Context: an optimization exercise on an open-source flow, tuned for small area and a short achievable clock period. The choices shown serve that exercise and are no tape-out recipe. RTL that was checked went through simulation tests only; none was proved equivalent to the original. Some runs may be left out. An edit can pass the tests and still lose a function that they never use. The RTL of runs 10 to 12 was laid out without a check of its function. Power figures rest on the tool's default switching activity, not on a simulated workload.

## flow/design.v in outline (module list and top-level ports)
// module DIV: 3833 lines
// module COMP: 6 lines
// module MUX2x1: 12 lines
// module REG: 12 lines
// module CIRCUIT7: 12 lines
module CIRCUIT7(a, b, c, d, zero, Clk, Rst, z);
  // ...
==> flow/flow/run.sh <==
#!/bin/bash
# Standard layout (standard.sh), with timing repair aiming for extra
# setup slack so that the resizer works on the critical paths although the
# clock is met. Pin swapping is left out of the repair moves.
set -e
cd "$(dirname "$0")/.."
cat >> config.mk <<'EOC'
export SETUP_SLACK_MARGIN = 110
export SKIP_PIN_SWAP = 1
EOC
bash standard.sh > standard.log 2>&1
==> flow/standard.sh <==
#!/bin/bash
# synth_recipe.tcl (not shown) runs the flow's synth.tcl, then flattens the netlist and writes it again
# the make line also repeats each setting of config.mk as NAME=value (left out here)
make -C /OpenROAD-flow-scripts/flow DESIGN_CONFIG=/design/flow/config.mk WORK_HOME=/design/flow/orfs CLKGATE_MAP_FILE= SYNTH_SCRIPT=/design/flow/synth_recipe.tcl "${@:-finish}"
==> flow/config.mk <==
export PLATFORM = sky130hd
export DESIGN_NAME = CIRCUIT7
export DESIGN_NICKNAME = CIRCUIT7
export VERILOG_FILES = /design/flow/design.v
export SDC_FILE = /design/flow/constraint.sdc
export NUM_CORES = 4
export LEC_CHECK = 0
export ABC_AREA = 1
export CAP_MARGIN = 20
export CORE_MARGIN = 2
export CORE_UTILIZATION = 65
export CTS_CLUSTER_DIAMETER = 25
export CTS_CLUSTER_SIZE = 4
export SLEW_MARGIN = 20
export SETUP_SLACK_MARGIN = 110
export SKIP_PIN_SWAP = 1
==> flow/constraint.sdc <==
create_clock -name core_clock -period 260.0 [get_ports {Clk}]
set_input_delay 52.0000 -clock core_clock [delete_from_list [all_inputs] [get_ports {Clk}]]
set_output_delay 52.0000 -clock core_clock [all_outputs]
set_load 0.01 [all_outputs]
==> run_1/cell_density.png <==
28 x 28 tiles, from dark purple (low) to yellow (high), 0 to 100% covered.
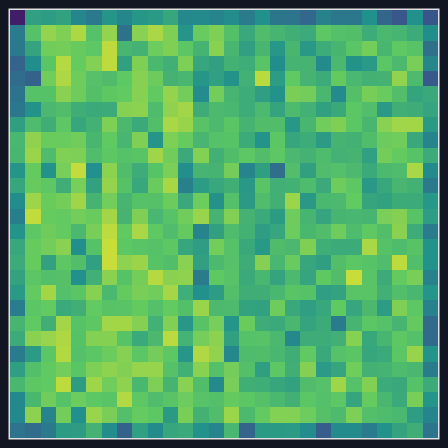
The mean over all tiles is 67%. 29% of the tiles are over 75% full. The fullest tile reaches 92%.

==> run_1/io_fan.png <==
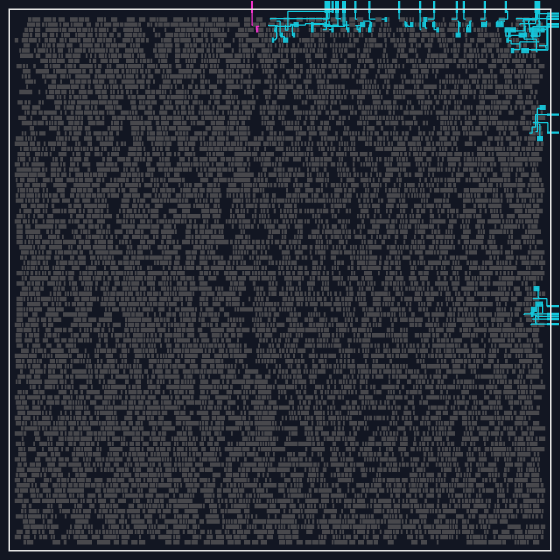
`Rst`: in magenta, bits 1, direction input, edge top, end cells 1, buffers 1, wire 11.4 um. `zero`: in cyan, bits 32, direction input, edge 20 top, 12 right, end cells 54, buffers 32, wire 758 um.
port buffer count: 193
Boundary Pins: 194

==> run_1/congestion.png <==
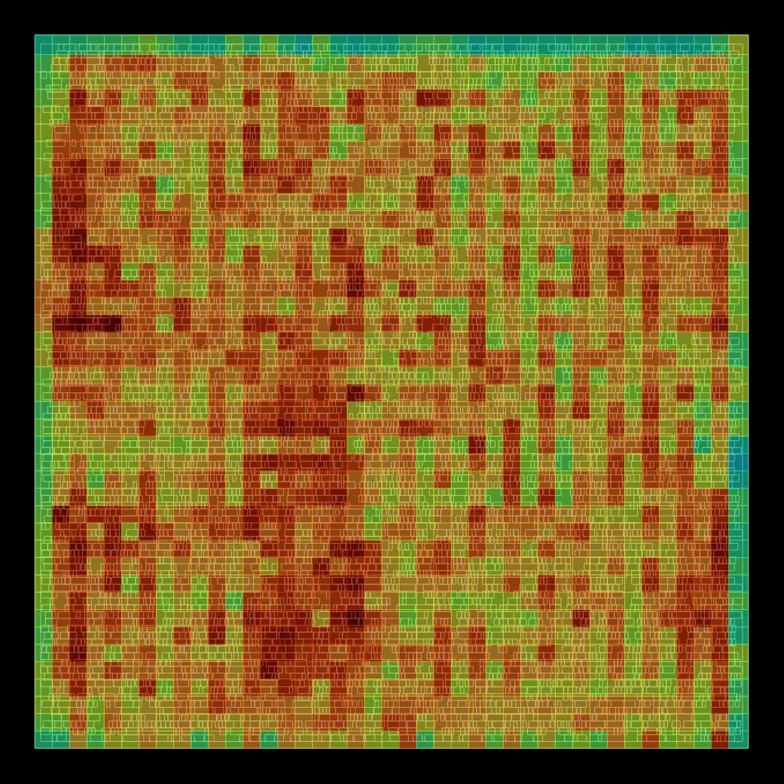
routed length per instance: 16.5 um
busiest grt layer: met2
routing usage on met1: 46.1%
core occupancy in the finished layout: 71.3%

==> summary.txt, run 1 <==
The power density of the placed cells is 2.62 nW/um2. The global placement routability congestion came out at 0.959. The mean instance size in the synthesized netlist is 6.67 um2. The path class of the tightest hold or removal check is input pin to register. The worst endpoint data arrival time is 143.80 ns.

The largest area contributor in the synthesized netlist is sky130_fd_sc_hd__ha_1. The number of clock sinks came out at 32. TritonCTS built the clock tree.

The number of DRC violations after detailed-routing iteration 0 is 3,213. The detailed-route via count is 50,900. By startpoint and endpoint, the worst setup path is classified as input pin to register. In the synthesized netlist, the number of instances is 7,628. In this run the cell area of the synthesized design comes to 50,900 um2. The area occupied by multi-input gates is 46,800 um2. For this block, the routed nets add up to 146 mm of wire.

By instance count, the cell type seen most on the critical path is sky130_fd_sc_hd__a21o_1. The placed cell area is 53,400 um2. The buffering stage count on the worst path with inverters included came out at 44. The relative contribution of the clock network to total power is 5.0%. The worst hold slack across all endpoints came out at 52.21 ns. The root buffer selected by CTS is sky130_fd_sc_hd__clkbuf_16.

The die span in y came out at 284 um. Internal power comes to 0.0646 mW. The run finished with no timing, DRC or antenna violations.

The proportion of netlist area held by the largest area contributor is 23.7%. The non-filler instance count after layout came out at 8,850. Clock-pin slew was measured on the worst setup and hold paths at 0.06 ns. Of all nets on the critical path, the largest fanout is 39. The maximum number of pins on one net before global-route repair is 57. Counting instances, the worst hold path has a depth of 6. The first detailed-routing pass took 6 iterations. Relative to the synthesized area, the layout overhead comes to 8.47%. The clock group power is 0.00728 mW. The share of final-layout standard cells stronger than drive strength 1 came out at 11.5%. The worst setup path is launched from an input pin.

Leaving out fill and tap cells, the most frequent cells in the layout are sky130_fd_sc_hd__nand2_1, sky130_fd_sc_hd__ha_1, sky130_fd_sc_hd__inv_1, sky130_fd_sc_hd__nand3_1, sky130_fd_sc_hd__xnor2_1. The core area came out at 77,500 um2. The least setup slack across all paths after layout is 116.39 ns. The quantity of hold-fixing buffers added after cts is 0. The area enclosed by the die boundary is 80,500 um2.

At the pin with the least slew margin, the transition time is 1.13 ns. Setup repair after global routing left no endpoint under its margin. The power consumed by combinational cells came out at 0.132 mW.

The average via count per standard cell came out at 5.76. The critical-path cell with the highest stage delay is sky130_fd_sc_hd__clkdlybuf4s50_1. The first-pass GRT wire length is 240 mm. The number of endpoints with negative hold slack in the final report came out at 0.

CTS built an H-tree with a depth of 2. The switching share of total power is 55.3%. The global route total overflow came out at 0. The synthesis-stage register bit count is 32. The critical path runs through a total of 623 cells.

The remaining max-slew budget at the tightest pin came out at 24.2%. Adding up every negative setup slack in the final design gives 0 ns. The total setup violations reported at the end of the flow came out at 0. The required time reported for the critical path endpoint is 260.18 ns.

The top achievable clock speed is 6.96 MHz. The largest stage delay on the critical path is 0.46 ns. The total track usage is 35.4%. The most used flip-flop cell after synthesis is sky130_fd_sc_hd__dfxtp_1. Detailed placement finished with a half-perimeter wire length of 116 mm. The number of flops mapped to enable cells by yosys is 0. The flip-flop count of the largest register, all copies and words added is 32.

The post-route cell area came out at 55,200 um2. The via count of the first global-routing pass is 48,600. The final critical-path required period is 143.61 ns.

The number of nets in the finished design came out at 9,185. Yosys attributes the largest share of cell area to sky130_fd_sc_hd__ha_1, sky130_fd_sc_hd__nand2_1, sky130_fd_sc_hd__fa_1, sky130_fd_sc_hd__nand3_1, sky130_fd_sc_hd__inv_1. The switching power is 0.0799 mW. The floorplan row count came out at 102. In the post-synthesis netlist, the cell with the most instances is sky130_fd_sc_hd__nand2_1. The buffer levels on the longest clock path came out at 2. Leaving out fill and tap cells, the most frequent cell in the layout is sky130_fd_sc_hd__nand2_1. The share of power burned in combinational logic came out at 91.5%. The starting density of the core is 65.7%.

The floorplan die width came out at 284 um. After synthesis, the most frequently instantiated cells are sky130_fd_sc_hd__nand2_1, sky130_fd_sc_hd__ha_1, sky130_fd_sc_hd__inv_1. The part of the power in registers came out at 3.5%. The post-cts resize count is 60. Of all flip-flops after synthesis, the portion carrying an async set or reset was 0%. The number of antenna-violating nets in the routed design came out at 0. The cell class contributing the biggest share of worst-path delay is compound AO/OA/AOI/OAI gates. The sequential power came out at 0.00501 mW. For this run, design rule violations remaining after detail routing come to 0. The total power came out at 0.145 mW. STA classifies the critical path endpoint as a register. The post-CTS setup-driven buffer insertion count is 8. The initial antenna violation count is 2. The number of violations of the max-capacitance limit came out at 0. The TritonCTS buffer count came out at 5. The synthesized netlist contains 73 unique library cells.

Summing the sequential cell areas from Yosys gives 1.26% of the chip area. Yosys printed 2 warnings. Across the VDD grid, the largest voltage drop is 0.00363 mV. The largest share of the power goes to combinational cells. The analysis attributes to cell leakage a power of 30.7 nW. The net count of the mapped netlist is 9,007. Fill cells in the final layout number 6,882. The post-placement cell count is 8,749. The post-place setup slack came out at 102.40 ns.
## run 1: per-layer routing
metal | global-route usage (%) | vias up | part of all wire (%)
met5 | 0 | - | 0
met3 | 3.10 | 290 | 5.7
met4 | 12.6 | 0 | 3.5
li1 | - | 25700 | -
met2 | 61.2 | 1348 | 47
met1 | 46.1 | 23600 | 44
## run 1: layout make-up
cell class / count / area share [%]
Sequential cell: 32 / 1.16
Timing Repair inverter: 1 / 0.00907
Clock inverter: 3 / 0.0771
Timing Repair Buffer: 330 / 5.50
Tap cell: 1040 / 2.36
Multi-Input combinational cell: 6585 / 84.7
Inverter: 851 / 5.94
Clock buffer: 5 / 0.227
Antenna cell: 3 / 0.0136
## run 1: cell families (layout without fill, tap and decap cells)
family                     after synthesis  count (layout)  synth area share, %
adders and majority gates             1217            1217                 33.7
other                                    0               3                    0
and+or+nand+nor                       3575            3595                 32.0
muxes                                    4               4                0.103
AOI/OAI and AO/OA                     1237            1237                 15.0
xor gates and xnor gates               532             532                 9.16
buffers and inverters                 1031            1190                 8.74
DFF                                     32              32                 1.26
==> run 2, diff against run 1 <==
--- a/flow/config.mk
+++ b/flow/config.mk
@@ -8,7 +8,7 @@
 export ABC_AREA = 1
 export CAP_MARGIN = 20
 export CORE_MARGIN = 2
-export CORE_UTILIZATION = 65
+export CORE_UTILIZATION = 50
 export CTS_CLUSTER_DIAMETER = 25
 export CTS_CLUSTER_SIZE = 4
 export SLEW_MARGIN = 20
==> run_2/cell_density.png <==
32 x 32 tiles, from dark purple (low) to yellow (high), 0 to 100% covered.
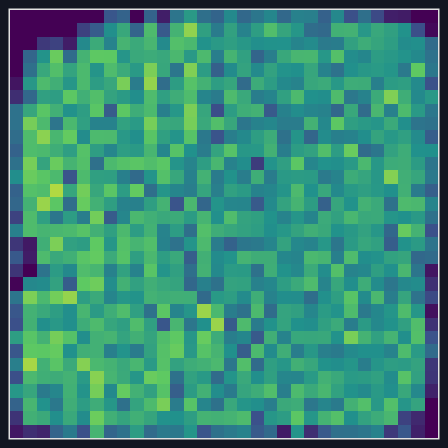
4.6% of the tiles are over 75% full. 2.3% of the tiles are nearly empty. The fullest tile reaches 88%. The mean over all tiles is 52%.
floorplan core area: 101,000 um2
initial core utilization: 50.2%

==> run_2/logic_types.png <==
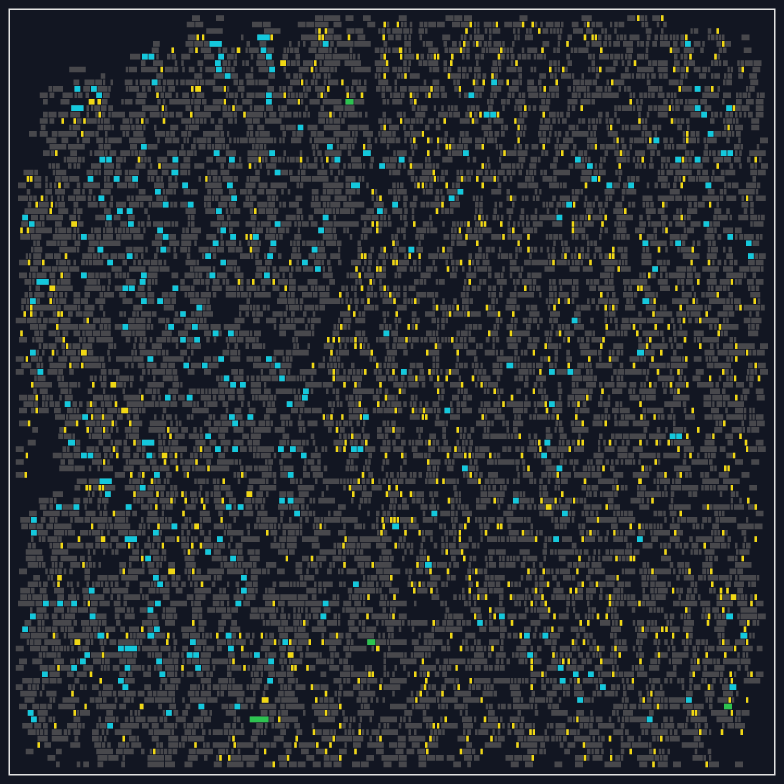
non-inverting ao/oa cells: in cyan, cells 274, most used a21o_1, where widely spread. inv cells: in yellow, cells 852, most used inv_1, where widely spread. mux cells: in green, cells 4, most used mux2i_1.
multi-input gate share of the layout cell area: 83.7%
leading cell type in the layout, fill and taps excluded: sky130_fd_sc_hd__nand2_1
count of non-filler cells in the finished layout: 9,188

==> run_2/congestion.png <==
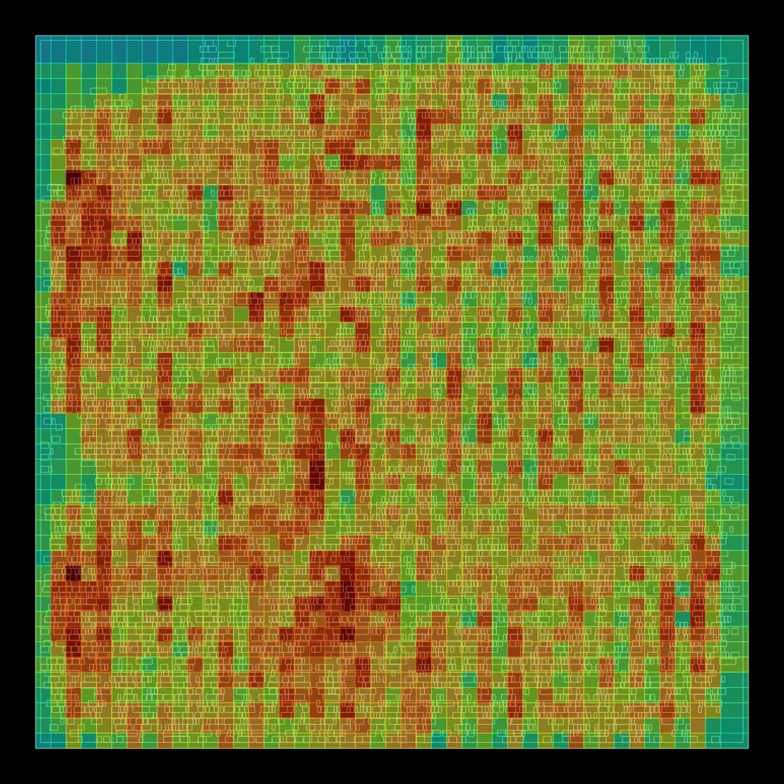
routed length per instance: 16.2 um
routing usage on met1: 38.9%
gr usage total: 28.3%

==> run 2 against run 1 <==
Largest power group unchanged. Non-clock buffer count up 17. Clock power up 2%. Hold slack better by 0.0039 ns. Still clean on timing, DRC and antenna. Critical path type unchanged. Count of clock-buffer cells in the layout unchanged. Via count down 2.7%. Core utilization down 16 points. Sequential power about the same. Power down 0.83%.
==> summary.txt, run 2 <==
The post-place setup slack is 102.52 ns. The area fraction in compound gates after synthesis came out at 15.0%. Hold timing on the final database bottoms out at a slack of 52.22 ns. The TritonCTS buffer count is 5. The run finished with no timing, DRC or antenna violations. The floorplan row count came out at 117. During I/O placement, the number of pins put on the boundary was 194. The peak ir drop on the vdd network is 0.00219 mV. The leading power group is combinational cells. Multiplexer cells account for 0.103% of the synthesized area. The mean instance size in the synthesized netlist came out at 6.67 um2.

The top achievable clock speed is 6.98 MHz. Cells with a size suffix above 1 make up 11.5% of the layout. The quantity of hold-fixing buffers added after cts is 0. Summing the areas of all and, or, nand and nor instances in the mapped netlist gives 32.0% of the synthesized area.

On the worst path, the slowest cell contributes a delay of 0.47 ns. The number of endpoints with negative hold slack in the final report came out at 0. The leakage power is 30.7 nW. Of all nets on the critical path, the largest fanout is 39. The final number of max-transition violations came out at 0. By area the synthesized netlist is led by sky130_fd_sc_hd__ha_1, sky130_fd_sc_hd__nand2_1, sky130_fd_sc_hd__fa_1, sky130_fd_sc_hd__nand3_1, sky130_fd_sc_hd__inv_1.

The floorplan step set the die width to 323 um. The part of the power in registers came out at 3.5%. Summed over all layers, the global routing overflow is 0. sky130_fd_sc_hd__ha_1 takes more of the synthesized area than any other cell. In the routed layout, each cell is associated on average with a via count of 5.39.

The die span in y is 323 um. The initial antenna violation count is 1. In this run, the number of DRC markers left after iteration 0 of detailed routing was 2,772. The maximum number of pins on one net before global-route repair came out at 57. In this run the number of cells on the critical path is 622.

The detailed placer's ending HPWL came out at 120 mm. The net count of the mapped netlist is 9,007. The post-route cell area is 55,700 um2. Clock-pin slew was measured on the worst setup and hold paths at 0.06 ns. In this run the biggest area consumer among cell types represents 23.7% of the synthesized area. After layout, the worst setup slack is 116.75 ns. The number of clock sinks is 32. The path category of the worst min-delay check is input pin to register. The post-route setup TNS came out at 0 ns.

Power attributed to sequential cells is 0.00500 mW. The number of flops mapped to enable cells by yosys is 0. The required time reported for the critical path endpoint is 260.19 ns. The detailed-route via count came out at 49,500. The via count of the first global-routing pass is 47,100. Counting instances, the worst hold path has a depth of 6. After synthesis, the largest family of logic cells by area is adder cells. The actual transition at the worst max-transition pin came out at 1.07 ns. The synthesis-stage register bit count is 32. The sequential share of the synthesized area came out at 1.26%. The share of async-settable or async-resettable flops after synthesis came out at 0%. After detailed routing, the number of remaining DRC violations is 0.

The buffering stage count on the worst path with inverters included is 46. The buffer levels on the longest clock path came out at 2. The area enclosed by the die boundary is 104,000 um2. The TritonCTS clock tree is yes.

The number of violations of the max-capacitance limit came out at 0. The area share of xor/xnor cells in the synthesized design came out at 9.16%. The placed instances occupy a cell area of 53,800 um2. Summing the areas of all fa, ha and maj instances in the mapped netlist gives 33.7% of the synthesized area. The worst setup path is captured at a register. In this run the remaining antenna-violating nets after routing total 0. The number of cells produced by synthesis came out at 7,628. The final standard cell utilization of the core is 55.0%. The cell repeated most along the worst path is sky130_fd_sc_hd__a21o_1. The final critical-path required period came out at 143.25 ns. The number of search-and-repair iterations in the first detailed-routing pass is 8. Yosys instantiated no cell more often than sky130_fd_sc_hd__nand2_1. During synthesis, Yosys emitted a total of 2 warnings. The share of power burned in combinational logic is 91.3%. The number of H-tree levels is 2. The switching power is 0.0787 mW.

The root buffer selected by CTS is sky130_fd_sc_hd__clkbuf_16. The number of nets in the finished design is 9,197. The worst endpoint data arrival time is 143.44 ns. The global placement routability congestion came out at 0.889. The final wirelength is 149 mm. The number of different library cells in the post-synthesis netlist is 73.

After synthesis, the most frequently instantiated cells are sky130_fd_sc_hd__nand2_1, sky130_fd_sc_hd__ha_1, sky130_fd_sc_hd__inv_1. Among all flip-flop cells after synthesis, the most frequent one is sky130_fd_sc_hd__dfxtp_1. The worst path uses 55.1% of the clock period. Grouping stages by cell kind, the critical path spends the most delay in compound AO/OA/AOI/OAI gates.

The clock group power came out at 0.00744 mW. The flip-flop count of the largest register, all copies and words added is 32. The critical path class is input pin to register. The power consumed by combinational cells came out at 0.131 mW. The internal portion of total power came out at 0.0646 mW. Summing internal, switching and leakage power gives 0.143 mW. The total setup violations reported at the end of the flow came out at 0. STA classifies the critical path startpoint as an input pin. The first-pass GRT wire length is 243 mm.

Compared with the post-synthesis result, the final layout area differs by 9.40%. The cell area that synthesis handed to floorplanning was 50,900 um2. Among all stages on the critical path, the largest delay is contributed by sky130_fd_sc_hd__clkdlybuf4s50_1. The top cell types in the final layout, fill and taps aside, are sky130_fd_sc_hd__nand2_1, sky130_fd_sc_hd__ha_1, sky130_fd_sc_hd__inv_1, sky130_fd_sc_hd__nand3_1, sky130_fd_sc_hd__xnor2_1.

The count of buffers added on input and output ports is 193. The switching share of total power came out at 54.9%. Setup repair after global routing could not meet its margin everywhere. The post-placement cell count came out at 9,079. The clock network burns 5.2% of the power. The remaining max-slew budget at the tightest pin came out at 28.7%. The power density of the placed cells is 2.57 nW/um2.
-- run 2: cell counts after synthesis --
Identical to the previous run, type by type.
-- run 2: metal layers --
metal	GRT usage, %	vias up	wire, um
li1	-	25800	-
met1	38.9	22800	72500
met2	49.5	793	69100
met3	0.726	151	4440
met4	5.76	0	3100
met5	0	-	0
-- run 2: final cells by class --
type,count,area (um2)
fillers,10200,45600
well taps,1368,1710
repair inverters,1,5.00
flip-flops and latches,32,641
repair buffers,347,3270
clock buffers,5,125
multi-input cells,6580,46600
diodes,1,2.50
inverters,851,3270
clock inverters,3,42.5
-- run 2: logic make-up (layout without fill, tap and decap cells) --
kind of cell | Yosys count | after routing
AOI/OAI and AO/OA | 1237 | 1237
buffers and inverters | 1031 | 1207
xor gates and xnor gates | 532 | 532
DFF | 32 | 32
muxes | 4 | 4
other | 0 | 1
and+or+nand+nor | 3575 | 3590
adders and majority gates | 1217 | 1217
-- run 2: repair_timing --
action | 4_1_cts | 5_1_grt
buffers inserted | 14 | 64
endpoints found under the setup margin | 3 | 32
resized for setup | 65 | 179
gates cloned | 5 | 17
==> run 3, diff against run 2 <==
--- a/flow/config.mk
+++ b/flow/config.mk
@@ -6,11 +6,11 @@
 export NUM_CORES = 4
 export LEC_CHECK = 0
 export ABC_AREA = 1
-export CAP_MARGIN = 20
+export CAP_MARGIN = 70
 export CORE_MARGIN = 2
 export CORE_UTILIZATION = 50
 export CTS_CLUSTER_DIAMETER = 25
 export CTS_CLUSTER_SIZE = 4
-export SLEW_MARGIN = 20
+export SLEW_MARGIN = 70
 export SETUP_SLACK_MARGIN = 110
 export SKIP_PIN_SWAP = 1
==> run_3/cell_density.png <==
32 x 32 tiles, from dark purple (low) to yellow (high), 0 to 100% covered.
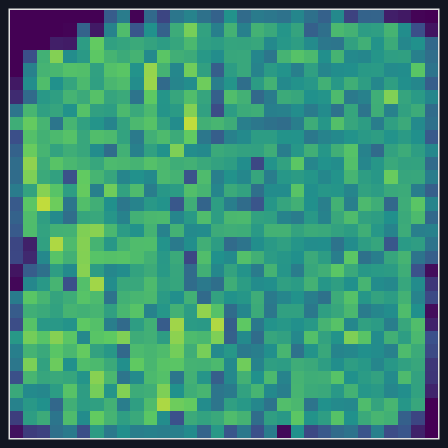
The mean over all tiles is 52%. The fullest tile reaches 91%. 5.3% of the tiles are over 75% full. 2.3% of the tiles are nearly empty.

==> run_3/congestion.png <==
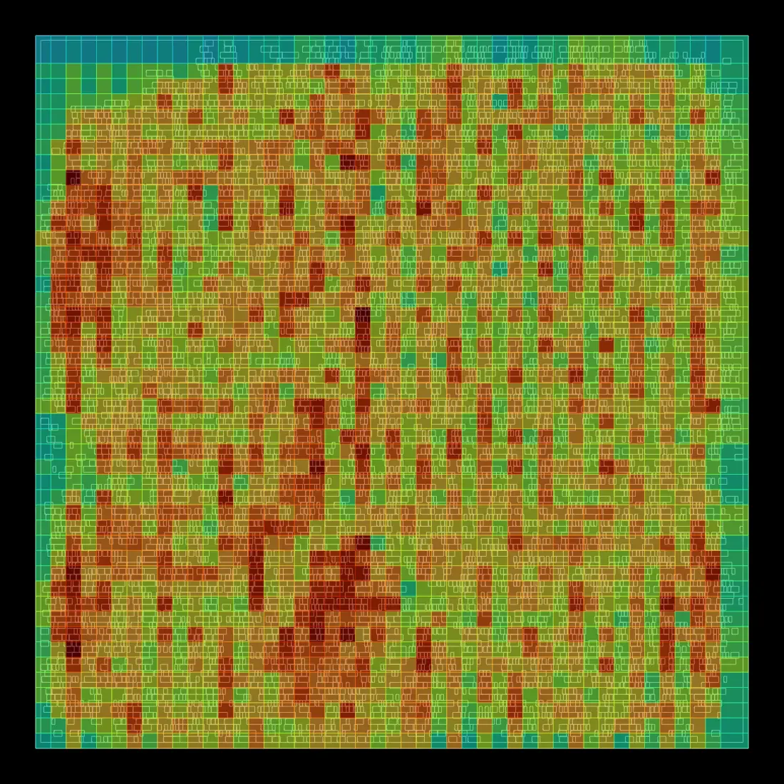
core occupancy in the finished layout: 55.6%
routed length per instance: 16.2 um
GR Layer Usage met3: 1.12%
routing usage on met1: 38.4%
global-route track usage on met2: 49.0%

==> run_3/io_fan.png <==
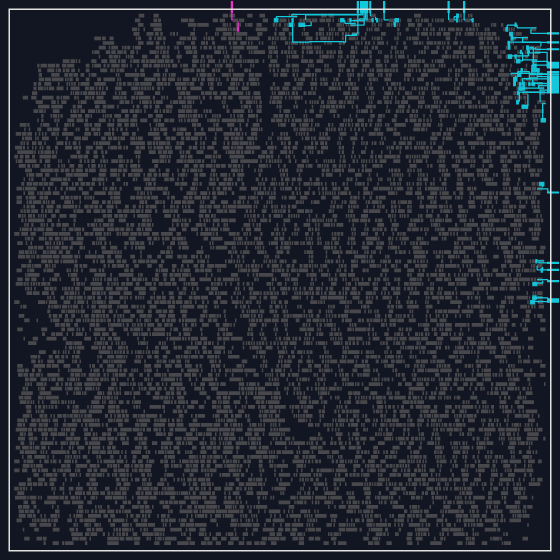
`zero`: in cyan, bits 32, direction input, edge 22 right, 10 top, end cells 54, buffers 32, wire 806 um. `Rst`: in magenta, bits 1, direction input, edge top, end cells 1, buffers 1, wire 10.6 um.

==> run 3 against run 2 <==
Synthesized area did not move. Critical path depth fell by 2. Power rose by 1.1%. Maximum frequency barely moved. Synthesized cell count did not move. Count of clock-buffer cells in the layout did not move. Flip-flop and latch count did not move. Cell area rose by 1.2%.
==> summary.txt, run 3 <==
Among cell families on the critical path, the largest total delay comes from compound AO/OA/AOI/OAI gates. The floorplan row count came out at 117. For this run, the slowest stage of the critical path takes 0.49 ns. The first-pass GRT wire length is 242 mm. The worst setup path is launched from an input pin. By startpoint and endpoint, the worst setup path is classified as input pin to register. In the synthesized netlist the dominant register cell turns out to be sky130_fd_sc_hd__dfxtp_1. The switching power is 0.0795 mW. Setup repair after global routing left no endpoint under its margin. The total track usage came out at 28.2%. The number of violations of the max-capacitance limit came out at 0. The cell sitting at the root of the clock tree is a sky130_fd_sc_hd__clkbuf_16. The post-route cell area came out at 56,300 um2. The post-place setup slack is 107.01 ns. The power density of the placed cells came out at 2.57 nW/um2. The peak ir drop on the vdd network is 0.00220 mV. After layout, the design draws a total of 0.145 mW. Detailed placement ended at an HPWL of 121 mm. The via count of the first global-routing pass is 47,400. The mean instance size in the synthesized netlist came out at 6.67 um2. The number of different library cells in the post-synthesis netlist came out at 73. After synthesis, the cell types taking the most area are sky130_fd_sc_hd__ha_1, sky130_fd_sc_hd__nand2_1, sky130_fd_sc_hd__fa_1, sky130_fd_sc_hd__nand3_1, sky130_fd_sc_hd__inv_1. The clock network consumes a total of 0.00742 mW. The required time reported for the critical path endpoint is 260.20 ns.

The post-placement cell count came out at 9,089. The detailed-route via count is 49,800. In the post-synthesis netlist, the cell with the most instances is sky130_fd_sc_hd__nand2_1. The count of warnings emitted by yosys came out at 2. The congestion estimate from routability-driven global placement came to 0.889. Based on the critical path, the design can be clocked at up to 6.98 MHz.

The final number of max-transition violations is 0. The buffering stage count on the worst path with inverters included came out at 49. The number of flops mapped to enable cells by yosys is 0. Registers take 641 um2.

The register with the most flip-flops in the layout has 32 of them. The total setup violations reported at the end of the flow came out at 0. The final critical-path required period is 143.24 ns. For this design, the slowest cell found on the critical path is sky130_fd_sc_hd__clkdlybuf4s50_1. The number of clock sinks is 32. The number of nets in the finished design came out at 9,212. The floorplan die width is 323 um. The actual transition at the worst max-transition pin came out at 0.588 ns. The I/O pin count came out at 194. The initial antenna violation count is 3. The largest area contributor in the synthesized netlist is sky130_fd_sc_hd__ha_1. The area enclosed by the die boundary is 104,000 um2. The worst hold slack across all endpoints came out at 52.25 ns. In the final layout, the multi-input gates occupy 46,800 um2. In the synthesized netlist, the cells that appear most often are sky130_fd_sc_hd__nand2_1, sky130_fd_sc_hd__ha_1, sky130_fd_sc_hd__inv_1. The final wirelength is 149 mm. Of the synthesized area, sequential elements account for 1.26%. The maximum number of pins on one net before global-route repair came out at 57.

The leading power group is combinational cells. The global route total overflow came out at 0. Counting the buffers created by CTS gives 5. The core area came out at 101,000 um2.

The proportion of netlist area held by the largest area contributor is 23.7%. TritonCTS built the clock tree. The detailed-route DRC error count is 0. The part of the power in registers is 3.5%. The buffer levels on the longest clock path came out at 2.

Along the worst path, the maximum fanout reaches 32. The number of search-and-repair iterations in the first detailed-routing pass is 6. The post-route setup TNS is 0 ns. The path category of the worst min-delay check is input pin to register. The count of cell instances traversed by the critical path came out at 620.

The worst hold path cell count is 6. The share of final-layout standard cells stronger than drive strength 1 came out at 12.5%. The number of antenna-violating nets in the routed design is 0. Setup slack on the critical path of the routed design comes to 116.76 ns. The flow ran to the end and the layout has no timing, DRC or antenna violations. The number of cells produced by synthesis came out at 7,628. Synthesis produced a netlist with a net count of 9,007. The clock slew seen by the registers of the worst setup and hold paths came out at 0.06 ns.

During placement, the flow inserted port buffers numbering 193. After detailed placement, the total cell area comes to 54,400 um2. The critical path capture point type is a register.

The number of H-tree levels came out at 2. The internal portion of total power is 0.0654 mW. The post-synthesis instance area is 50,900 um2. The sequential power is 0.00500 mW.

The cell repeated most along the worst path is sky130_fd_sc_hd__a21o_1. The layout filler cell count came out at 10,200. The final worst-path cycle share came out at 55.1%.

The power consumed by combinational cells is 0.133 mW. The leakage power is 31.0 nW. The number of DRC violations after detailed-routing iteration 0 came out at 2,608. The starting density of the core came out at 50.2%. The synthesis-to-finish area growth came out at 10.7%. The number of endpoints with negative hold slack in the final report came out at 0. The worst endpoint data arrival time is 143.44 ns. The die span in y came out at 323 um. The synthesis-stage register bit count came out at 32. After synthesis, the share of flip-flops with an asynchronous set or reset is 0%. In the layout the commonest cells are sky130_fd_sc_hd__nand2_1, sky130_fd_sc_hd__ha_1, sky130_fd_sc_hd__inv_1, sky130_fd_sc_hd__nand3_1, sky130_fd_sc_hd__xnor2_1.
[run 3: layer usage]
layer  global-route usage (%)  vias up  share of wire, %
met5                        0        -                 0
li1                         -    25800                 -
met4                     6.58        0               2.6
met3                     1.12      169               3.4
met1                     38.4    23000                48
met2                     49.0      899                46
[run 3: logic make-up (layout without fill, tap and decap cells)]
family / Yosys count / after routing / synth area share, %
xor gates and xnor gates: 532 / 532 / 9.16
DFF: 32 / 32 / 1.26
AOI/OAI and AO/OA: 1237 / 1237 / 15.0
adders and majority gates: 1217 / 1217 / 33.7
other: 0 / 1 / 0
and+or+nand+nor: 3575 / 3590 / 32.0
muxes: 4 / 4 / 0.103
buffers and inverters: 1031 / 1222 / 8.74
[run 3: layout make-up]
cell class	count	area share, %
multi-input cells	6580	83.1
repair buffers	363	6.56
inverters	851	5.85
well taps	1368	3.04
flip-flops and latches	32	1.14
clock buffers	5	0.222
clock inverters	3	0.0755
diodes	1	0.00444
[run 3: timing repair]
item | 4_1_cts | 5_1_grt
hold endpoints to repair | 0 | 0
gates resized for setup | 39 | 163
buffers inserted | 9 | 72
gates cloned | 4 | 18
setup endpoints to repair | 2 | 3
==> run 4, diff against run 3 <==
--- a/flow/flow/run.sh
+++ b/flow/flow/run.sh
@@ -5,7 +5,7 @@
 set -e
 cd "$(dirname "$0")/.."
 cat >> config.mk <<'EOC'
-export SETUP_SLACK_MARGIN = 110
+export SETUP_SLACK_MARGIN = 118
 export SKIP_PIN_SWAP = 1
 EOC
 bash standard.sh > standard.log 2>&1
--- a/flow/config.mk
+++ b/flow/config.mk
@@ -6,11 +6,11 @@
 export NUM_CORES = 4
 export LEC_CHECK = 0
 export ABC_AREA = 1
-export CAP_MARGIN = 70
+export CAP_MARGIN = 20
 export CORE_MARGIN = 2
 export CORE_UTILIZATION = 50
 export CTS_CLUSTER_DIAMETER = 25
 export CTS_CLUSTER_SIZE = 4
-export SLEW_MARGIN = 70
-export SETUP_SLACK_MARGIN = 110
+export SLEW_MARGIN = 20
+export SETUP_SLACK_MARGIN = 118
 export SKIP_PIN_SWAP = 1
==> run_4/io_fan.png <==
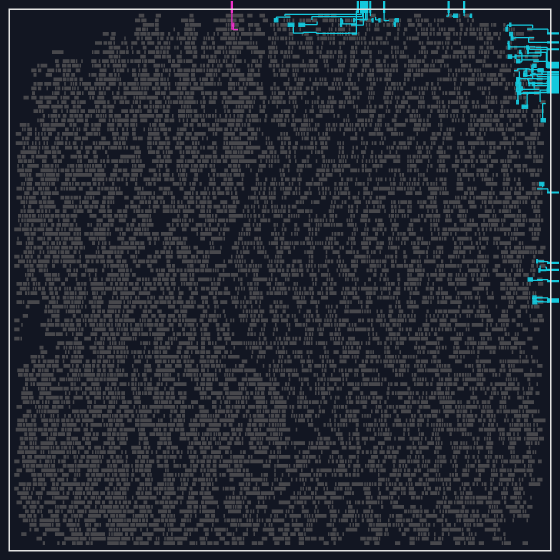
`zero`: in cyan, bits 32, direction input, edge 22 right, 10 top, end cells 54, buffers 32, wire 789 um. `Rst`: in magenta, bits 1, direction input, edge top, end cells 1, buffers 1, wire 17.6 um.

==> run_4/congestion.png <==
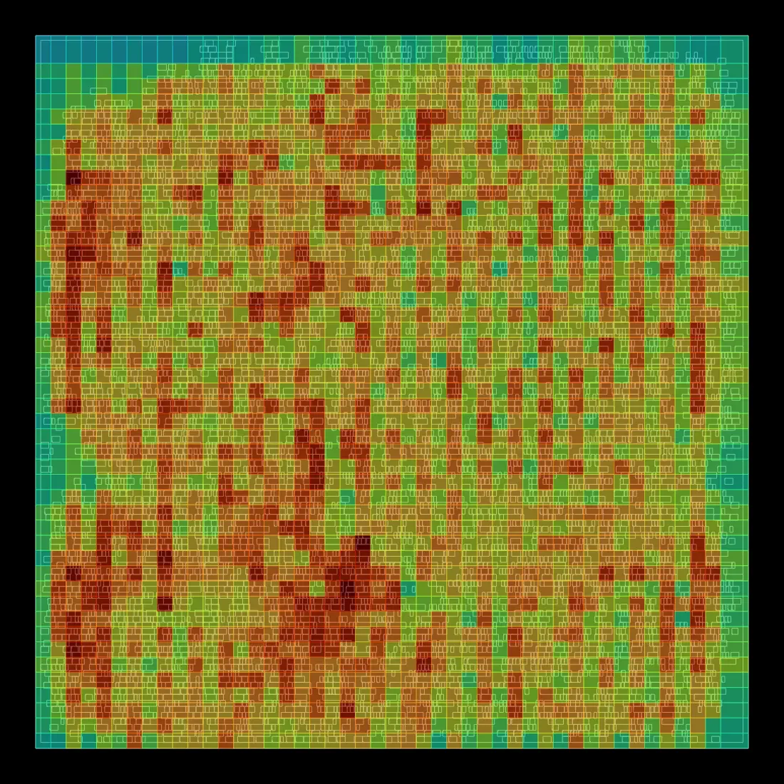
routing usage on met1: 39.5%
routed length per instance: 16.6 um
global-route track usage on met2: 50.6%

==> run_4/logic_types.png <==
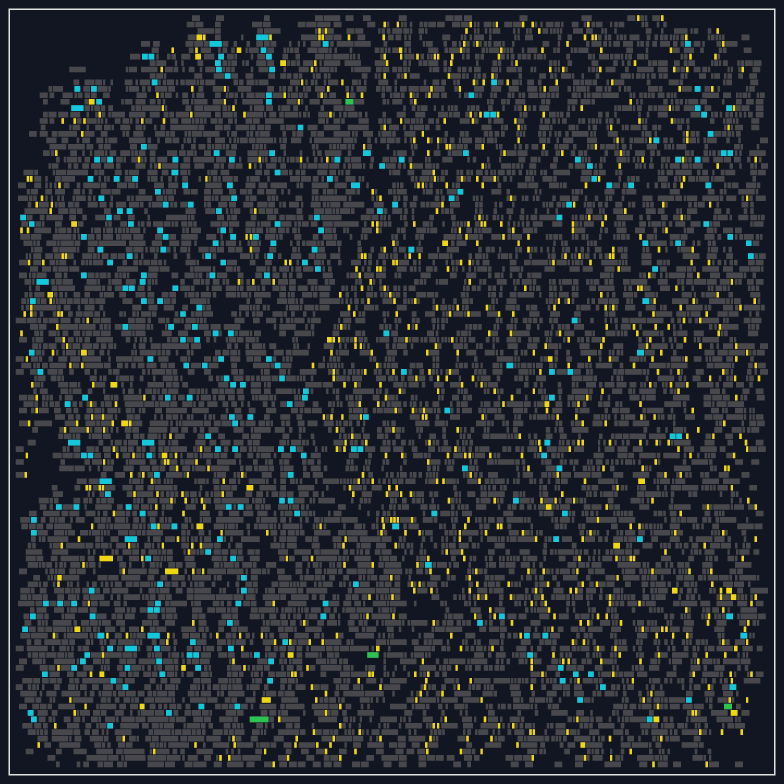
inv cells: in yellow, cells 851, most used inv_1, where widely spread. non-inverting ao/oa cells: in cyan, cells 274, most used a21o_1, where widely spread. mux cells: in green, cells 4, most used mux2i_1.
count of non-filler cells in the finished layout: 9,381
multi-input gate share of the layout cell area: 81.5%

==> run 4 against run 3 <==
Combinational power increased by 5%. Flip-flop and latch count unchanged. Synthesized cell count did not move. First-iteration DRC count rose by 5.4%. Synthesized area is the same. Count of clock-buffer cells in the layout unchanged. Setup slack improved by 5.7 ns. Still clean. Clock power grew 0.5%. Cell count is 1.9% higher. Sequential share of layout area barely moved. Highest routed layer unchanged. Maximum frequency grew 4.1%.
==> summary.txt, run 4 <==
TritonCTS built the clock tree. Counting along the longest clock path gives a buffer depth of 2. In the routed design, unresolved DRC markers number 0.

The TritonCTS buffer count is 5. Including well taps, the total number of placed cells is 9,079. The commonest cells after synthesis are sky130_fd_sc_hd__nand2_1, sky130_fd_sc_hd__ha_1, sky130_fd_sc_hd__inv_1. The number of clock sinks came out at 32. The number of flops mapped to enable cells by yosys is 0. The critical path class is input pin to register. The internal power of the cells totals 0.0693 mW. The maximum number of pins on one net before global-route repair came out at 49. The average via count per standard cell came out at 5.43. The first global-routing pass estimated 248 mm of wire.

The proportion of netlist area held by the largest area contributor is 23.7%. STA classifies the critical path startpoint as an input pin. The final wirelength came out at 155 mm. The initial antenna violation count came out at 1.

The largest stage delay on the critical path came out at 0.49 ns. The number of port buffers is 193. The die is 323 um tall. The area growth from synthesis to layout is 15.5%. The share of final-layout standard cells stronger than drive strength 1 is 16.5%. Hold is met by 52.19 ns.

The number of different library cells in the post-synthesis netlist came out at 73. The power density of the placed cells is 2.57 nW/um2. Counting I/O delays and the setup requirement, the final critical path takes 137.59 ns. The number of endpoints with negative hold slack in the final report is 0. The total track usage came out at 28.9%. After routing the design area is 58,800 um2. The I/O pin count came out at 194. The final standard cell utilization of the core is 58.0%.

The total power is 0.151 mW. Of the available clock period, the critical path in the final layout requires 52.9%. The sequential power is 0.00500 mW.

The area enclosed by the die boundary came out at 104,000 um2. The number of H-tree levels is 2. The starting density of the core is 50.2%.

The number of setup buffers added after CTS is 54. In this run the number of cells on the critical path is 613. The switching power is 0.0820 mW.

The peak ir drop on the vdd network came out at 0.00222 mV. The remaining max-slew budget at the tightest pin is 29.7%. Setup violations remaining at the end of the flow were counted as 0. The Yosys step of the flow raised 2 warnings. The count of nets left with antenna violations once routing finished came out at 0. Yosys instantiated no cell more often than sky130_fd_sc_hd__nand2_1. The number of nets in the synthesized netlist is 9,007. The detailed-route via count is 51,000. The library cells used most frequently in the layout, excluding fill and tap cells, are sky130_fd_sc_hd__nand2_1, sky130_fd_sc_hd__ha_1, sky130_fd_sc_hd__inv_1, sky130_fd_sc_hd__nand3_1, sky130_fd_sc_hd__xnor2_1. The number of nets in the finished design came out at 9,390. The clock group power came out at 0.00746 mW. Counting flops with an async set or reset pin after synthesis yields a share of 0%.

The least setup slack across all paths after layout is 122.41 ns. Before CTS, the worst setup slack after placement is 102.52 ns. The root buffer selected by CTS is sky130_fd_sc_hd__clkbuf_16.

The final number of max-transition violations came out at 0. The largest total area in the synthesized netlist belongs to sky130_fd_sc_hd__ha_1. The actual transition at the worst max-transition pin is 1.05 ns. The number of DRC violations after detailed-routing iteration 0 came out at 2,749.

The required time reported for the critical path endpoint came out at 260.19 ns. The worst hold path cell count came out at 6. The global route total overflow is 0. Counting both buffers and inverters, the worst setup path holds a total of 52.

The path class of the tightest hold or removal check is input pin to register. The top achievable clock speed came out at 7.27 MHz. STA classifies the critical path endpoint as a register. Of the total power, the share spent switching nets is 54.2%.

The post-synthesis instance area is 50,900 um2. The leading power group is combinational cells. The sequential share of the synthesized area came out at 1.26%. The post-cts resize count is 219. The core area is 101,000 um2. The floorplan row count is 117.

Combinational logic is responsible for 91.8% of the overall power. The synthesis-stage register bit count is 32. The quantity of hold-fixing buffers added after cts is 0. The post-route setup TNS came out at 0 ns. The flow ran to the end and the layout has no timing, DRC or antenna violations.

The die is 323 um wide. The register with the most flip-flops in the layout has 32 of them. The number of search-and-repair iterations in the first detailed-routing pass is 6. The mean instance size in the synthesized netlist came out at 6.67 um2. The dominant synthesized flop cell is sky130_fd_sc_hd__dfxtp_1. By area the synthesized netlist is led by sky130_fd_sc_hd__ha_1, sky130_fd_sc_hd__nand2_1, sky130_fd_sc_hd__fa_1, sky130_fd_sc_hd__nand3_1, sky130_fd_sc_hd__inv_1. Setup repair after global routing left no endpoint under its margin. The worst endpoint data arrival time came out at 137.78 ns. After clock tree synthesis, the clock-pin slew on the worst setup and hold paths is 0.06 ns.

The part of the power in registers came out at 3.3%. The leakage power is 32.1 nW. The power consumed by combinational cells is 0.139 mW. The wire-length estimate of the detail-placed layout is 120 mm. The number of violations of the max-capacitance limit came out at 0.
run 4: changes by cell type in the layout (fill, tap and decap cells not counted), sizes merged, moves of 3 or more:
cell	previous run	this run
buf	171	324
bufbuf	0	8
clkinvlp	13	17
dlymetal6s2s	0	3
inv	830	825
nand2	2125	2134
nand3	791	794
run 4: final cells by class:
cell class / instances / area [um2]
Timing Repair Buffer: 529 / 4980
Clock inverter: 3 / 42.5
Inverter: 851 / 3350
Sequential cell: 32 / 641
Tap cell: 1368 / 1710
Fill cell: 9890 / 42500
Clock buffer: 5 / 125
Antenna cell: 1 / 2.50
Multi-Input combinational cell: 6592 / 47900
run 4: layer usage:
layer / share of wire, % / global-route usage, % / vias to the layer above
met1: 48 / 39.5 / 23700
met3: 3.4 / 0.770 / 211
li1: - / - / 26200
met4: 2.6 / 6.24 / 0
met5: 0 / 0 / -
met2: 46 / 50.6 / 907
run 4: logic make-up after synthesis:
kind of cell	share of synthesized area, %
XOR/XNOR	9.16
flip-flops	1.26
AND/OR/NAND/NOR	32.0
adder cells (fa/ha/maj)	33.7
multiplexers	0.103
AO/OA/AOI/OAI	15.0
buffers and inverters	8.74
==> run 5, diff against run 4 <==
--- a/flow/flow/run.sh
+++ b/flow/flow/run.sh
@@ -5,7 +5,7 @@
 set -e
 cd "$(dirname "$0")/.."
 cat >> config.mk <<'EOC'
-export SETUP_SLACK_MARGIN = 118
+export SETUP_SLACK_MARGIN = 114
 export SKIP_PIN_SWAP = 1
 EOC
 bash standard.sh > standard.log 2>&1
--- a/flow/config.mk
+++ b/flow/config.mk
@@ -12,5 +12,5 @@
 export CTS_CLUSTER_DIAMETER = 25
 export CTS_CLUSTER_SIZE = 4
 export SLEW_MARGIN = 20
-export SETUP_SLACK_MARGIN = 118
+export SETUP_SLACK_MARGIN = 114
 export SKIP_PIN_SWAP = 1
==> run_5/congestion.png <==
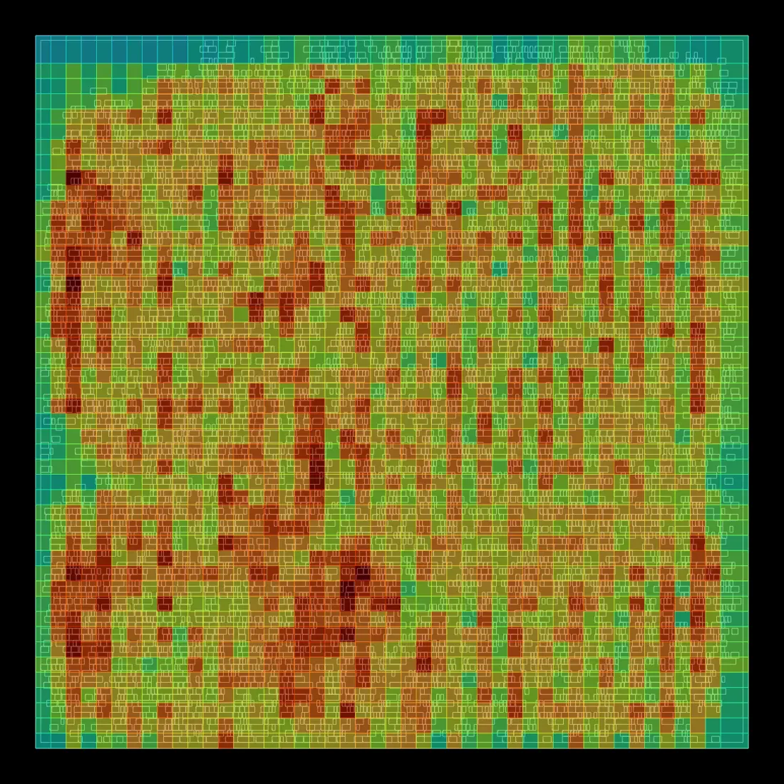
gr usage total: 28.5%
core occupancy in the finished layout: 56.0%
routed length per instance: 16.4 um
GR Layer Usage met3: 0.851%

==> run_5/logic_types.png <==
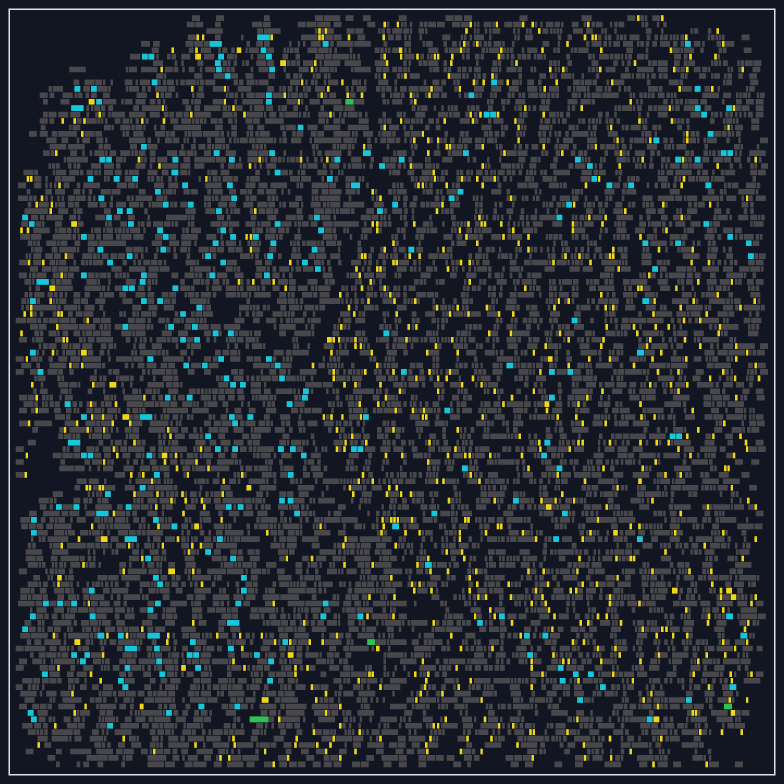
inv cells: in yellow, cells 851, most used inv_1, where widely spread. mux cells: in green, cells 4, most used mux2i_1. non-inverting ao/oa cells: in cyan, cells 274, most used a21o_1, where widely spread.
count of non-filler cells in the finished layout: 9,236
multi-input gate share of the layout cell area: 83.2%

==> run_5/cell_density.png <==
32 x 32 tiles, from dark purple (low) to yellow (high), 0 to 100% covered.
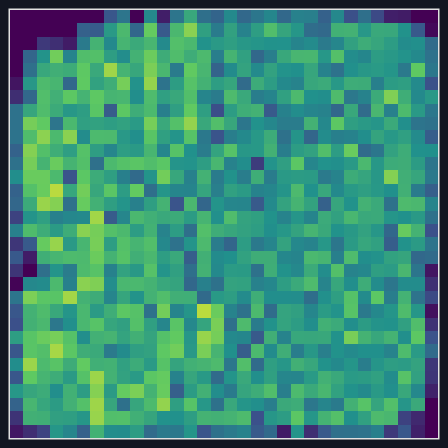
The fullest tile reaches 90%. 6.7% of the tiles are over 75% full. The mean over all tiles is 53%.

==> run 5 against run 4 <==
Still clean. Die area did not move. Clock power down 0.5%. Sequential share of layout area is essentially flat. Critical path type unchanged. Critical endpoint unchanged. Largest power group unchanged.
==> summary.txt, run 5 <==
The clock slew seen by the registers of the worst setup and hold paths is 0.06 ns. The part of the power in registers is 3.4%. The number of nets in the finished design came out at 9,244.

For met1 alone, demand over resource in global routing was 39.1%. The number of cells produced by synthesis is 7,628. The sequential power is 0.00500 mW.

The number of port buffers is 193. The detailed router placed 50,000 vias in this run. In this run, synthesis produced a sequential element count of 32. The final number of max-transition violations is 0. The clock group power is 0.00742 mW.

The worst hold path passes through 6 cells. Wires add up to 151 mm. The total power is 0.146 mW. Sequential cells were found to cover 1.26% of the synthesized design area. 194 I/O pins were placed. The number of clock sinks is 32. Among the stages of the critical path, the cell type that occurs most often is sky130_fd_sc_hd__a21o_1. The placed cell area came out at 53,800 um2. Summing all multi-input logic gate instances after layout gives 47,200 um2. The H-tree was split into 2 levels. The final critical-path required period came out at 140.03 ns. The library cell used most frequently in the layout, excluding fill and tap cells, is sky130_fd_sc_hd__nand2_1. Setup repair after global routing could not meet its margin everywhere. For the final routed database, the setup TNS stands at 0 ns. The relative contribution of the clock network to total power came out at 5.1%. The sequential standard cell area is 641 um2. The post-synthesis instance area came out at 50,900 um2. The worst setup path is launched from an input pin.

The leakage power came out at 31.2 nW. At the pin with the least slew margin, the transition time is 1.05 ns. The largest area contributor in the synthesized netlist is sky130_fd_sc_hd__ha_1. The leading cell type by number of instances after synthesis is sky130_fd_sc_hd__nand2_1. In this run the core area contains 117 standard-cell rows. Data arrives at the worst endpoint at 140.22 ns. IR analysis of the VDD net gives a maximum drop of 0.00223 mV.

The proportion of netlist area held by the largest area contributor came out at 23.7%. The largest stage delay on the critical path came out at 0.45 ns. The group that draws the most power in this run is combinational cells. In the finished design, the share of the clock period the worst path needs comes to 53.9%. TritonCTS built the clock tree. The die covers 104,000 um2. The synthesis-to-finish area growth came out at 11.5%. The buffer levels on the longest clock path came out at 2. Ranked by instance count, the synthesized netlist is headed by sky130_fd_sc_hd__nand2_1, sky130_fd_sc_hd__ha_1, sky130_fd_sc_hd__inv_1. After global routing the overflow that remains totals 0. The post-route netlist has 13.2% of its cells at a drive strength greater than 1. The power consumed by combinational cells came out at 0.134 mW. The number of antenna-violating nets in the routed design is 0.

The critical-path cell with the highest stage delay is sky130_fd_sc_hd__fa_1. The run finished with no timing, DRC or antenna violations. The first-pass GRT wire length is 245 mm.

The internal power of the cells totals 0.0661 mW. A synthesized cell averages 6.67 um2. The die is 323 um wide. The worst hold slack across all endpoints came out at 52.21 ns. The switching power came out at 0.0799 mW. The global-route met2 utilization is 49.8%. The initial antenna violation count came out at 2. The switching share of total power is 54.7%. The root buffer selected by CTS is sky130_fd_sc_hd__clkbuf_16.

STA classifies the critical path endpoint as a register. The dominant synthesized flop cell is sky130_fd_sc_hd__dfxtp_1. The post-route cell area is 56,800 um2.

The buffering stage count on the worst path with inverters included came out at 50. The number of different library cells used by synthesis comes to 73. The number of DRC violations after detailed-routing iteration 0 came out at 2,757.

In this run, synthesis inferred 0 flip-flops with an integrated enable. The power density of the placed cells is 2.57 nW/um2. The total setup violations reported at the end of the flow is 0. The critical path class is input pin to register. The detailed-route DRC error count came out at 0. In this design, the largest share of critical-path delay is due to compound AO/OA/AOI/OAI gates. In this run the worst path has a maximum fanout of 21.

The share of async-settable or async-resettable flops after synthesis came out at 0%. The path category of the worst min-delay check is input pin to register. The count of cell instances traversed by the critical path came out at 618. After synthesis, the cell types taking the most area are sky130_fd_sc_hd__ha_1, sky130_fd_sc_hd__nand2_1, sky130_fd_sc_hd__fa_1, sky130_fd_sc_hd__nand3_1, sky130_fd_sc_hd__inv_1. Per report_power, the combinational group accounts for 91.5% of the total. The Yosys step of the flow raised 2 warnings.

The layout filler cell count came out at 10,100. For this run, the top clock speed supported by timing is 7.14 MHz. The top cell types in the final layout, fill and taps aside, are sky130_fd_sc_hd__nand2_1, sky130_fd_sc_hd__ha_1, sky130_fd_sc_hd__inv_1, sky130_fd_sc_hd__nand3_1, sky130_fd_sc_hd__xnor2_1. The net count of the mapped netlist came out at 9,007. met2 is the most crowded layer. For this configuration, the core starts out at a cell density of 50.2%.

The remaining max-slew budget at the tightest pin is 30.1%. In this run the standard cell core region covers 101,000 um2. The number of violations of the max-capacitance limit is 0. The detailed placer's ending HPWL is 120 mm. The average via count per standard cell came out at 5.41. At the end of routability-driven placement, the weighted congestion stood at 0.889. The via count of the first global-routing pass is 47,400.

The register with the most flip-flops in the layout has 32 of them. Entering global routing, the biggest net connects 49 pins. The required time reported for the critical path endpoint came out at 260.19 ns. The number of endpoints with negative hold slack in the final report is 0. The die span in y came out at 323 um. The first detailed-routing pass ran for 6 iterations. In this run, CTS created clock tree buffers numbering 5.
run 5: stage by stage:
stage,worst slack [ns],cells,util [%]
after CTS,114.01,9127,54.1
final,119.97,9236,56.0
after detailed placement,102.52,9079,53.1
after floorplan,121.46,7628,-
after global placement,105.29,9079,53.1
after global routing,113.36,9236,56.0
run 5: cell type report:
class	instances	share of cell area [%]
diodes	2	0.00882
well taps	1368	3.02
clock buffers	5	0.220
multi-input cells	6583	83.2
repair buffers	392	6.58
clock inverters	3	0.0749
inverters	851	5.82
flip-flops and latches	32	1.13
run 5: cells by family after synthesis:
logic type	count (synthesis)	share of synthesized area, %
and+or+nand+nor	3575	32.0
AOI/OAI and AO/OA	1237	15.0
adders and majority gates	1217	33.7
buffers and inverters	1031	8.74
xor gates and xnor gates	532	9.16
DFF	32	1.26
muxes	4	0.103
run 5: repair_timing:
action                     CTS  global route
hold buffers                 0             0
resized for setup          128           263
setup endpoints to repair    3            32
setup buffers               27            92
gates cloned                13            15
run 5: routing by layer:
metal / vias to the layer above / part of all wire (%) / wire (um)
met5: - / 0 / 0
met4: 0 / 2.2 / 3370
met3: 163 / 3.1 / 4740
met2: 824 / 46 / 70200
met1: 23100 / 48 / 72900
li1: 25900 / - / -
==> run 6, diff against run 5 <==
--- a/flow/config.mk
+++ b/flow/config.mk
@@ -12,5 +12,6 @@
 export CTS_CLUSTER_DIAMETER = 25
 export CTS_CLUSTER_SIZE = 4
 export SLEW_MARGIN = 20
+export TNS_END_PERCENT = 10
 export SETUP_SLACK_MARGIN = 114
 export SKIP_PIN_SWAP = 1
==> run_6/io_fan.png <==
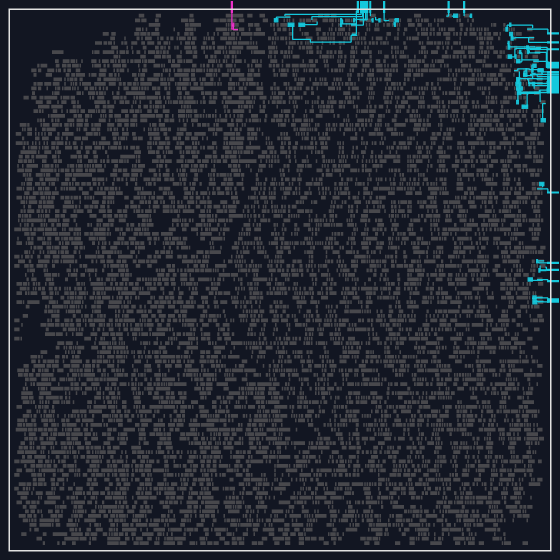
`Rst`: in magenta, bits 1, direction input, edge top, end cells 1, buffers 1, wire 17.6 um. `zero`: in cyan, bits 32, direction input, edge 22 right, 10 top, end cells 54, buffers 32, wire 798 um.

==> run_6/clk_routes.png <==
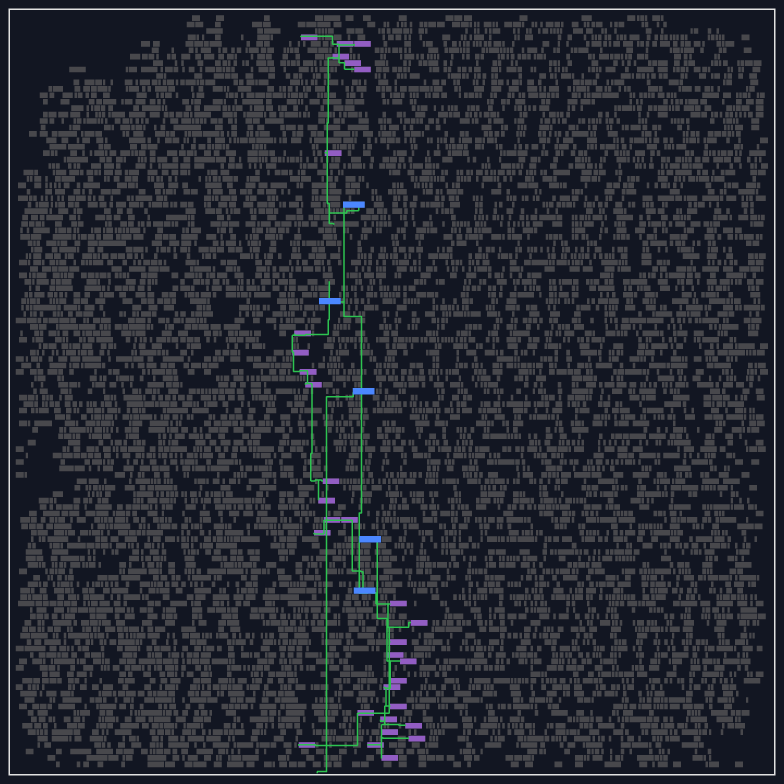
clock drivers: in blue, count 5. clock wires: in green, length 969 um. flip-flops: in purple, count 32.
Position of the flops: a column down the middle.
clock group power: 0.00742 mW
fraction of power consumed by the clock network: 5.1%

==> run 6 against run 5 <==
Die area is the same. Synthesized cell count is the same. Global-route usage is the same. Clock power is essentially flat. Cell area is the same. Power is the same. Maximum frequency is the same. Via count is the same. Routed wire length is the same. Core utilization is the same. Sequential power is essentially flat.
==> summary.txt, run 6 <==
The run finished with no timing, DRC or antenna violations. Once routing completed, OpenROAD measured the worst setup slack at 119.97 ns. From synthesis to final layout, the design area changed by 11.5%. The via count of the first global-routing pass came to 47,400. The number of flops mapped to enable cells by yosys came out at 0. Sorting the synthesized cells by how often they occur yields sky130_fd_sc_hd__nand2_1, sky130_fd_sc_hd__ha_1, sky130_fd_sc_hd__inv_1. The post-route cell area is 56,800 um2.

The simple-gate share of the synthesized area is 32.0%. Of all cell types, the one taking the most synthesized area is sky130_fd_sc_hd__ha_1. For this design the ratio of total power to cell area is 2.57 nW/um2.

Clock-pin slew was measured on the worst setup and hold paths at 0.06 ns. After detailed placement, the total cell area comes to 53,800 um2. The final standard cell utilization of the core came out at 56.0%. Before antenna repair, the detailed router went through 6 iterations. Overall power consumption after layout is estimated at 0.146 mW. For this run, the slowest stage of the critical path takes 0.45 ns. The detailed placer's ending HPWL came out at 120 mm.

The critical path in this run is classified as input pin to register. The post-placement cell count came out at 9,079. The leakage power came out at 31.2 nW. The post-synthesis instance area came out at 50,900 um2.

The core area is 101,000 um2. Setup repair after global routing could not meet its margin everywhere. The worst hold slack across all endpoints came out at 52.21 ns. At the worst endpoint, the required time is 260.19 ns. The number of buffers and inverters on the critical path is 50. The share of final-layout standard cells stronger than drive strength 1 came out at 13.2%. The congestion estimate from routability-driven global placement came to 0.889. The number of port buffers came out at 193.

The initial antenna violation count is 2. The number of DRC violations after detailed-routing iteration 0 came out at 2,757. The global route total overflow came out at 0.

The area fraction in compound gates after synthesis is 15.0%. The average via count per standard cell came out at 5.41. The synthesized-area fraction occupied by adder cells came out at 33.7%.

The actual transition at the worst max-transition pin came out at 1.05 ns. The dominant synthesized flop cell is sky130_fd_sc_hd__dfxtp_1. The final layout contains routed wiring with a total length of 151 mm. The internal portion of total power is 0.0661 mW. The worst hold path cell count came out at 6. The floorplan step defined a die boundary enclosing 104,000 um2.

On the critical path the largest part of the delay comes from compound AO/OA/AOI/OAI gates. The number of antenna-violating nets in the routed design is 0. The post-route setup TNS came out at 0 ns. For this design, the slowest cell found on the critical path is sky130_fd_sc_hd__fa_1. The share of async-settable or async-resettable flops after synthesis came out at 0%. The layout filler cell count came out at 10,100. The number of endpoints with negative hold slack in the final report came to 0. The net count of the mapped netlist is 9,007.

The switching power came out at 0.0799 mW. The area share of xor/xnor cells in the synthesized design is 9.16%. The worst endpoint data arrival time is 140.22 ns. The leading cell type by number of instances after synthesis is sky130_fd_sc_hd__nand2_1. The quantity of hold-fixing buffers added after cts is 0. Entering global routing, the biggest net connects 49 pins. The number of different library cells in the post-synthesis netlist is 73.

The number of H-tree levels came out at 2. The final critical-path required period is 140.03 ns. The detailed-route wire length per cell is 16.4 um. The detailed-route DRC error count came out at 0.
[run 6: cell counts after synthesis]
No cell type changed its count.
[run 6: timing repair]
| action | in CTS | in global routing |
|---|---|---|
| gates resized for setup | 128 | 263 |
| gates cloned | 13 | 15 |
| buffers inserted | 27 | 92 |
| endpoints found under the setup margin | 3 | 32 |
[run 6: metal layers]
layer | vias to the layer above | wire [um] | GRT usage [%]
met5 | - | 0 | 0
met4 | 0 | 3370 | 6.13
met3 | 163 | 4740 | 0.851
met2 | 824 | 70200 | 49.8
met1 | 23100 | 72900 | 39.1
li1 | 25900 | - | -
[run 6: layout make-up]
| class | instances | area (um2) | share of cell area, % |
|---|---|---|---|
| clock buffer | 5 | 125 | 0.220 |
| tap | 1368 | 1710 | 3.02 |
| multi-input combinational | 6583 | 47200 | 83.2 |
| timing repair buffer | 392 | 3740 | 6.58 |
| clock inverter | 3 | 42.5 | 0.0749 |
| sequential | 32 | 641 | 1.13 |
| antenna | 2 | 5.00 | 0.00882 |
| inverter | 851 | 3300 | 5.82 |
==> run 7, diff against run 6 <==
==> flow/run.sh (new file) <==
#!/bin/bash
# synth_recipe.tcl (not shown) runs the flow's synth.tcl, then flattens the netlist and writes it again
# the make line also repeats each setting of config.mk as NAME=value (left out here)
make -C /OpenROAD-flow-scripts/flow DESIGN_CONFIG=/design/flow/config.mk WORK_HOME=/design/flow/orfs CLKGATE_MAP_FILE= SYNTH_SCRIPT=/design/flow/synth_recipe.tcl finish
--- a/flow/config.mk
+++ b/flow/config.mk
@@ -12,6 +12,3 @@
 export CTS_CLUSTER_DIAMETER = 25
 export CTS_CLUSTER_SIZE = 4
 export SLEW_MARGIN = 20
-export TNS_END_PERCENT = 10
-export SETUP_SLACK_MARGIN = 114
-export SKIP_PIN_SWAP = 1
removed: flow/flow/run.sh
removed: flow/standard.sh
==> run_7/clk_routes.png <==
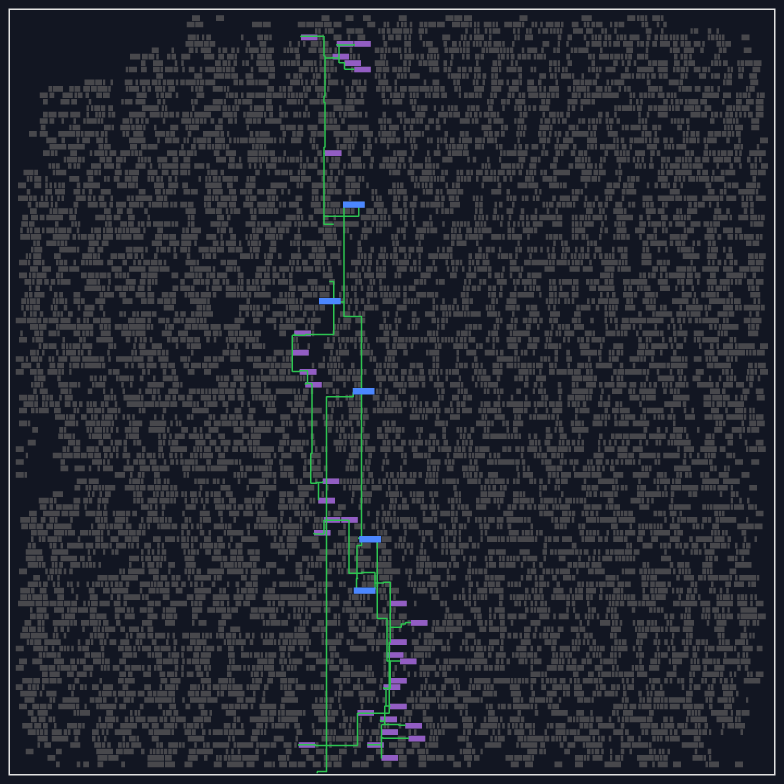
clock drivers: in blue, count 5. flip-flops: in purple, count 32. clock wires: in green, length 976 um.
There are 6 routed clock nets.
clock group power: 0.00741 mW
fraction of power consumed by the clock network: 5.3%

==> run_7/congestion.png <==
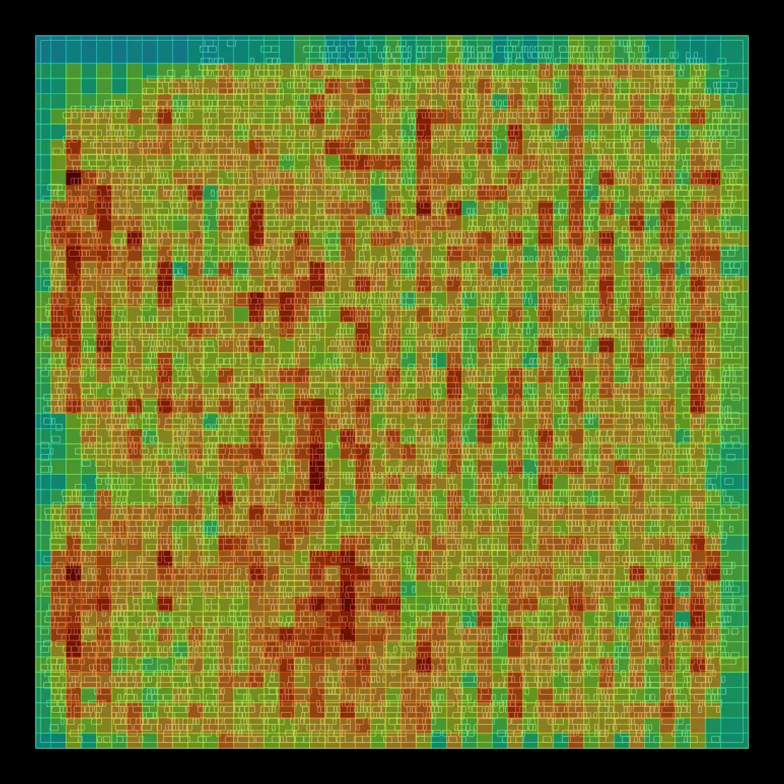
gr usage total: 28.1%
routed length per instance: 16.0 um
core occupancy in the finished layout: 53.3%
routing usage on met1: 38.8%
global-route track usage on met2: 48.8%

==> run_7/io_fan.png <==
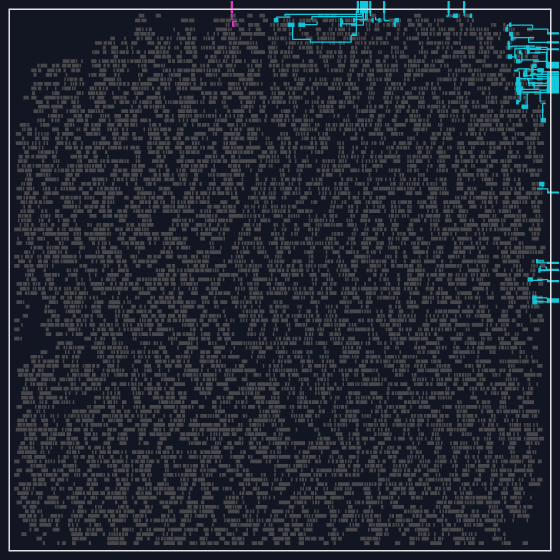
`zero`: in cyan, bits 32, direction input, edge 22 right, 10 top, end cells 54, buffers 32, wire 799 um. `Rst`: in magenta, bits 1, direction input, edge top, end cells 1, buffers 1, wire 10.6 um.

==> run 7 against run 6 <==
Highest routed layer unchanged. Global-route usage fell by 0.47 points. Via count fell by 2.5%. Critical path depth fell by 3. Power fell by 4.3%. Cell area fell by 4.9%. Count of clock-buffer cells in the layout did not move. First-iteration DRC count rose by 0.65%. Still clean on timing, DRC and antenna. Die area did not move. Cell count fell by 1.6%. Combinational power fell by 5%. Hold slack improved by 0.0093 ns. Largest cell class unchanged. Sequential share of layout area rose by 0.058 points.
==> summary.txt, run 7 <==
The part of the power in registers came out at 3.6%. Among cell families on the critical path, the largest total delay comes from compound AO/OA/AOI/OAI gates. The post-place setup slack came out at 102.52 ns.

Leaving out fill and tap cells, the most frequent cell in the layout is sky130_fd_sc_hd__nand2_1. The placed cell area came out at 53,800 um2. During placement, the flow inserted port buffers numbering 193. TritonCTS built the clock tree.

The share of final-layout standard cells stronger than drive strength 1 came out at 8.96%. The post-synthesis instance area came out at 50,900 um2. In this run the static leakage power is 30.1 nW. The nature of the critical path startpoint is an input pin.

The first-pass GRT wire length came out at 241 mm. On the critical path, the stage with the largest delay is an instance of sky130_fd_sc_hd__nand2_2. The sequential standard cell area is 641 um2. The required time reported for the critical path endpoint came out at 260.19 ns.

Buffers inserted during clock tree synthesis total 5. The sequential power came out at 0.00500 mW. The routed design has 145 mm of wire. The final worst-path cycle share is 60.6%.

The detailed-route DRC error count came out at 0. The actual transition at the worst max-transition pin is 1.07 ns. The internal portion of total power came out at 0.0630 mW. After the first detailed-routing iteration, the DRC count stood at 2,775. In this run the power density over the cells is 2.59 nW/um2.

The buffering stage count on the worst path with inverters included is 49. The cell repeated most along the worst path is sky130_fd_sc_hd__a21o_1. The global placement routability congestion came out at 0.889. The I/O pin count is 194. The post-route cell area came out at 54,000 um2. The most used flip-flop cell after synthesis is sky130_fd_sc_hd__dfxtp_1. The top achievable clock speed is 6.34 MHz.

The register with the most flip-flops in the layout has 32 of them. The largest total area in the synthesized netlist belongs to sky130_fd_sc_hd__ha_1. sky130_fd_sc_hd__nand2_1 is the most common cell in the netlist. The sequential share of the synthesized area came out at 1.26%.

The final critical-path required period is 157.66 ns. The region available for standard cell placement spans 101,000 um2. The worst hold path cell count came out at 6.

After the flow finishes, the layout carries non-filler instances totaling 9,088. The power consumed by combinational cells came out at 0.127 mW. The detailed placer's ending HPWL came out at 120 mm. Hold repair after CTS inserted 0 buffers. The switching share of total power came out at 54.9%. The number of search-and-repair iterations in the first detailed-routing pass is 5. The die span in y is 323 um.

The average via count per standard cell came out at 5.36. In this run, the combinational gates consume 91.1% of the power. The number of antenna-violating nets in the routed design is 0. For this run the aggregate overflow at the end of global routing stands at 0. The mean instance size in the synthesized netlist came out at 6.67 um2. The worst endpoint data arrival time is 157.86 ns. The number of endpoints with negative hold slack in the final report came to 0. The starting density of the core is 50.2%. The highest net fanout along the worst path is 56. The net count of the mapped netlist is 9,007. The clock slew seen by the registers of the worst setup and hold paths came out at 0.06 ns. The post-CTS setup-driven buffer insertion count came out at 0.

By area the synthesized netlist is led by sky130_fd_sc_hd__ha_1, sky130_fd_sc_hd__nand2_1, sky130_fd_sc_hd__fa_1, sky130_fd_sc_hd__nand3_1, sky130_fd_sc_hd__inv_1. The tree is rooted in a sky130_fd_sc_hd__clkbuf_16. By count the netlist is led by sky130_fd_sc_hd__nand2_1, sky130_fd_sc_hd__ha_1, sky130_fd_sc_hd__inv_1. Counting every instance in the synthesized netlist gives 7,628. The synthesis-stage register bit count is 32.

The layout has 10,300 filler cells. The total setup violations reported at the end of the flow came out at 0. The proportion of netlist area held by the largest area contributor came out at 23.7%. The total power came out at 0.140 mW. The critical path class is input pin to register.

The final number of max-transition violations is 0. The worst hold slack across all endpoints is 52.22 ns. During synthesis, Yosys emitted a total of 2 warnings.

The number of H-tree levels is 2. The number of violations of the max-capacitance limit is 0. The routed layout has 48,700 vias. The min-delay analysis places its worst path in the category input pin to register. The switching power came out at 0.0767 mW. Gates resized during post-CTS repair numbered 0. In this design, the stage delay of the slowest critical-path cell is 0.68 ns.

The floorplan die width came out at 323 um. The die covers 104,000 um2. The number of clock sinks is 32. The remaining max-slew budget at the tightest pin came out at 28.7%. Counting distinct cell types in the post-synthesis netlist gives 73. The post-placement cell count is 9,079.

In the layout the commonest cells are sky130_fd_sc_hd__nand2_1, sky130_fd_sc_hd__ha_1, sky130_fd_sc_hd__inv_1, sky130_fd_sc_hd__nand3_1, sky130_fd_sc_hd__xnor2_1. Compared with the post-synthesis result, the final layout area differs by 6.06%. The share of async-settable or async-resettable flops after synthesis came out at 0%. In the final design database the tool counted 9,097 nets.

Yosys mapped a number of flops with a built-in enable equal to 0. The post-route setup TNS is 0 ns. The count of cell instances traversed by the critical path came out at 615. Summing all multi-input logic gate instances after layout gives 45,800 um2. The via count of the first global-routing pass came out at 46,900. Setup repair after global routing left no endpoint under its margin. STA classifies the critical path endpoint as a register. The maximum number of pins on one net before global-route repair came out at 57.

Once routing completed, OpenROAD measured the worst setup slack at 102.34 ns. The run finished with no timing, DRC or antenna violations. The initial antenna violation count was 1.

The buffer levels on the longest clock path is 2. Per report_power, the top consumer among the power groups is combinational cells. The peak ir drop on the vdd network is 0.00220 mV. The floorplan row count is 117.
## run 7: area by class of cell
class | instances | area share, %
repair buffers | 263 | 4.51
clock buffers | 5 | 0.232
diodes | 1 | 0.00464
clock inverters | 3 | 0.0788
inverters | 851 | 5.93
well taps | 1368 | 3.17
multi-input cells | 6565 | 84.9
flip-flops and latches | 32 | 1.19
## run 7: cell families (layout without fill, tap and decap cells)
| logic type | after synthesis | count (layout) | share of synthesized area (%) |
|---|---|---|---|
| AO/OA/AOI/OAI | 1237 | 1237 | 15.0 |
| XOR/XNOR | 532 | 532 | 9.16 |
| adder cells (fa/ha/maj) | 1217 | 1217 | 33.7 |
| buffers and inverters | 1031 | 1122 | 8.74 |
| flip-flops | 32 | 32 | 1.26 |
| multiplexers | 4 | 4 | 0.103 |
| other | 0 | 1 | 0 |
| AND/OR/NAND/NOR | 3575 | 3575 | 32.0 |
## run 7: layer usage
layer,share of wire [%],GRT usage (%),vias up
met5,0,0,-
met4,1.9,5.70,0
met3,2.8,0.645,130
met2,46,48.8,702
met1,49,38.8,22300
li1,-,-,25500
==> run 8, diff against run 7 <==
--- a/flow/config.mk
+++ b/flow/config.mk
@@ -6,9 +6,9 @@
 export NUM_CORES = 4
 export LEC_CHECK = 0
 export ABC_AREA = 1
-export CAP_MARGIN = 20
+export CAP_MARGIN = 90
 export CORE_MARGIN = 2
 export CORE_UTILIZATION = 50
 export CTS_CLUSTER_DIAMETER = 25
 export CTS_CLUSTER_SIZE = 4
-export SLEW_MARGIN = 20
+export SLEW_MARGIN = 90
==> run 8 against run 7 <==
The run now fails in global routing (5_1_grt). Synthesized area is the same. Synthesized cell count is the same.
==> summary.txt, run 8 <==
The flow did not finish. The stage where the flow stopped is global routing (5_1_grt). The tool reported: "[ERROR GRT-0232] Routing congestion too high. Check the congestion heatmap in the GUI". The number of flops mapped to enable cells by yosys is 0. The mean instance size in the synthesized netlist is 6.67 um2. The area fraction in compound gates after synthesis came out at 15.0%. The net count of the mapped netlist is 9,007. After detailed placement, the total cell area comes to 86,900 um2. By area, the combinational part of the netlist is dominated by adder cells. The root buffer selected by CTS is sky130_fd_sc_hd__clkbuf_16. The quantity of hold-fixing buffers added after cts is 0. The starting density of the core is 50.2%. Measured along the x axis, the die boundary spans 323 um. The number of clock sinks is 32. Yosys printed 2 warnings.

Summed over its instances, the top area cell type makes up 23.7% of the synthesized netlist area. The share of async-settable or async-resettable flops after synthesis is 0%. At the end of routability-driven placement, the weighted congestion stood at 0.889. Summed over all instances, the cell type with the most area after synthesis is sky130_fd_sc_hd__ha_1. The multiplexer share of the synthesized area is 0.103%. Counting tap cells, the placed design contains a total of 10,500 instances. In the synthesized netlist the dominant register cell turns out to be sky130_fd_sc_hd__dfxtp_1. The TritonCTS buffer count is 5.

The maximum number of pins on one net before global-route repair came out at 17. By area the synthesized netlist is led by sky130_fd_sc_hd__ha_1, sky130_fd_sc_hd__nand2_1, sky130_fd_sc_hd__fa_1, sky130_fd_sc_hd__nand3_1, sky130_fd_sc_hd__inv_1. The post-cts resize count is 0. Ranked by instance count, the synthesized netlist is headed by sky130_fd_sc_hd__nand2_1, sky130_fd_sc_hd__ha_1, sky130_fd_sc_hd__inv_1.

The buffer levels on the longest clock path came out at 2. The detailed placer's ending HPWL is 196 mm. The sequential share of the synthesized area is 1.26%.

The simple-gate share of the synthesized area came out at 32.0%. The I/O pin count came out at 194. The post-synthesis instance area came out at 50,900 um2. The post-CTS setup-driven buffer insertion count came out at 0. The floorplan row count came out at 117. The number of H-tree levels is 2.

The synthesis-stage register bit count came out at 32. The most common cell in the synthesized netlist is sky130_fd_sc_hd__nand2_1. The number of port buffers came out at 193. Summing the areas of all xor and xnor instances in the mapped netlist gives 9.16% of the synthesized area. The synthesized netlist devotes 33.7% of its cell area to adder and majority cells.

The number of cells produced by synthesis came out at 7,628. The number of different library cells in the post-synthesis netlist is 73. The floorplan step set the die height to 323 um.
run 8: kinds of logic after synthesis:
family	Yosys count
simple gates	3575
compound gates	1237
fa+ha+maj	1217
buf+inv	1031
xor+xnor	532
flops	32
mux	4
run 8: stage by stage:
| step | power (mW) | util (%) | worst slack, ns | hold slack, ns |
|---|---|---|---|---|
| after floorplan | 0.104 | - | 121.46 | 52.18 |
| after global placement | 0.130 | 53.1 | 105.29 | 52.52 |
| after detailed placement | 0.239 | 85.8 | 83.12 | 52.41 |
| after CTS | 0.248 | 85.9 | 83.01 | 52.20 |
==> run 9, diff against run 8 <==
--- a/flow/config.mk
+++ b/flow/config.mk
@@ -6,9 +6,9 @@
 export NUM_CORES = 4
 export LEC_CHECK = 0
 export ABC_AREA = 1
-export CAP_MARGIN = 90
+export CAP_MARGIN = 70
 export CORE_MARGIN = 2
 export CORE_UTILIZATION = 50
 export CTS_CLUSTER_DIAMETER = 25
 export CTS_CLUSTER_SIZE = 4
-export SLEW_MARGIN = 90
+export SLEW_MARGIN = 70
==> run_9/congestion.png <==
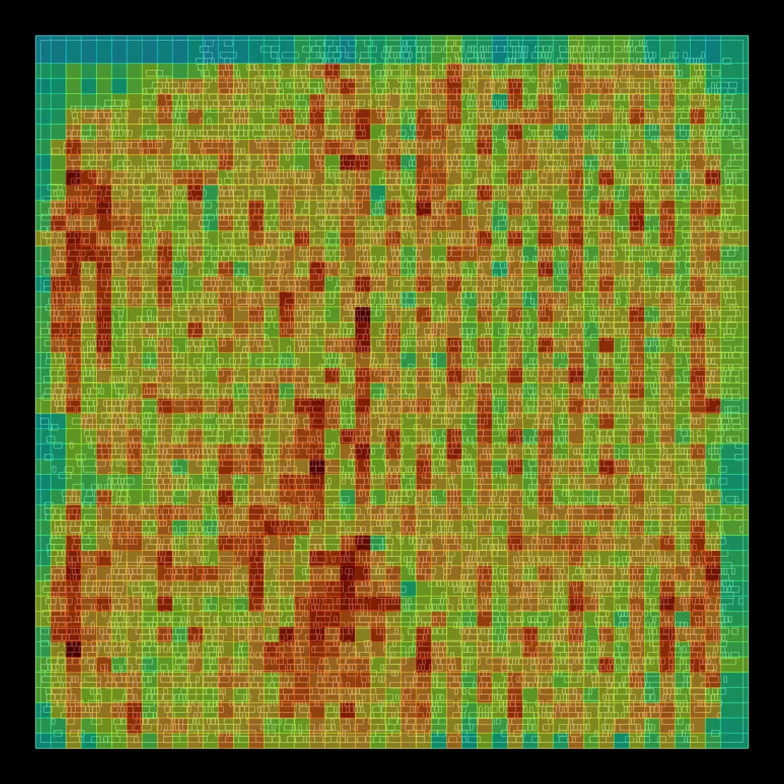
routed length per instance: 16.0 um
GR Layer Usage met3: 1.01%
core occupancy in the finished layout: 54.0%

==> run_9/logic_types.png <==
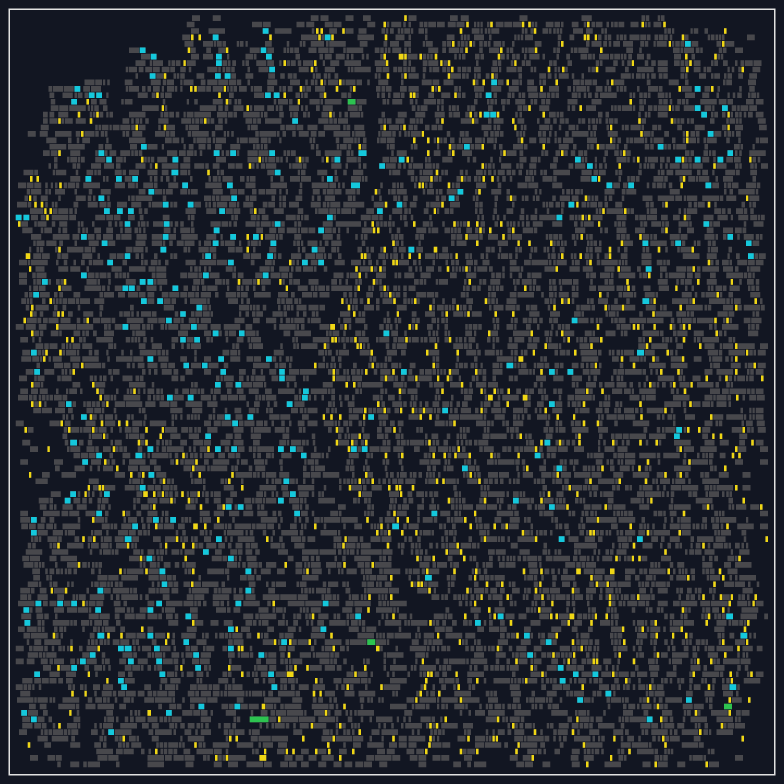
inv cells: in yellow, cells 851, most used inv_1, where widely spread. non-inverting ao/oa cells: in cyan, cells 274, most used a21o_1, where widely spread. mux cells: in green, cells 4, most used mux2i_1.
count of non-filler cells in the finished layout: 9,100
multi-input gate share of the layout cell area: 84.3%

==> run_9/io_fan.png <==
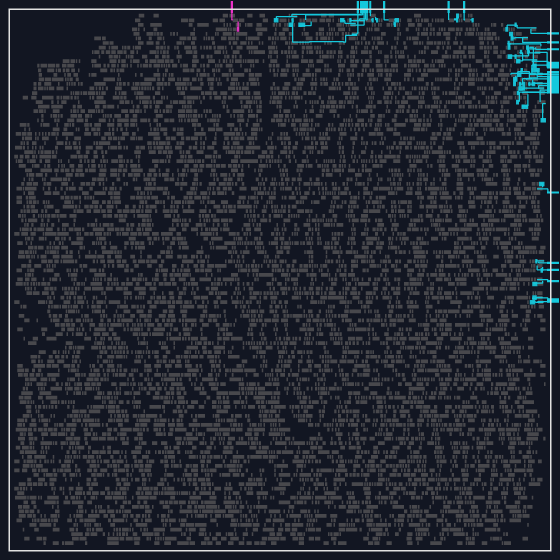
`Rst`: in magenta, bits 1, direction input, edge top, end cells 1, buffers 1, wire 10.6 um. `zero`: in cyan, bits 32, direction input, edge 22 right, 10 top, end cells 54, buffers 32, wire 804 um.

==> run 9 against run 8 <==
Synthesized cell count did not move. The run now finishes clean. Synthesized area unchanged.
==> summary.txt, run 9 <==
Summing over every cut layer, the via total after detailed routing is 49,100. The critical-path cell with the highest stage delay is sky130_fd_sc_hd__clkdlybuf4s50_1. The worst endpoint data arrival time came out at 153.08 ns. The largest stage delay on the critical path came out at 0.48 ns. The top cell types in the final layout, fill and taps aside, are sky130_fd_sc_hd__nand2_1, sky130_fd_sc_hd__ha_1, sky130_fd_sc_hd__inv_1, sky130_fd_sc_hd__nand3_1, sky130_fd_sc_hd__xnor2_1. The synthesis-stage register bit count is 32. The via count of the first global-routing pass came out at 47,200. The number of clock sinks came out at 32.

The die span in y is 323 um. The clock group power is 0.00734 mW. Power attributed to sequential cells is 0.00500 mW. The area enclosed by the die boundary is 104,000 um2. When the netlist entered floorplanning its net count stood at 9,007. The total setup violations reported at the end of the flow is 0. The floorplan row count came out at 117. Synthesis produced a netlist whose cell count is 7,628.

In this run the worst path has a maximum fanout of 56. The core area came out at 101,000 um2. After synthesis, the share of flip-flops with an asynchronous set or reset is 0%. The number of search-and-repair iterations in the first detailed-routing pass is 7. The maximum number of pins on one net before global-route repair is 57.

Counting flops with a built-in enable in the synthesized netlist gives 0. The power density of the placed cells came out at 2.59 nW/um2. The most used flip-flop cell after synthesis is sky130_fd_sc_hd__dfxtp_1. The largest area contributor in the synthesized netlist is sky130_fd_sc_hd__ha_1. TritonCTS built the clock tree. The starting density of the core is 50.2%. The proportion of netlist area held by the largest area contributor came out at 23.7%. The synthesis-to-finish area growth is 7.59%. The post-route cell area is 54,700 um2. The number of nets in the finished design came out at 9,109. The TritonCTS buffer count is 5.

The internal portion of total power is 0.0640 mW. The remaining max-slew budget at the tightest pin came out at 69.7%. The global placement routability congestion is 0.889. The part of the power in registers came out at 3.5%. The initial antenna violation count is 3. The library cell used most frequently in the layout, excluding fill and tap cells, is sky130_fd_sc_hd__nand2_1.

The mean instance size in the synthesized netlist is 6.67 um2. The average via count per standard cell is 5.40. The power consumed by combinational cells is 0.129 mW. In the final timing run, aggregate negative setup slack is 0 ns.

The number of DRC violations after detailed-routing iteration 0 is 2,544. The share of final-layout standard cells stronger than drive strength 1 is 10.1%. Per report_power, the combinational group accounts for 91.3% of the total.

Setup repair after global routing left no endpoint under its margin. The nature of the critical path startpoint is an input pin. The biggest slice of the total power is consumed by combinational cells. The number of violations of the max-capacitance limit came out at 0. After clock tree synthesis, the flow added hold-fix buffers numbering 0. The peak ir drop on the vdd network came out at 0.00215 mV.

The number of endpoints with negative hold slack in the final report came out at 0. The sequential share of the synthesized area came out at 1.26%. At the pin with the least slew margin, the transition time is 0.451 ns.

The number of gates resized after CTS was 0. The flow ran to the end and the layout has no timing, DRC or antenna violations. The tree is rooted in a sky130_fd_sc_hd__clkbuf_16. The number of different library cells in the post-synthesis netlist is 73. The mapped netlist covers 50,900 um2. The buffer levels on the longest clock path came out at 2. For this run, design rule violations remaining after detail routing come to 0. The detailed placer's ending HPWL came out at 121 mm. Once placement completed, the tool counted placed cells totaling 9,089. The final number of max-transition violations is 0. The worst hold slack across all endpoints is 52.24 ns. The leading cell type by number of instances after synthesis is sky130_fd_sc_hd__nand2_1. The final critical-path required period came out at 152.83 ns. The floorplan die width is 323 um. The worst setup path is captured at a register.

The global route total overflow came out at 0. The post-CTS setup-driven buffer insertion count came out at 0. OpenSTA, run right after detailed placement, puts the worst setup slack at 107.01 ns. In this design, the critical path's most frequently occurring cell is sky130_fd_sc_hd__a21o_1. The count of cell instances traversed by the critical path is 616. Among cell families on the critical path, the largest total delay comes from compound AO/OA/AOI/OAI gates. The top achievable clock speed came out at 6.54 MHz. The buffering stage count on the worst path with inverters included is 49. Along the worst hold path, the cell count comes to 6. The leakage power is 30.3 nW. The number of port buffers is 193. The switching power came out at 0.0776 mW. The critical path class is input pin to register. The H-tree was split into 2 levels. The count of warnings emitted by yosys came out at 2. Yosys attributes the largest share of cell area to sky130_fd_sc_hd__ha_1, sky130_fd_sc_hd__nand2_1, sky130_fd_sc_hd__fa_1, sky130_fd_sc_hd__nand3_1, sky130_fd_sc_hd__inv_1. Summing internal, switching and leakage power gives 0.142 mW. Once detail routing completed, the nets flagged for antenna violations numbered 0. Pin placement for this block handled 194 I/O pins.

The relative contribution of the clock network to total power is 5.2%. The tightest min-delay check is of the input pin to register type. The first-pass GRT wire length came out at 241 mm. The flip-flop count of the largest register, all copies and words added is 32. The placed cell area came out at 54,400 um2. Net switching is 54.8% of the power. By count the netlist is led by sky130_fd_sc_hd__nand2_1, sky130_fd_sc_hd__ha_1, sky130_fd_sc_hd__inv_1.

Clock-pin slew was measured on the worst setup and hold paths at 0.06 ns. The final wirelength is 146 mm. The required time reported for the critical path endpoint came out at 260.24 ns. Setup slack closes at 107.17 ns. The final worst-path cycle share came out at 58.8%. For this run, the total global-route usage over all layers was measured as 28.1%.
[run 9: cell counts after synthesis]
No cell type changed its count.
[run 9: final cells by class]
type                            instances  area (um2)
Clock buffer                            5         125
Inverter                              851        3240
Timing Repair Buffer                  275        2820
Antenna cell                            1        2.50
Fill cell                           10300       46600
Tap cell                             1368        1710
Clock inverter                          3        42.5
Multi-Input combinational cell       6565       46200
Sequential cell                        32         641
[run 9: cells by family (layout without fill, tap and decap cells)]
group                    after synthesis  count (layout)  share of synthesized area (%)
AND/OR/NAND/NOR                     3575            3575                           32.0
adder cells (fa/ha/maj)             1217            1217                           33.7
multiplexers                           4               4                          0.103
buffers and inverters               1031            1134                           8.74
XOR/XNOR                             532             532                           9.16
flip-flops                            32              32                           1.26
AO/OA/AOI/OAI                       1237            1237                           15.0
other                                  0               1                              0
[run 9: metal layers]
| metal | track usage, % | part of all wire (%) | up-vias |
|---|---|---|---|
| met5 | 0 | 0 | - |
| met4 | 6.41 | 2.3 | 0 |
| met3 | 1.01 | 3.2 | 149 |
| met2 | 48.7 | 46 | 792 |
| met1 | 38.4 | 49 | 22600 |
| li1 | - | - | 25500 |
==> run 10, diff against run 9 <==
--- a/flow/design.v
+++ b/flow/design.v
@@ -60,7 +60,7 @@
     wire p29_2 = r30_1 ^ nb[2];
     wire G2 = g29_1 | (p29_1 & g29_0);
     wire G3 = g29_2 | (p29_2 & G2);
-    assign quot[29] = hz[3] & G3;
+    assign quot[29] = (hz[3] & g29_2) | ((hz[3] & p29_2) & G2);
     wire s29_0 = p29_0;
     wire r29_0 = quot[29] ? s29_0 : a[29];
     wire s29_1 = p29_1 ^ g29_0;
@@ -80,7 +80,7 @@
     wire P6 = p28_3 & p28_2;
     wire G7 = g28_2 | (p28_2 & G4);
     wire G8 = G5 | (P6 & G4);
-    assign quot[28] = hz[4] & G8;
+    assign quot[28] = (hz[4] & G5) | ((hz[4] & P6) & G4);
     wire s28_0 = p28_0;
     wire r28_0 = quot[28] ? s28_0 : a[28];
     wire s28_1 = p28_1 ^ g28_0;
@@ -105,7 +105,7 @@
     wire P12 = p27_4 & p27_3;
     wire G13 = g27_3 | (p27_3 & G10);
     wire G14 = G11 | (P12 & G10);
-    assign quot[27] = hz[5] & G14;
+    assign quot[27] = (hz[5] & G11) | ((hz[5] & P12) & G10);
     wire s27_0 = p27_0;
     wire r27_0 = quot[27] ? s27_0 : a[27];
     wire s27_1 = p27_1 ^ g27_0;
@@ -137,7 +137,7 @@
     wire G21 = g26_3 | (p26_3 & G16);
     wire G22 = G17 | (P18 & G16);
     wire G23 = G19 | (P20 & G16);
-    assign quot[26] = hz[6] & G23;
+    assign quot[26] = (hz[6] & G19) | ((hz[6] & P20) & G16);
     wire s26_0 = p26_0;
     wire r26_0 = quot[26] ? s26_0 : a[26];
     wire s26_1 = p26_1 ^ g26_0;
@@ -176,7 +176,7 @@
     wire G33 = g25_4 | (p25_4 & G28);
     wire G34 = G29 | (P30 & G28);
     wire G35 = G31 | (P32 & G28);
-    assign quot[25] = hz[7] & G35;
+    assign quot[25] = (hz[7] & G31) | ((hz[7] & P32) & G28);
     wire s25_0 = p25_0;
     wire r25_0 = quot[25] ? s25_0 : a[25];
     wire s25_1 = p25_1 ^ g25_0;
@@ -224,7 +224,7 @@
     wire G50 = G41 | (P42 & G40);
     wire G51 = G45 | (P46 & G40);
     wire G52 = G47 | (P48 & G40);
-    assign quot[24] = hz[8] & G52;
+    assign quot[24] = (hz[8] & G47) | ((hz[8] & P48) & G40);
     wire s24_0 = p24_0;
     wire r24_0 = quot[24] ? s24_0 : a[24];
     wire s24_1 = p24_1 ^ g24_0;
@@ -277,7 +277,7 @@
     wire G68 = G59 | (P60 & G58);
     wire G69 = G63 | (P64 & G58);
     wire G70 = G65 | (P66 & G58);
-    assign quot[23] = hz[9] & G70;
+    assign quot[23] = (hz[9] & G65) | ((hz[9] & P66) & G58);
     wire s23_0 = p23_0;
     wire r23_0 = quot[23] ? s23_0 : a[23];
     wire s23_1 = p23_1 ^ g23_0;
@@ -337,7 +337,7 @@
     wire G89 = G79 | (P80 & G76);
     wire G90 = G83 | (P84 & G76);
     wire G91 = G85 | (P86 & G76);
-    assign quot[22] = hz[10] & G91;
+    assign quot[22] = (hz[10] & G85) | ((hz[10] & P86) & G76);
     wire s22_0 = p22_0;
     wire r22_0 = quot[22] ? s22_0 : a[22];
     wire s22_1 = p22_1 ^ g22_0;
@@ -404,7 +404,7 @@
     wire G113 = G103 | (P104 & G100);
     wire G114 = G107 | (P108 & G100);
     wire G115 = G109 | (P110 & G100);
-    assign quot[21] = hz[11] & G115;
+    assign quot[21] = (hz[11] & G109) | ((hz[11] & P110) & G100);
     wire s21_0 = p21_0;
     wire r21_0 = quot[21] ? s21_0 : a[21];
     wire s21_1 = p21_1 ^ g21_0;
@@ -480,7 +480,7 @@
     wire G142 = G133 | (P134 & G124);
     wire G143 = G135 | (P136 & G124);
     wire G144 = G137 | (P138 & G124);
-    assign quot[20] = hz[12] & G144;
+    assign quot[20] = (hz[12] & G137) | ((hz[12] & P138) & G124);
     wire s20_0 = p20_0;
     wire r20_0 = quot[20] ? s20_0 : a[20];
     wire s20_1 = p20_1 ^ g20_0;
@@ -563,7 +563,7 @@
     wire G174 = G165 | (P166 & G156);
     wire G175 = G167 | (P168 & G156);
     wire G176 = G169 | (P170 & G156);
-    assign quot[19] = hz[13] & G176;
+    assign quot[19] = (hz[13] & G169) | ((hz[13] & P170) & G156);
     wire s19_0 = p19_0;
     wire r19_0 = quot[19] ? s19_0 : a[19];
     wire s19_1 = p19_1 ^ g19_0;
@@ -655,7 +655,7 @@
     wire G211 = G201 | (P202 & G188);
     wire G212 = G203 | (P204 & G188);
     wire G213 = G205 | (P206 & G188);
-    assign quot[18] = hz[14] & G213;
+    assign quot[18] = (hz[14] & G205) | ((hz[14] & P206) & G188);
     wire s18_0 = p18_0;
     wire r18_0 = quot[18] ? s18_0 : a[18];
     wire s18_1 = p18_1 ^ g18_0;
@@ -756,7 +756,7 @@
     wire G253 = G243 | (P244 & G230);
     wire G254 = G245 | (P246 & G230);
     wire G255 = G247 | (P248 & G230);
-    assign quot[17] = hz[15] & G255;
+    assign quot[17] = (hz[15] & G247) | ((hz[15] & P248) & G230);
     wire s17_0 = p17_0;
     wire r17_0 = quot[17] ? s17_0 : a[17];
     wire s17_1 = p17_1 ^ g17_0;
@@ -868,7 +868,7 @@
     wire G302 = G291 | (P292 & G272);
     wire G303 = G293 | (P294 & G272);
     wire G304 = G295 | (P296 & G272);
-    assign quot[16] = hz[16] & G304;
+    assign quot[16] = (hz[16] & G295) | ((hz[16] & P296) & G272);
     wire s16_0 = p16_0;
     wire r16_0 = quot[16] ? s16_0 : a[16];
     wire s16_1 = p16_1 ^ g16_0;
@@ -985,7 +985,7 @@
     wire G352 = G341 | (P342 & G322);
     wire G353 = G343 | (P344 & G322);
     wire G354 = G345 | (P346 & G322);
-    assign quot[15] = hz[17] & G354;
+    assign quot[15] = (hz[17] & G345) | ((hz[17] & P346) & G322);
     wire s15_0 = p15_0;
     wire r15_0 = quot[15] ? s15_0 : a[15];
     wire s15_1 = p15_1 ^ g15_0;
@@ -1109,7 +1109,7 @@
     wire G405 = G393 | (P394 & G372);
     wire G406 = G395 | (P396 & G372);
     wire G407 = G397 | (P398 & G372);
-    assign quot[14] = hz[18] & G407;
+    assign quot[14] = (hz[18] & G397) | ((hz[18] & P398) & G372);
     wire s14_0 = p14_0;
     wire r14_0 = quot[14] ? s14_0 : a[14];
     wire s14_1 = p14_1 ^ g14_0;
@@ -1240,7 +1240,7 @@
     wire G461 = G449 | (P450 & G428);
     wire G462 = G451 | (P452 & G428);
     wire G463 = G453 | (P454 & G428);
-    assign quot[13] = hz[19] & G463;
+    assign quot[13] = (hz[19] & G453) | ((hz[19] & P454) & G428);
     wire s13_0 = p13_0;
     wire r13_0 = quot[13] ? s13_0 : a[13];
     wire s13_1 = p13_1 ^ g13_0;
@@ -1380,7 +1380,7 @@
     wire G522 = G509 | (P510 & G484);
     wire G523 = G511 | (P512 & G484);
     wire G524 = G513 | (P514 & G484);
-    assign quot[12] = hz[20] & G524;
+    assign quot[12] = (hz[20] & G513) | ((hz[20] & P514) & G484);
     wire s12_0 = p12_0;
     wire r12_0 = quot[12] ? s12_0 : a[12];
     wire s12_1 = p12_1 ^ g12_0;
@@ -1527,7 +1527,7 @@
     wire G586 = G573 | (P574 & G548);
     wire G587 = G575 | (P576 & G548);
     wire G588 = G577 | (P578 & G548);
-    assign quot[11] = hz[21] & G588;
+    assign quot[11] = (hz[21] & G577) | ((hz[21] & P578) & G548);
     wire s11_0 = p11_0;
     wire r11_0 = quot[11] ? s11_0 : a[11];
     wire s11_1 = p11_1 ^ g11_0;
@@ -1683,7 +1683,7 @@
     wire G655 = G641 | (P642 & G612);
     wire G656 = G643 | (P644 & G612);
     wire G657 = G645 | (P646 & G612);
-    assign quot[10] = hz[22] & G657;
+    assign quot[10] = (hz[22] & G645) | ((hz[22] & P646) & G612);
     wire s10_0 = p10_0;
     wire r10_0 = quot[10] ? s10_0 : a[10];
     wire s10_1 = p10_1 ^ g10_0;
@@ -1848,7 +1848,7 @@
     wire G729 = G715 | (P716 & G686);
     wire G730 = G717 | (P718 & G686);
     wire G731 = G719 | (P720 & G686);
-    assign quot[9] = hz[23] & G731;
+    assign quot[9] = (hz[23] & G719) | ((hz[23] & P720) & G686);
     wire s9_0 = p9_0;
     wire r9_0 = quot[9] ? s9_0 : a[9];
     wire s9_1 = p9_1 ^ g9_0;
@@ -2024,7 +2024,7 @@
     wire G810 = G795 | (P796 & G760);
     wire G811 = G797 | (P798 & G760);
     wire G812 = G799 | (P800 & G760);
-    assign quot[8] = hz[24] & G812;
+    assign quot[8] = (hz[24] & G799) | ((hz[24] & P800) & G760);
     wire s8_0 = p8_0;
     wire r8_0 = quot[8] ? s8_0 : a[8];
     wire s8_1 = p8_1 ^ g8_0;
@@ -2207,7 +2207,7 @@
     wire G894 = G879 | (P880 & G844);
     wire G895 = G881 | (P882 & G844);
     wire G896 = G883 | (P884 & G844);
-    assign quot[7] = hz[25] & G896;
+    assign quot[7] = (hz[25] & G883) | ((hz[25] & P884) & G844);
     wire s7_0 = p7_0;
     wire r7_0 = quot[7] ? s7_0 : a[7];
     wire s7_1 = p7_1 ^ g7_0;
@@ -2399,7 +2399,7 @@
     wire G983 = G967 | (P968 & G928);
     wire G984 = G969 | (P970 & G928);
     wire G985 = G971 | (P972 & G928);
-    assign quot[6] = hz[26] & G985;
+    assign quot[6] = (hz[26] & G971) | ((hz[26] & P972) & G928);
     wire s6_0 = p6_0;
     wire r6_0 = quot[6] ? s6_0 : a[6];
     wire s6_1 = p6_1 ^ g6_0;
@@ -2600,7 +2600,7 @@
     wire G1077 = G1061 | (P1062 & G1022);
     wire G1078 = G1063 | (P1064 & G1022);
     wire G1079 = G1065 | (P1066 & G1022);
-    assign quot[5] = hz[27] & G1079;
+    assign quot[5] = (hz[27] & G1065) | ((hz[27] & P1066) & G1022);
     wire s5_0 = p5_0;
     wire r5_0 = quot[5] ? s5_0 : a[5];
     wire s5_1 = p5_1 ^ g5_0;
@@ -2812,7 +2812,7 @@
     wire G1178 = G1161 | (P1162 & G1116);
     wire G1179 = G1163 | (P1164 & G1116);
     wire G1180 = G1165 | (P1166 & G1116);
-    assign quot[4] = hz[28] & G1180;
+    assign quot[4] = (hz[28] & G1165) | ((hz[28] & P1166) & G1116);
     wire s4_0 = p4_0;
     wire r4_0 = quot[4] ? s4_0 : a[4];
     wire s4_1 = p4_1 ^ g4_0;
@@ -3033,7 +3033,7 @@
     wire G1284 = G1267 | (P1268 & G1222);
     wire G1285 = G1269 | (P1270 & G1222);
     wire G1286 = G1271 | (P1272 & G1222);
-    assign quot[3] = hz[29] & G1286;
+    assign quot[3] = (hz[29] & G1271) | ((hz[29] & P1272) & G1222);
     wire s3_0 = p3_0;
     wire r3_0 = quot[3] ? s3_0 : a[3];
     wire s3_1 = p3_1 ^ g3_0;
@@ -3265,7 +3265,7 @@
     wire G1397 = G1379 | (P1380 & G1328);
     wire G1398 = G1381 | (P1382 & G1328);
     wire G1399 = G1383 | (P1384 & G1328);
-    assign quot[2] = hz[30] & G1399;
+    assign quot[2] = (hz[30] & G1383) | ((hz[30] & P1384) & G1328);
     wire s2_0 = p2_0;
     wire r2_0 = quot[2] ? s2_0 : a[2];
     wire s2_1 = p2_1 ^ g2_0;
@@ -3508,7 +3508,7 @@
     wire G1517 = G1499 | (P1500 & G1448);
     wire G1518 = G1501 | (P1502 & G1448);
     wire G1519 = G1503 | (P1504 & G1448);
-    assign quot[1] = hz[31] & G1519;
+    assign quot[1] = (hz[31] & G1503) | ((hz[31] & P1504) & G1448);
     wire s1_0 = p1_0;
     wire r1_0 = quot[1] ? s1_0 : a[1];
     wire s1_1 = p1_1 ^ g1_0;
==> flow/flow/run.sh (new file) <==
#!/bin/bash
# Standard layout (standard.sh), with timing repair aiming for extra
# setup slack so that the resizer works on the critical paths although the
# clock is met. Pin swapping is left out of the repair moves.
set -e
cd "$(dirname "$0")/.."
cat >> config.mk <<'EOC'
export SETUP_SLACK_MARGIN = 110
export SKIP_PIN_SWAP = 1
EOC
bash standard.sh > standard.log 2>&1
==> flow/standard.sh (new file) <==
#!/bin/bash
# synth_recipe.tcl (not shown) runs the flow's synth.tcl, then flattens the netlist and writes it again
# the make line also repeats each setting of config.mk as NAME=value (left out here)
make -C /OpenROAD-flow-scripts/flow DESIGN_CONFIG=/design/flow/config.mk WORK_HOME=/design/flow/orfs CLKGATE_MAP_FILE= SYNTH_SCRIPT=/design/flow/synth_recipe.tcl "${@:-finish}"
--- a/flow/config.mk
+++ b/flow/config.mk
@@ -6,9 +6,11 @@
 export NUM_CORES = 4
 export LEC_CHECK = 0
 export ABC_AREA = 1
-export CAP_MARGIN = 70
+export CAP_MARGIN = 20
 export CORE_MARGIN = 2
 export CORE_UTILIZATION = 50
 export CTS_CLUSTER_DIAMETER = 25
 export CTS_CLUSTER_SIZE = 4
-export SLEW_MARGIN = 70
+export SLEW_MARGIN = 20
+export SETUP_SLACK_MARGIN = 110
+export SKIP_PIN_SWAP = 1
removed: flow/run.sh
==> run_10/cell_density.png <==
33 x 33 tiles, from dark purple (low) to yellow (high), 0 to 100% covered.
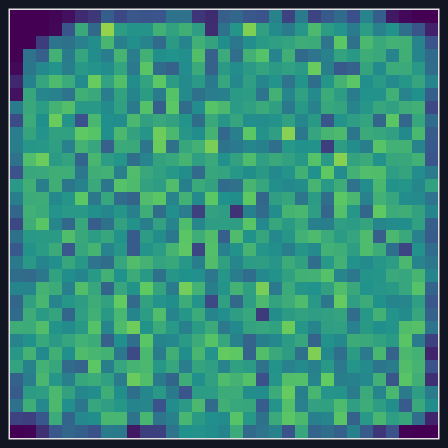
The mean over all tiles is 50%. 1.7% of the tiles are nearly empty. The fullest tile reaches 84%.

==> run_10/logic_types.png <==
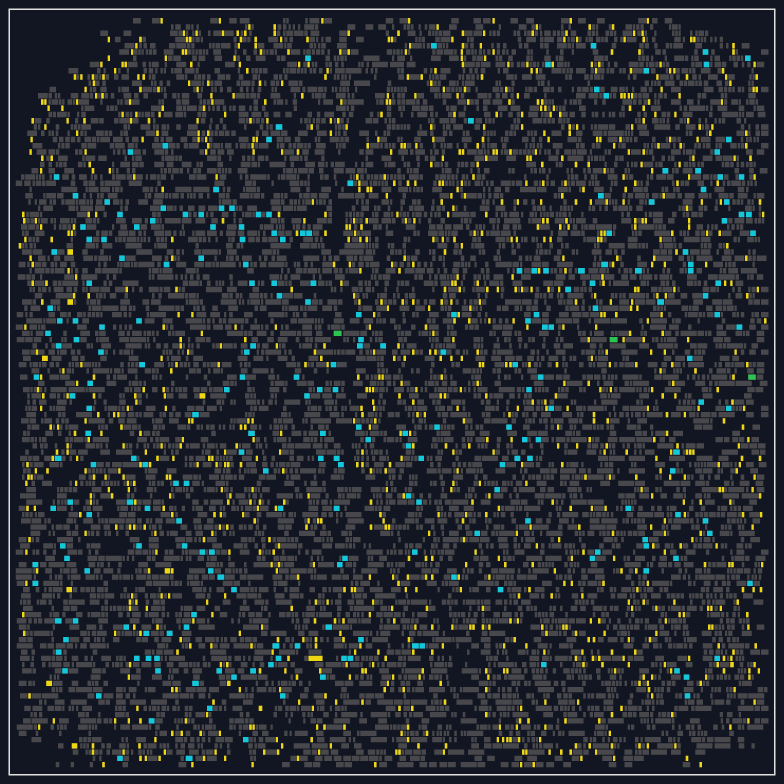
mux cells: in green, cells 3, most used mux2i_1. inv cells: in yellow, cells 1,141, most used inv_1, where widely spread. non-inverting ao/oa cells: in cyan, cells 234, most used a21o_1, where widely spread.

==> run_10/clk_routes.png <==
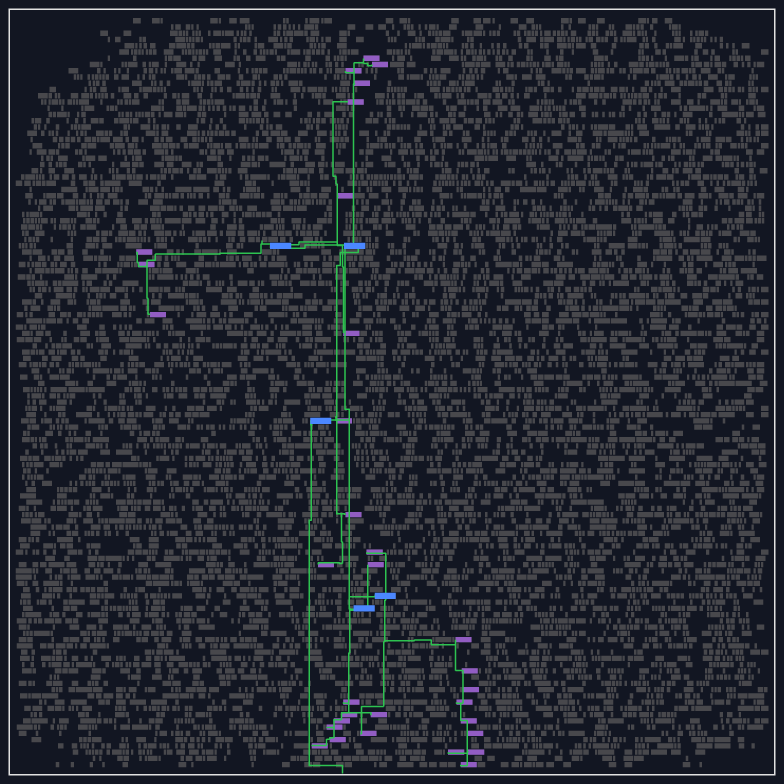
clock drivers: in blue, count 5. flip-flops: in purple, count 32. clock wires: in green, length 1,230 um.
Position of the flops: a column down the middle.
fraction of power consumed by the clock network: 5.4%
clock group power: 0.00796 mW

==> run 10 against run 9 <==
Combinational power grew 3%. Hold slack gained 0.059 ns. Count of clock-buffer cells in the layout is the same. Via count grew 9.3%. Critical path type unchanged.
==> summary.txt, run 10 <==
The run finished with no timing, DRC or antenna violations. The critical path is of the input pin to register type. The cell repeated most along the worst path is sky130_fd_sc_hd__nand2_1.

The post-place setup slack is 114.20 ns. Counting every instance in the synthesized netlist gives 8,356. The non-filler instance count after layout is 9,887. The floorplan row count came out at 120. The final number of max-transition violations came out at 0. The number of clock sinks is 32. Counting instances, the worst hold path has a depth of 6. The flip-flop count of the largest register, all copies and words added came out at 32. The number of nets in the finished design is 9,860.

After Yosys synthesis, full adders, half adders and majority gates account for 31.7% of the synthesized area. The count of warnings emitted by yosys came out at 2. The top achievable clock speed is 7.09 MHz.

Measured along the y axis, the die boundary spans 332 um. Summing the areas of all compound-gate instances in the mapped netlist gives 14.5% of the synthesized area. The number of H-tree levels is 2. The number of violations of the max-capacitance limit is 0. The detailed-route DRC error count is 0. The number of search-and-repair iterations in the first detailed-routing pass came out at 7. Final hold analysis gives a worst-case slack of 52.30 ns. The core region is 107,000 um2.

The number of DRC violations after detailed-routing iteration 0 is 3,189. The average via count per standard cell came out at 5.43. The simple-gate share of the synthesized area came out at 34.3%.

The starting density of the core came out at 50.4%. The total power came out at 0.146 mW. The leakage power is 32.1 nW. The library cell used most frequently in the layout, excluding fill and tap cells, is sky130_fd_sc_hd__nand2_1. The worst setup path is captured at a register. After synthesis the cells add up to 53,900 um2. The detailed-route wire length per cell came out at 16.6 um. The area enclosed by the die boundary is 111,000 um2. The critical-path cell with the highest stage delay is sky130_fd_sc_hd__o21ai_0. The net count of the mapped netlist is 9,735.

The clock slew seen by the registers of the worst setup and hold paths came out at 0.08 ns. The number of antenna-violating nets in the routed design is 0. The number of flops mapped to enable cells by yosys came out at 0. Dividing the synthesized area by the synthesized cell count gives 6.46 um2. IR analysis of the VDD net gives a maximum drop of 0.00395 mV. For the worst setup path, the data arrival time is 141.27 ns.

The final standard cell utilization of the core came out at 53.5%. The number of port buffers came out at 193. The required time reported for the critical path endpoint came out at 260.21 ns. Counting instances in the post-synthesis netlist gives the leading cell types as sky130_fd_sc_hd__nand2_1, sky130_fd_sc_hd__inv_1, sky130_fd_sc_hd__ha_1. By area, the combinational part of the netlist is dominated by simple AND/OR/NAND/NOR gates. The maximum number of pins on one net before global-route repair came out at 46.

By area the synthesized netlist is led by sky130_fd_sc_hd__ha_1, sky130_fd_sc_hd__nand2_1, sky130_fd_sc_hd__fa_1, sky130_fd_sc_hd__inv_1, sky130_fd_sc_hd__nand3_1. The largest area contributor in the synthesized netlist is sky130_fd_sc_hd__ha_1. The number of different library cells in the post-synthesis netlist came out at 79. The detailed placer's ending HPWL is 135 mm. The first global-routing pass estimated 269 mm of wire. The synthesis-stage register bit count came out at 32.

The leading cell type by number of instances after synthesis is sky130_fd_sc_hd__nand2_1. The actual transition at the worst max-transition pin is 1.16 ns. Global routing consumed, over all layers together, 29.6% of the routing resources. The detailed-route via count is 53,700. The root buffer cell chosen for the clock tree is sky130_fd_sc_hd__clkbuf_16.

After layout, the worst path uses 54.3% of the clock period. The share of async-settable or async-resettable flops after synthesis came out at 0%. The post-placement cell count is 9,874. Leaving out fill and tap cells, the most frequent cells in the layout are sky130_fd_sc_hd__nand2_1, sky130_fd_sc_hd__inv_1, sky130_fd_sc_hd__ha_1, sky130_fd_sc_hd__nand3_1, sky130_fd_sc_hd__a21oi_1. Setup repair after global routing left no endpoint under its margin. The synthesis-to-finish area growth came out at 6.15%. The initial antenna violation count is 3. The least setup slack across all paths after layout came out at 118.95 ns. The buffer levels on the longest clock path is 2. The placed cell area came out at 57,000 um2.

The number of endpoints with negative hold slack in the final report came out at 0. The dominant synthesized flop cell is sky130_fd_sc_hd__dfxtp_1. The synthesized netlist devotes 7.97% of its cell area to XOR and XNOR gates.

The TritonCTS buffer count came out at 5. The min-delay analysis places its worst path in the category input pin to register. The routed design has 164 mm of wire.

194 I/O pins were placed. STA classifies the critical path startpoint as an input pin. The final critical-path required period is 141.05 ns. The global placement routability congestion came out at 0.943. Of the synthesized area, sequential elements account for 1.19%.

The via count of the first global-routing pass was 50,800. The total setup violations reported at the end of the flow is 0. For the final routed database, the setup TNS stands at 0 ns. The remaining max-slew budget at the tightest pin is 22.5%. From left edge to right edge, the die measures 332 um. Once layout is done, the placed cells without fillers occupy 57,300 um2. Of all nets on the critical path, the largest fanout is 45. After global routing the overflow that remains totals 0. Of the post-synthesis cell area, the part taken by muxes is 0.0557%. The share of final-layout standard cells stronger than drive strength 1 is 8.87%. On the worst path, the slowest cell contributes a delay of 0.65 ns. The proportion of netlist area held by the largest area contributor is 22.4%.

The power density of the placed cells came out at 2.56 nW/um2. The TritonCTS clock tree is yes.
[run 10: routing by layer]
| layer | track usage [%] | wire length, um |
|---|---|---|
| met3 | 1.31 | 7030 |
| met5 | 0 | 0 |
| met4 | 7.19 | 4320 |
| met2 | 49.6 | 73600 |
| met1 | 41.5 | 79500 |
[run 10: repair_timing]
action	CTS	global route
buffers inserted	0	3
hold buffers	0	0
gates resized for setup	0	34
endpoints found under the setup margin	0	2
[run 10: area by class of cell]
cell class / instances / area [um2]
clock buffer: 5 / 125
antenna: 2 / 5.00
inverter: 1141 / 4330
multi-input combinational: 7024 / 47800
sequential: 32 / 641
clock inverter: 3 / 42.5
fill: 10900 / 49800
timing repair buffer: 277 / 2540
tap: 1403 / 1760
[run 10: power by group]
part | total (mW) | switching [mW] | internal, mW | leakage, nW
sequential | 0.00500 | 0.0000421 | 0.00496 | 0.258
combinational | 0.133 | 0.0793 | 0.0541 | 31.7
clock | 0.00796 | 0.00343 | 0.00454 | 0.0798
[run 10: worst max-delay path: cells and delay by family]
family          cells  cell delay (ns)
buf+inv            57             9.41
compound gates    192            36.85
fa+ha+maj          39            14.32
simple gates      263            28.37
--- run 11: outline of the changes from run 10 ---
flow/design.v: 3877 -> 3957 lines; modules unchanged: 4
  DIV: edited, 3833 -> 3913 lines
==> run_11/cell_density.png <==
33 x 33 tiles, from dark purple (low) to yellow (high), 0 to 100% covered.
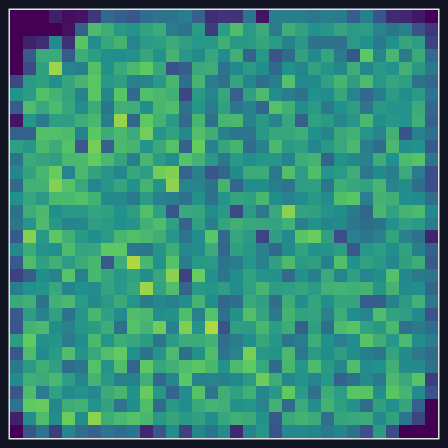
1.6% of the tiles are nearly empty. The mean over all tiles is 51%. 2.9% of the tiles are over 75% full. The fullest tile reaches 88%.
core occupancy in the finished layout: 53.8%
initial core utilization: 50.3%

==> run_11/io_fan.png <==
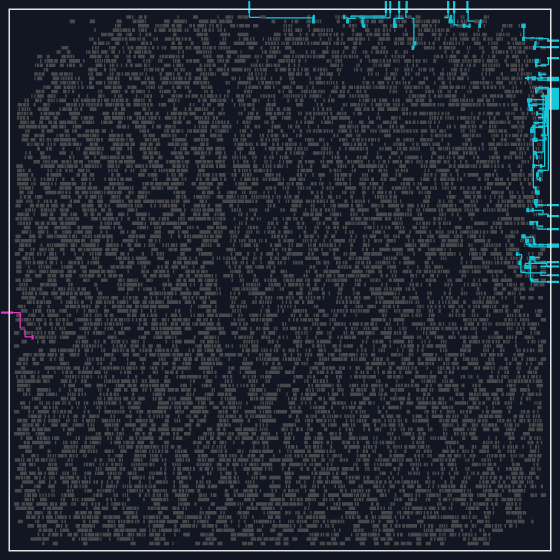
`Rst`: in magenta, bits 1, direction input, edge left, end cells 1, buffers 1, wire 24.2 um. `zero`: in cyan, bits 32, direction input, edge 24 right, 8 top, end cells 60, buffers 32, wire 885 um.

==> run_11/clk_routes.png <==
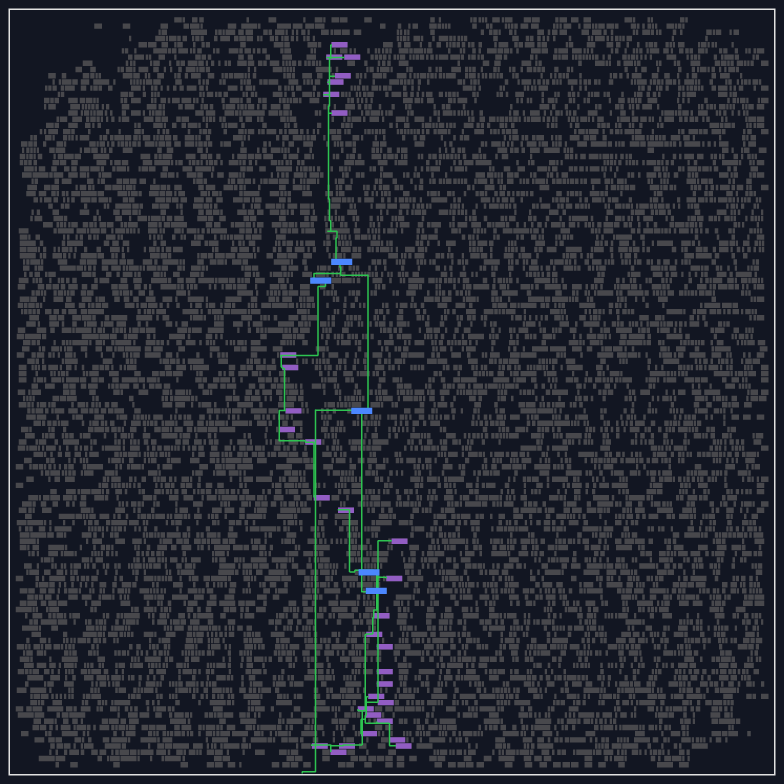
flip-flops: in purple, count 32. clock wires: in green, length 908 um. clock drivers: in blue, count 5.
There are 6 routed clock nets.

==> run 11 against run 10 <==
Synthesized area rose by 1.4%. Maximum frequency barely moved. Die area rose by 1.4%. Via count rose by 2.2%. Hold slack improved by 0.073 ns. Flip-flop and latch count did not move. Core utilization rose by 0.35 points. Synthesized cell count rose by 2.6%. First-iteration DRC count rose by 8.3%. Combinational power rose by 5%. Sequential share of layout area barely moved. Sequential power barely moved.
==> summary.txt, run 11 <==
The number of antenna-violating nets in the routed design came out at 0. Clock tree synthesis selected as its root buffer the cell sky130_fd_sc_hd__clkbuf_16. The actual transition at the worst max-transition pin came out at 0.990 ns. The flow ran to the end and the layout has no timing, DRC or antenna violations.

Broken down by cell family, the worst path's largest delay share belongs to compound AO/OA/AOI/OAI gates. The buffering stage count on the worst path with inverters included is 39. In the routed design, unresolved DRC markers number 0. Counting instances in the post-synthesis netlist gives the leading cell types as sky130_fd_sc_hd__nand2_1, sky130_fd_sc_hd__nand3_1, sky130_fd_sc_hd__inv_1.

The number of cells produced by synthesis came out at 8,570. The total power came out at 0.152 mW. TritonCTS built the clock tree. The non-filler instance count after layout came out at 10,100. The share of async-settable or async-resettable flops after synthesis came out at 0%. The dominant synthesized flop cell is sky130_fd_sc_hd__dfxtp_1. The part of the power in registers is 3.3%. The number of violations of the max-capacitance limit is 0. The number of H-tree levels is 2. The via count of the first global-routing pass is 51,800. Data on the critical path is required at its endpoint by 260.24 ns. The power consumed by combinational cells came out at 0.140 mW. The tree built by TritonCTS fans out to 32 sinks.

The largest stage delay on the critical path came out at 0.46 ns. The floorplan die width came out at 335 um. In the layout the commonest cells are sky130_fd_sc_hd__nand2_1, sky130_fd_sc_hd__nand3_1, sky130_fd_sc_hd__inv_1, sky130_fd_sc_hd__ha_1, sky130_fd_sc_hd__a21oi_1.

The number of search-and-repair iterations in the first detailed-routing pass came out at 6. After layout, the worst path uses 54.3% of the clock period. The synthesis-stage register bit count is 32.

STA classifies the critical path endpoint as a register. Of all cell types, the one taking the most synthesized area is sky130_fd_sc_hd__ha_1. The placed cell area is 57,800 um2.

By instance count, the cell type seen most on the critical path is sky130_fd_sc_hd__nand2_1. The count of cell instances traversed by the critical path came out at 656. The number of different library cells in the post-synthesis netlist is 77. The number of port buffers came out at 193. The leading cell type in the layout, fill and taps excluded is sky130_fd_sc_hd__nand2_1. The slowest stage of the critical path is the sky130_fd_sc_hd__fa_1 cell. The post-route setup TNS is 0 ns. The first-pass GRT wire length is 277 mm.

The worst hold path cell count came out at 6. 194 I/O pins were placed. The die span in y is 335 um. The path category of the worst min-delay check is input pin to register. Buffers inserted during clock tree synthesis total 5.

The leading power group is combinational cells. The finished cells cover 58,500 um2. Per report_power, the Clock row totals 0.00732 mW. The net count of the mapped netlist is 9,949. Combinational logic burns 91.9% of the power. At the end of the flow, the number of nets in the layout was 10,100. In the final routed layout, each cell accounts on average for 17.2 um. By startpoint and endpoint, the worst setup path is classified as input pin to register.

The total track usage is 30.6%. The synthesis-to-finish area growth is 6.96%. The Yosys step of the flow raised 2 warnings.

The maximum number of pins on one net before global-route repair came out at 55. In the post-synthesis netlist, the cell with the most instances is sky130_fd_sc_hd__nand2_1. The internal portion of total power came out at 0.0655 mW. The flip-flop count of the largest register, all copies and words added is 32.

The sequential share of the synthesized area is 1.17%. The least setup slack across all paths after layout came out at 118.91 ns. The switching power is 0.0864 mW. The average via count per standard cell is 5.42. The top achievable clock speed came out at 7.09 MHz. The worst endpoint data arrival time came out at 141.33 ns. The clock slew seen by the registers of the worst setup and hold paths is 0.06 ns.

The number of DRC violations after detailed-routing iteration 0 came out at 3,455. In this run the worst path has a maximum fanout of 48. The nature of the critical path startpoint is an input pin.

The worst hold slack across all endpoints is 52.38 ns. After synthesis, the cell types taking the most area are sky130_fd_sc_hd__ha_1, sky130_fd_sc_hd__nand2_1, sky130_fd_sc_hd__nand3_1, sky130_fd_sc_hd__fa_1, sky130_fd_sc_hd__inv_1. The post-placement cell count is 10,100. The number of endpoints with negative hold slack in the final report is 0. The global placement routability congestion is 0.942.

The buffer levels on the longest clock path came out at 2. The worst-case IR drop observed on VDD is 0.00228 mV. The sequential power is 0.00502 mW. In this run switching power makes up 56.9% of total power. The total setup violations reported at the end of the flow is 0. Once detailed placement completed, the half-perimeter wirelength came to 141 mm.

The area enclosed by the die boundary is 112,000 um2. The final critical-path required period is 141.09 ns. The power density of the placed cells is 2.60 nW/um2. The share of final-layout standard cells stronger than drive strength 1 came out at 9.52%. The initial antenna violation count came to 0. The proportion of netlist area held by the largest area contributor is 22.0%.

The relative contribution of the clock network to total power came out at 4.8%. The synthesized netlist occupies a cell area of 54,700 um2. Setup repair after global routing left no endpoint under its margin. The leakage power is 32.8 nW. The core region is 109,000 um2. The mean instance size in the synthesized netlist came out at 6.38 um2.

The post-place setup slack came out at 113.18 ns. The global route total overflow came out at 0. The number of diodes added for antenna fixing came out at 0.

Headroom to the max-slew limit came out at 33.9%. The final number of max-transition violations was 0. The detailed-route via count came out at 54,900. Summed over all layers, the routed wires come to 174 mm. The number of flops mapped to enable cells by yosys is 0. In this run the core area contains 121 standard-cell rows.
[run 11: timing repair]
| action | 4_1_cts | 5_1_grt |
|---|---|---|
| hold buffers | 0 | 0 |
| endpoints found under the setup margin | 0 | 3 |
| buffers inserted | 0 | 25 |
| resized for setup | 0 | 84 |
[run 11: layer usage]
metal	part of all wire, %	global-route usage, %
met5	0	0
met4	2.8	8.09
met3	4.9	2.31
met2	45	51.1
met1	47	42.4
[run 11: layout make-up]
class,count,area (um2)
Clock buffer,5,125
Clock inverter,3,42.5
Fill cell,11200,50200
Inverter,1078,4130
Multi-Input combinational cell,7289,49100
Sequential cell,32,641
Tap cell,1414,1770
Timing Repair Buffer,291,2670
Timing Repair inverter,1,8.76
[run 11: cells by family after synthesis]
kind of cell	Yosys count	synth area share, %
simple gates	4469	37.4
buf+inv	1257	9.61
fa+ha+maj	1217	31.3
compound gates	1111	12.8
xor+xnor	482	7.72
flops	32	1.17
mux	2	0.0366
--- run 12: outline of the changes from run 11 ---
flow/design.v: 3957 -> 3748 lines; modules unchanged: 4
  DIV: edited, 3913 -> 3704 lines
==> flow/flow/run.sh (replaced) <==
#!/bin/bash
# Standard layout, with timing repair aiming for extra setup slack so that
# the resizer works on the critical paths although the clock is met.
set -e
cd "$(dirname "$0")/.."
echo "export SETUP_SLACK_MARGIN = 110" >> config.mk
bash standard.sh > standard.log 2>&1
--- a/flow/config.mk
+++ b/flow/config.mk
@@ -14,3 +14,2 @@
 export SLEW_MARGIN = 20
 export SETUP_SLACK_MARGIN = 110
-export SKIP_PIN_SWAP = 1
==> run_12/clk_routes.png <==
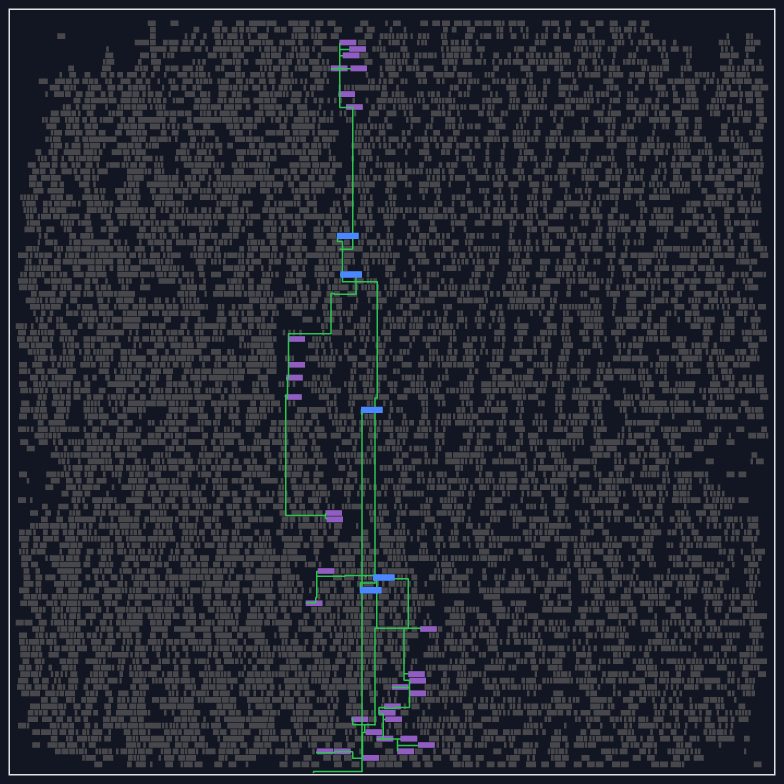
flip-flops: in purple, count 32. clock wires: in green, length 929 um. clock drivers: in blue, count 5.
There are 6 routed clock nets. Position of the flops: a column down the middle.
clock group power: 0.00738 mW
fraction of power consumed by the clock network: 4.9%

==> run_12/io_fan.png <==
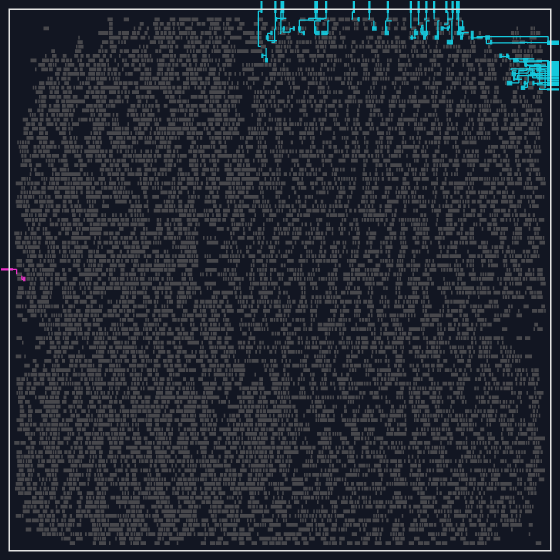
`zero`: in cyan, bits 32, direction input, edge 18 top, 14 right, end cells 52, buffers 32, wire 790 um. `Rst`: in magenta, bits 1, direction input, edge left, end cells 1, buffers 1, wire 9.50 um.

==> run_12/congestion.png <==
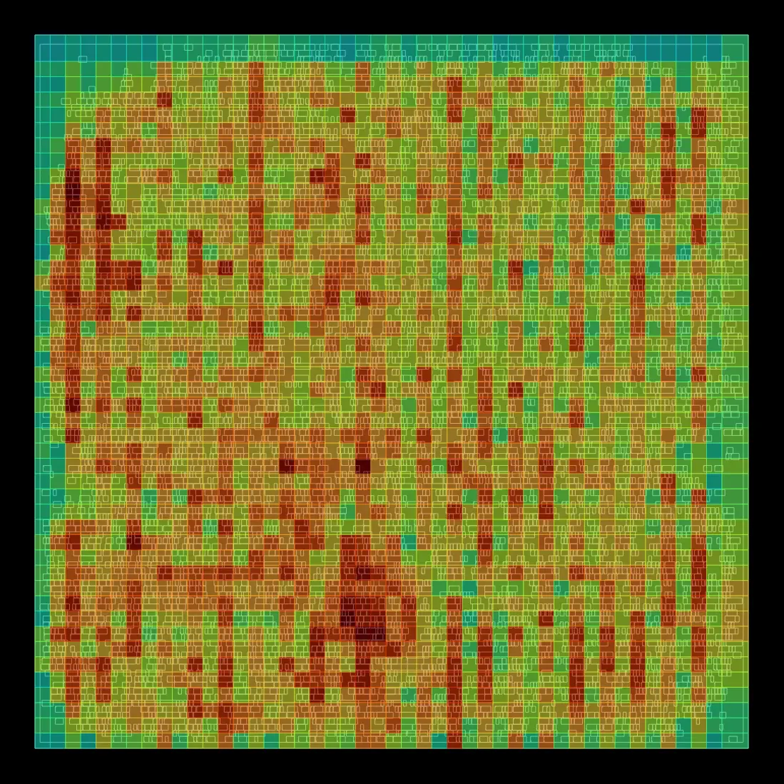
routed length per instance: 15.5 um
GR Layer Usage met3: 1.14%

==> run 12 against run 11 <==
Cell area down 0.89%. Routed wire length down 14%. Flip-flop and latch count unchanged. Die area down 7.2%. First-iteration DRC count down 23%. Count of clock-buffer cells in the layout unchanged. Via count down 6.2%. Largest cell class unchanged. Cell count down 4.7%. Synthesized cell count down 8.2%. Hold slack better by 0.13 ns.
==> summary.txt, run 12 <==
The relative area of non-clock buffer cells in the final design came out at 8.95%. For this design the ratio of total power to cell area is 2.62 nW/um2. The largest share of the power goes to combinational cells. The leading cell type by number of instances after synthesis is sky130_fd_sc_hd__nand2_1. The actual transition at the worst max-transition pin is 0.988 ns. The net count of the finished layout is 9,591.

The floorplan die width came out at 322 um. The core area came out at 100,000 um2. For this run, the total global-route usage over all layers was measured as 27.7%. The maximum number of pins on one net before global-route repair is 53. In the final layout, the multi-input gates occupy 46,600 um2. Counting flops with a built-in enable in the synthesized netlist gives 0.

The first-pass GRT wire length is 238 mm. Counting flops with an async set or reset pin after synthesis yields a share of 0%. The fraction of area in multi-input gates came out at 80.4%. The wire-length estimate of the detail-placed layout is 116 mm. The worst hold path cell count came out at 9. The net count of the mapped netlist came out at 9,178.

The initial antenna violation count came to 1. The peak ir drop on the vdd network came out at 0.00226 mV. Using the TritonRoute via totals, the vias-per-cell ratio works out to 5.34. In this run the deepest clock path goes through 2 buffers.

In this design, the critical path's most frequently occurring cell is sky130_fd_sc_hd__a21o_1. The number of H-tree levels came out at 2. The largest total area in the synthesized netlist belongs to sky130_fd_sc_hd__ha_1. The number of different library cells in the post-synthesis netlist is 69.

The layout multi-input combinational cell count is 6,722. The post-route setup TNS came out at 0 ns. The part of the power in registers is 3.3%. The worst setup path is captured at a register.

The global placement routability congestion came out at 0.886. The number of clock sinks came out at 32. Setup violations remaining at the end of the flow were counted as 0. The critical path class is input pin to register. The count of cell instances traversed by the critical path came out at 692. The remaining max-slew budget at the tightest pin came out at 34.1%. The layout filler cell count came out at 10,000. The TritonCTS buffer count came out at 5. The final-layout clock buffer total is 5. The share of power burned in combinational logic came out at 91.9%.

The dominant synthesized flop cell is sky130_fd_sc_hd__dfxtp_1. The sequential standard cell area came out at 641 um2. Sequential cells make up 1.10% of the cell area.

The leading cell type in the layout, fill and taps excluded is sky130_fd_sc_hd__nand2_1. The sequential share of the synthesized area came out at 1.26%. The required time reported for the critical path endpoint came out at 260.19 ns. The tightest min-delay check is of the input pin to register type. Setup repair after global routing could not meet its margin everywhere.

STA puts the critical path data arrival time at 146.25 ns. The flow ran to the end and the layout has no timing, DRC or antenna violations. The number of cells produced by synthesis came out at 7,869.

The layout has 959 inverters outside the clock class. The final worst-path cycle share is 56.2%. In the layout the commonest cells are sky130_fd_sc_hd__nand2_1, sky130_fd_sc_hd__ha_1, sky130_fd_sc_hd__inv_1, sky130_fd_sc_hd__nand3_1, sky130_fd_sc_hd__xnor2_1.
-- run 12: cell count changes in the layout (fill, tap and decap cells not counted), sizes merged, moves of 138 or more --
cell	change
nand2	-171
xnor2	+181
fa	-161
a21o	+138
nand3	-336
buf	+252
-- run 12: routing by layer --
metal / share of wire, % / routed length, um / track usage, %
met4: 2.6 / 3840 / 6.78
met3: 3.9 / 5820 / 1.14
met2: 46 / 68300 / 47.4
met5: 0 / 0 / 0
met1: 48 / 71300 / 38.1
-- run 12: kinds of logic after synthesis --
group | count (synthesis) | synth area share [%]
buffers and inverters | 1132 | 9.75
AOI/OAI and AO/OA | 1260 | 15.8
and+or+nand+nor | 3685 | 32.9
xor gates and xnor gates | 613 | 10.6
DFF | 32 | 1.26
adders and majority gates | 1147 | 29.7
-- run 12: per-stage QoR --
step	hold WS [ns]	power, mW	area (um2)	setup slack, ns	util, %
detailed placement	52.74	0.133	53500	100.83	53.3
global placement	52.74	0.131	53500	103.89	53.3
finish	52.51	0.152	58000	113.94	57.8
CTS	52.56	0.143	54500	110.04	54.3
floorplan	52.19	0.108	50700	117.43	-
global route	52.61	0.172	58000	108.02	57.8

Setup slack of run 12, layout unchanged: 113.944 ns with ideal ports, 113.977 ns with driving cells assumed (clock clkbuf_16, inputs buf_2), 113.626 ns with port delays also shifted by the 0.351 ns mid clock arrival.
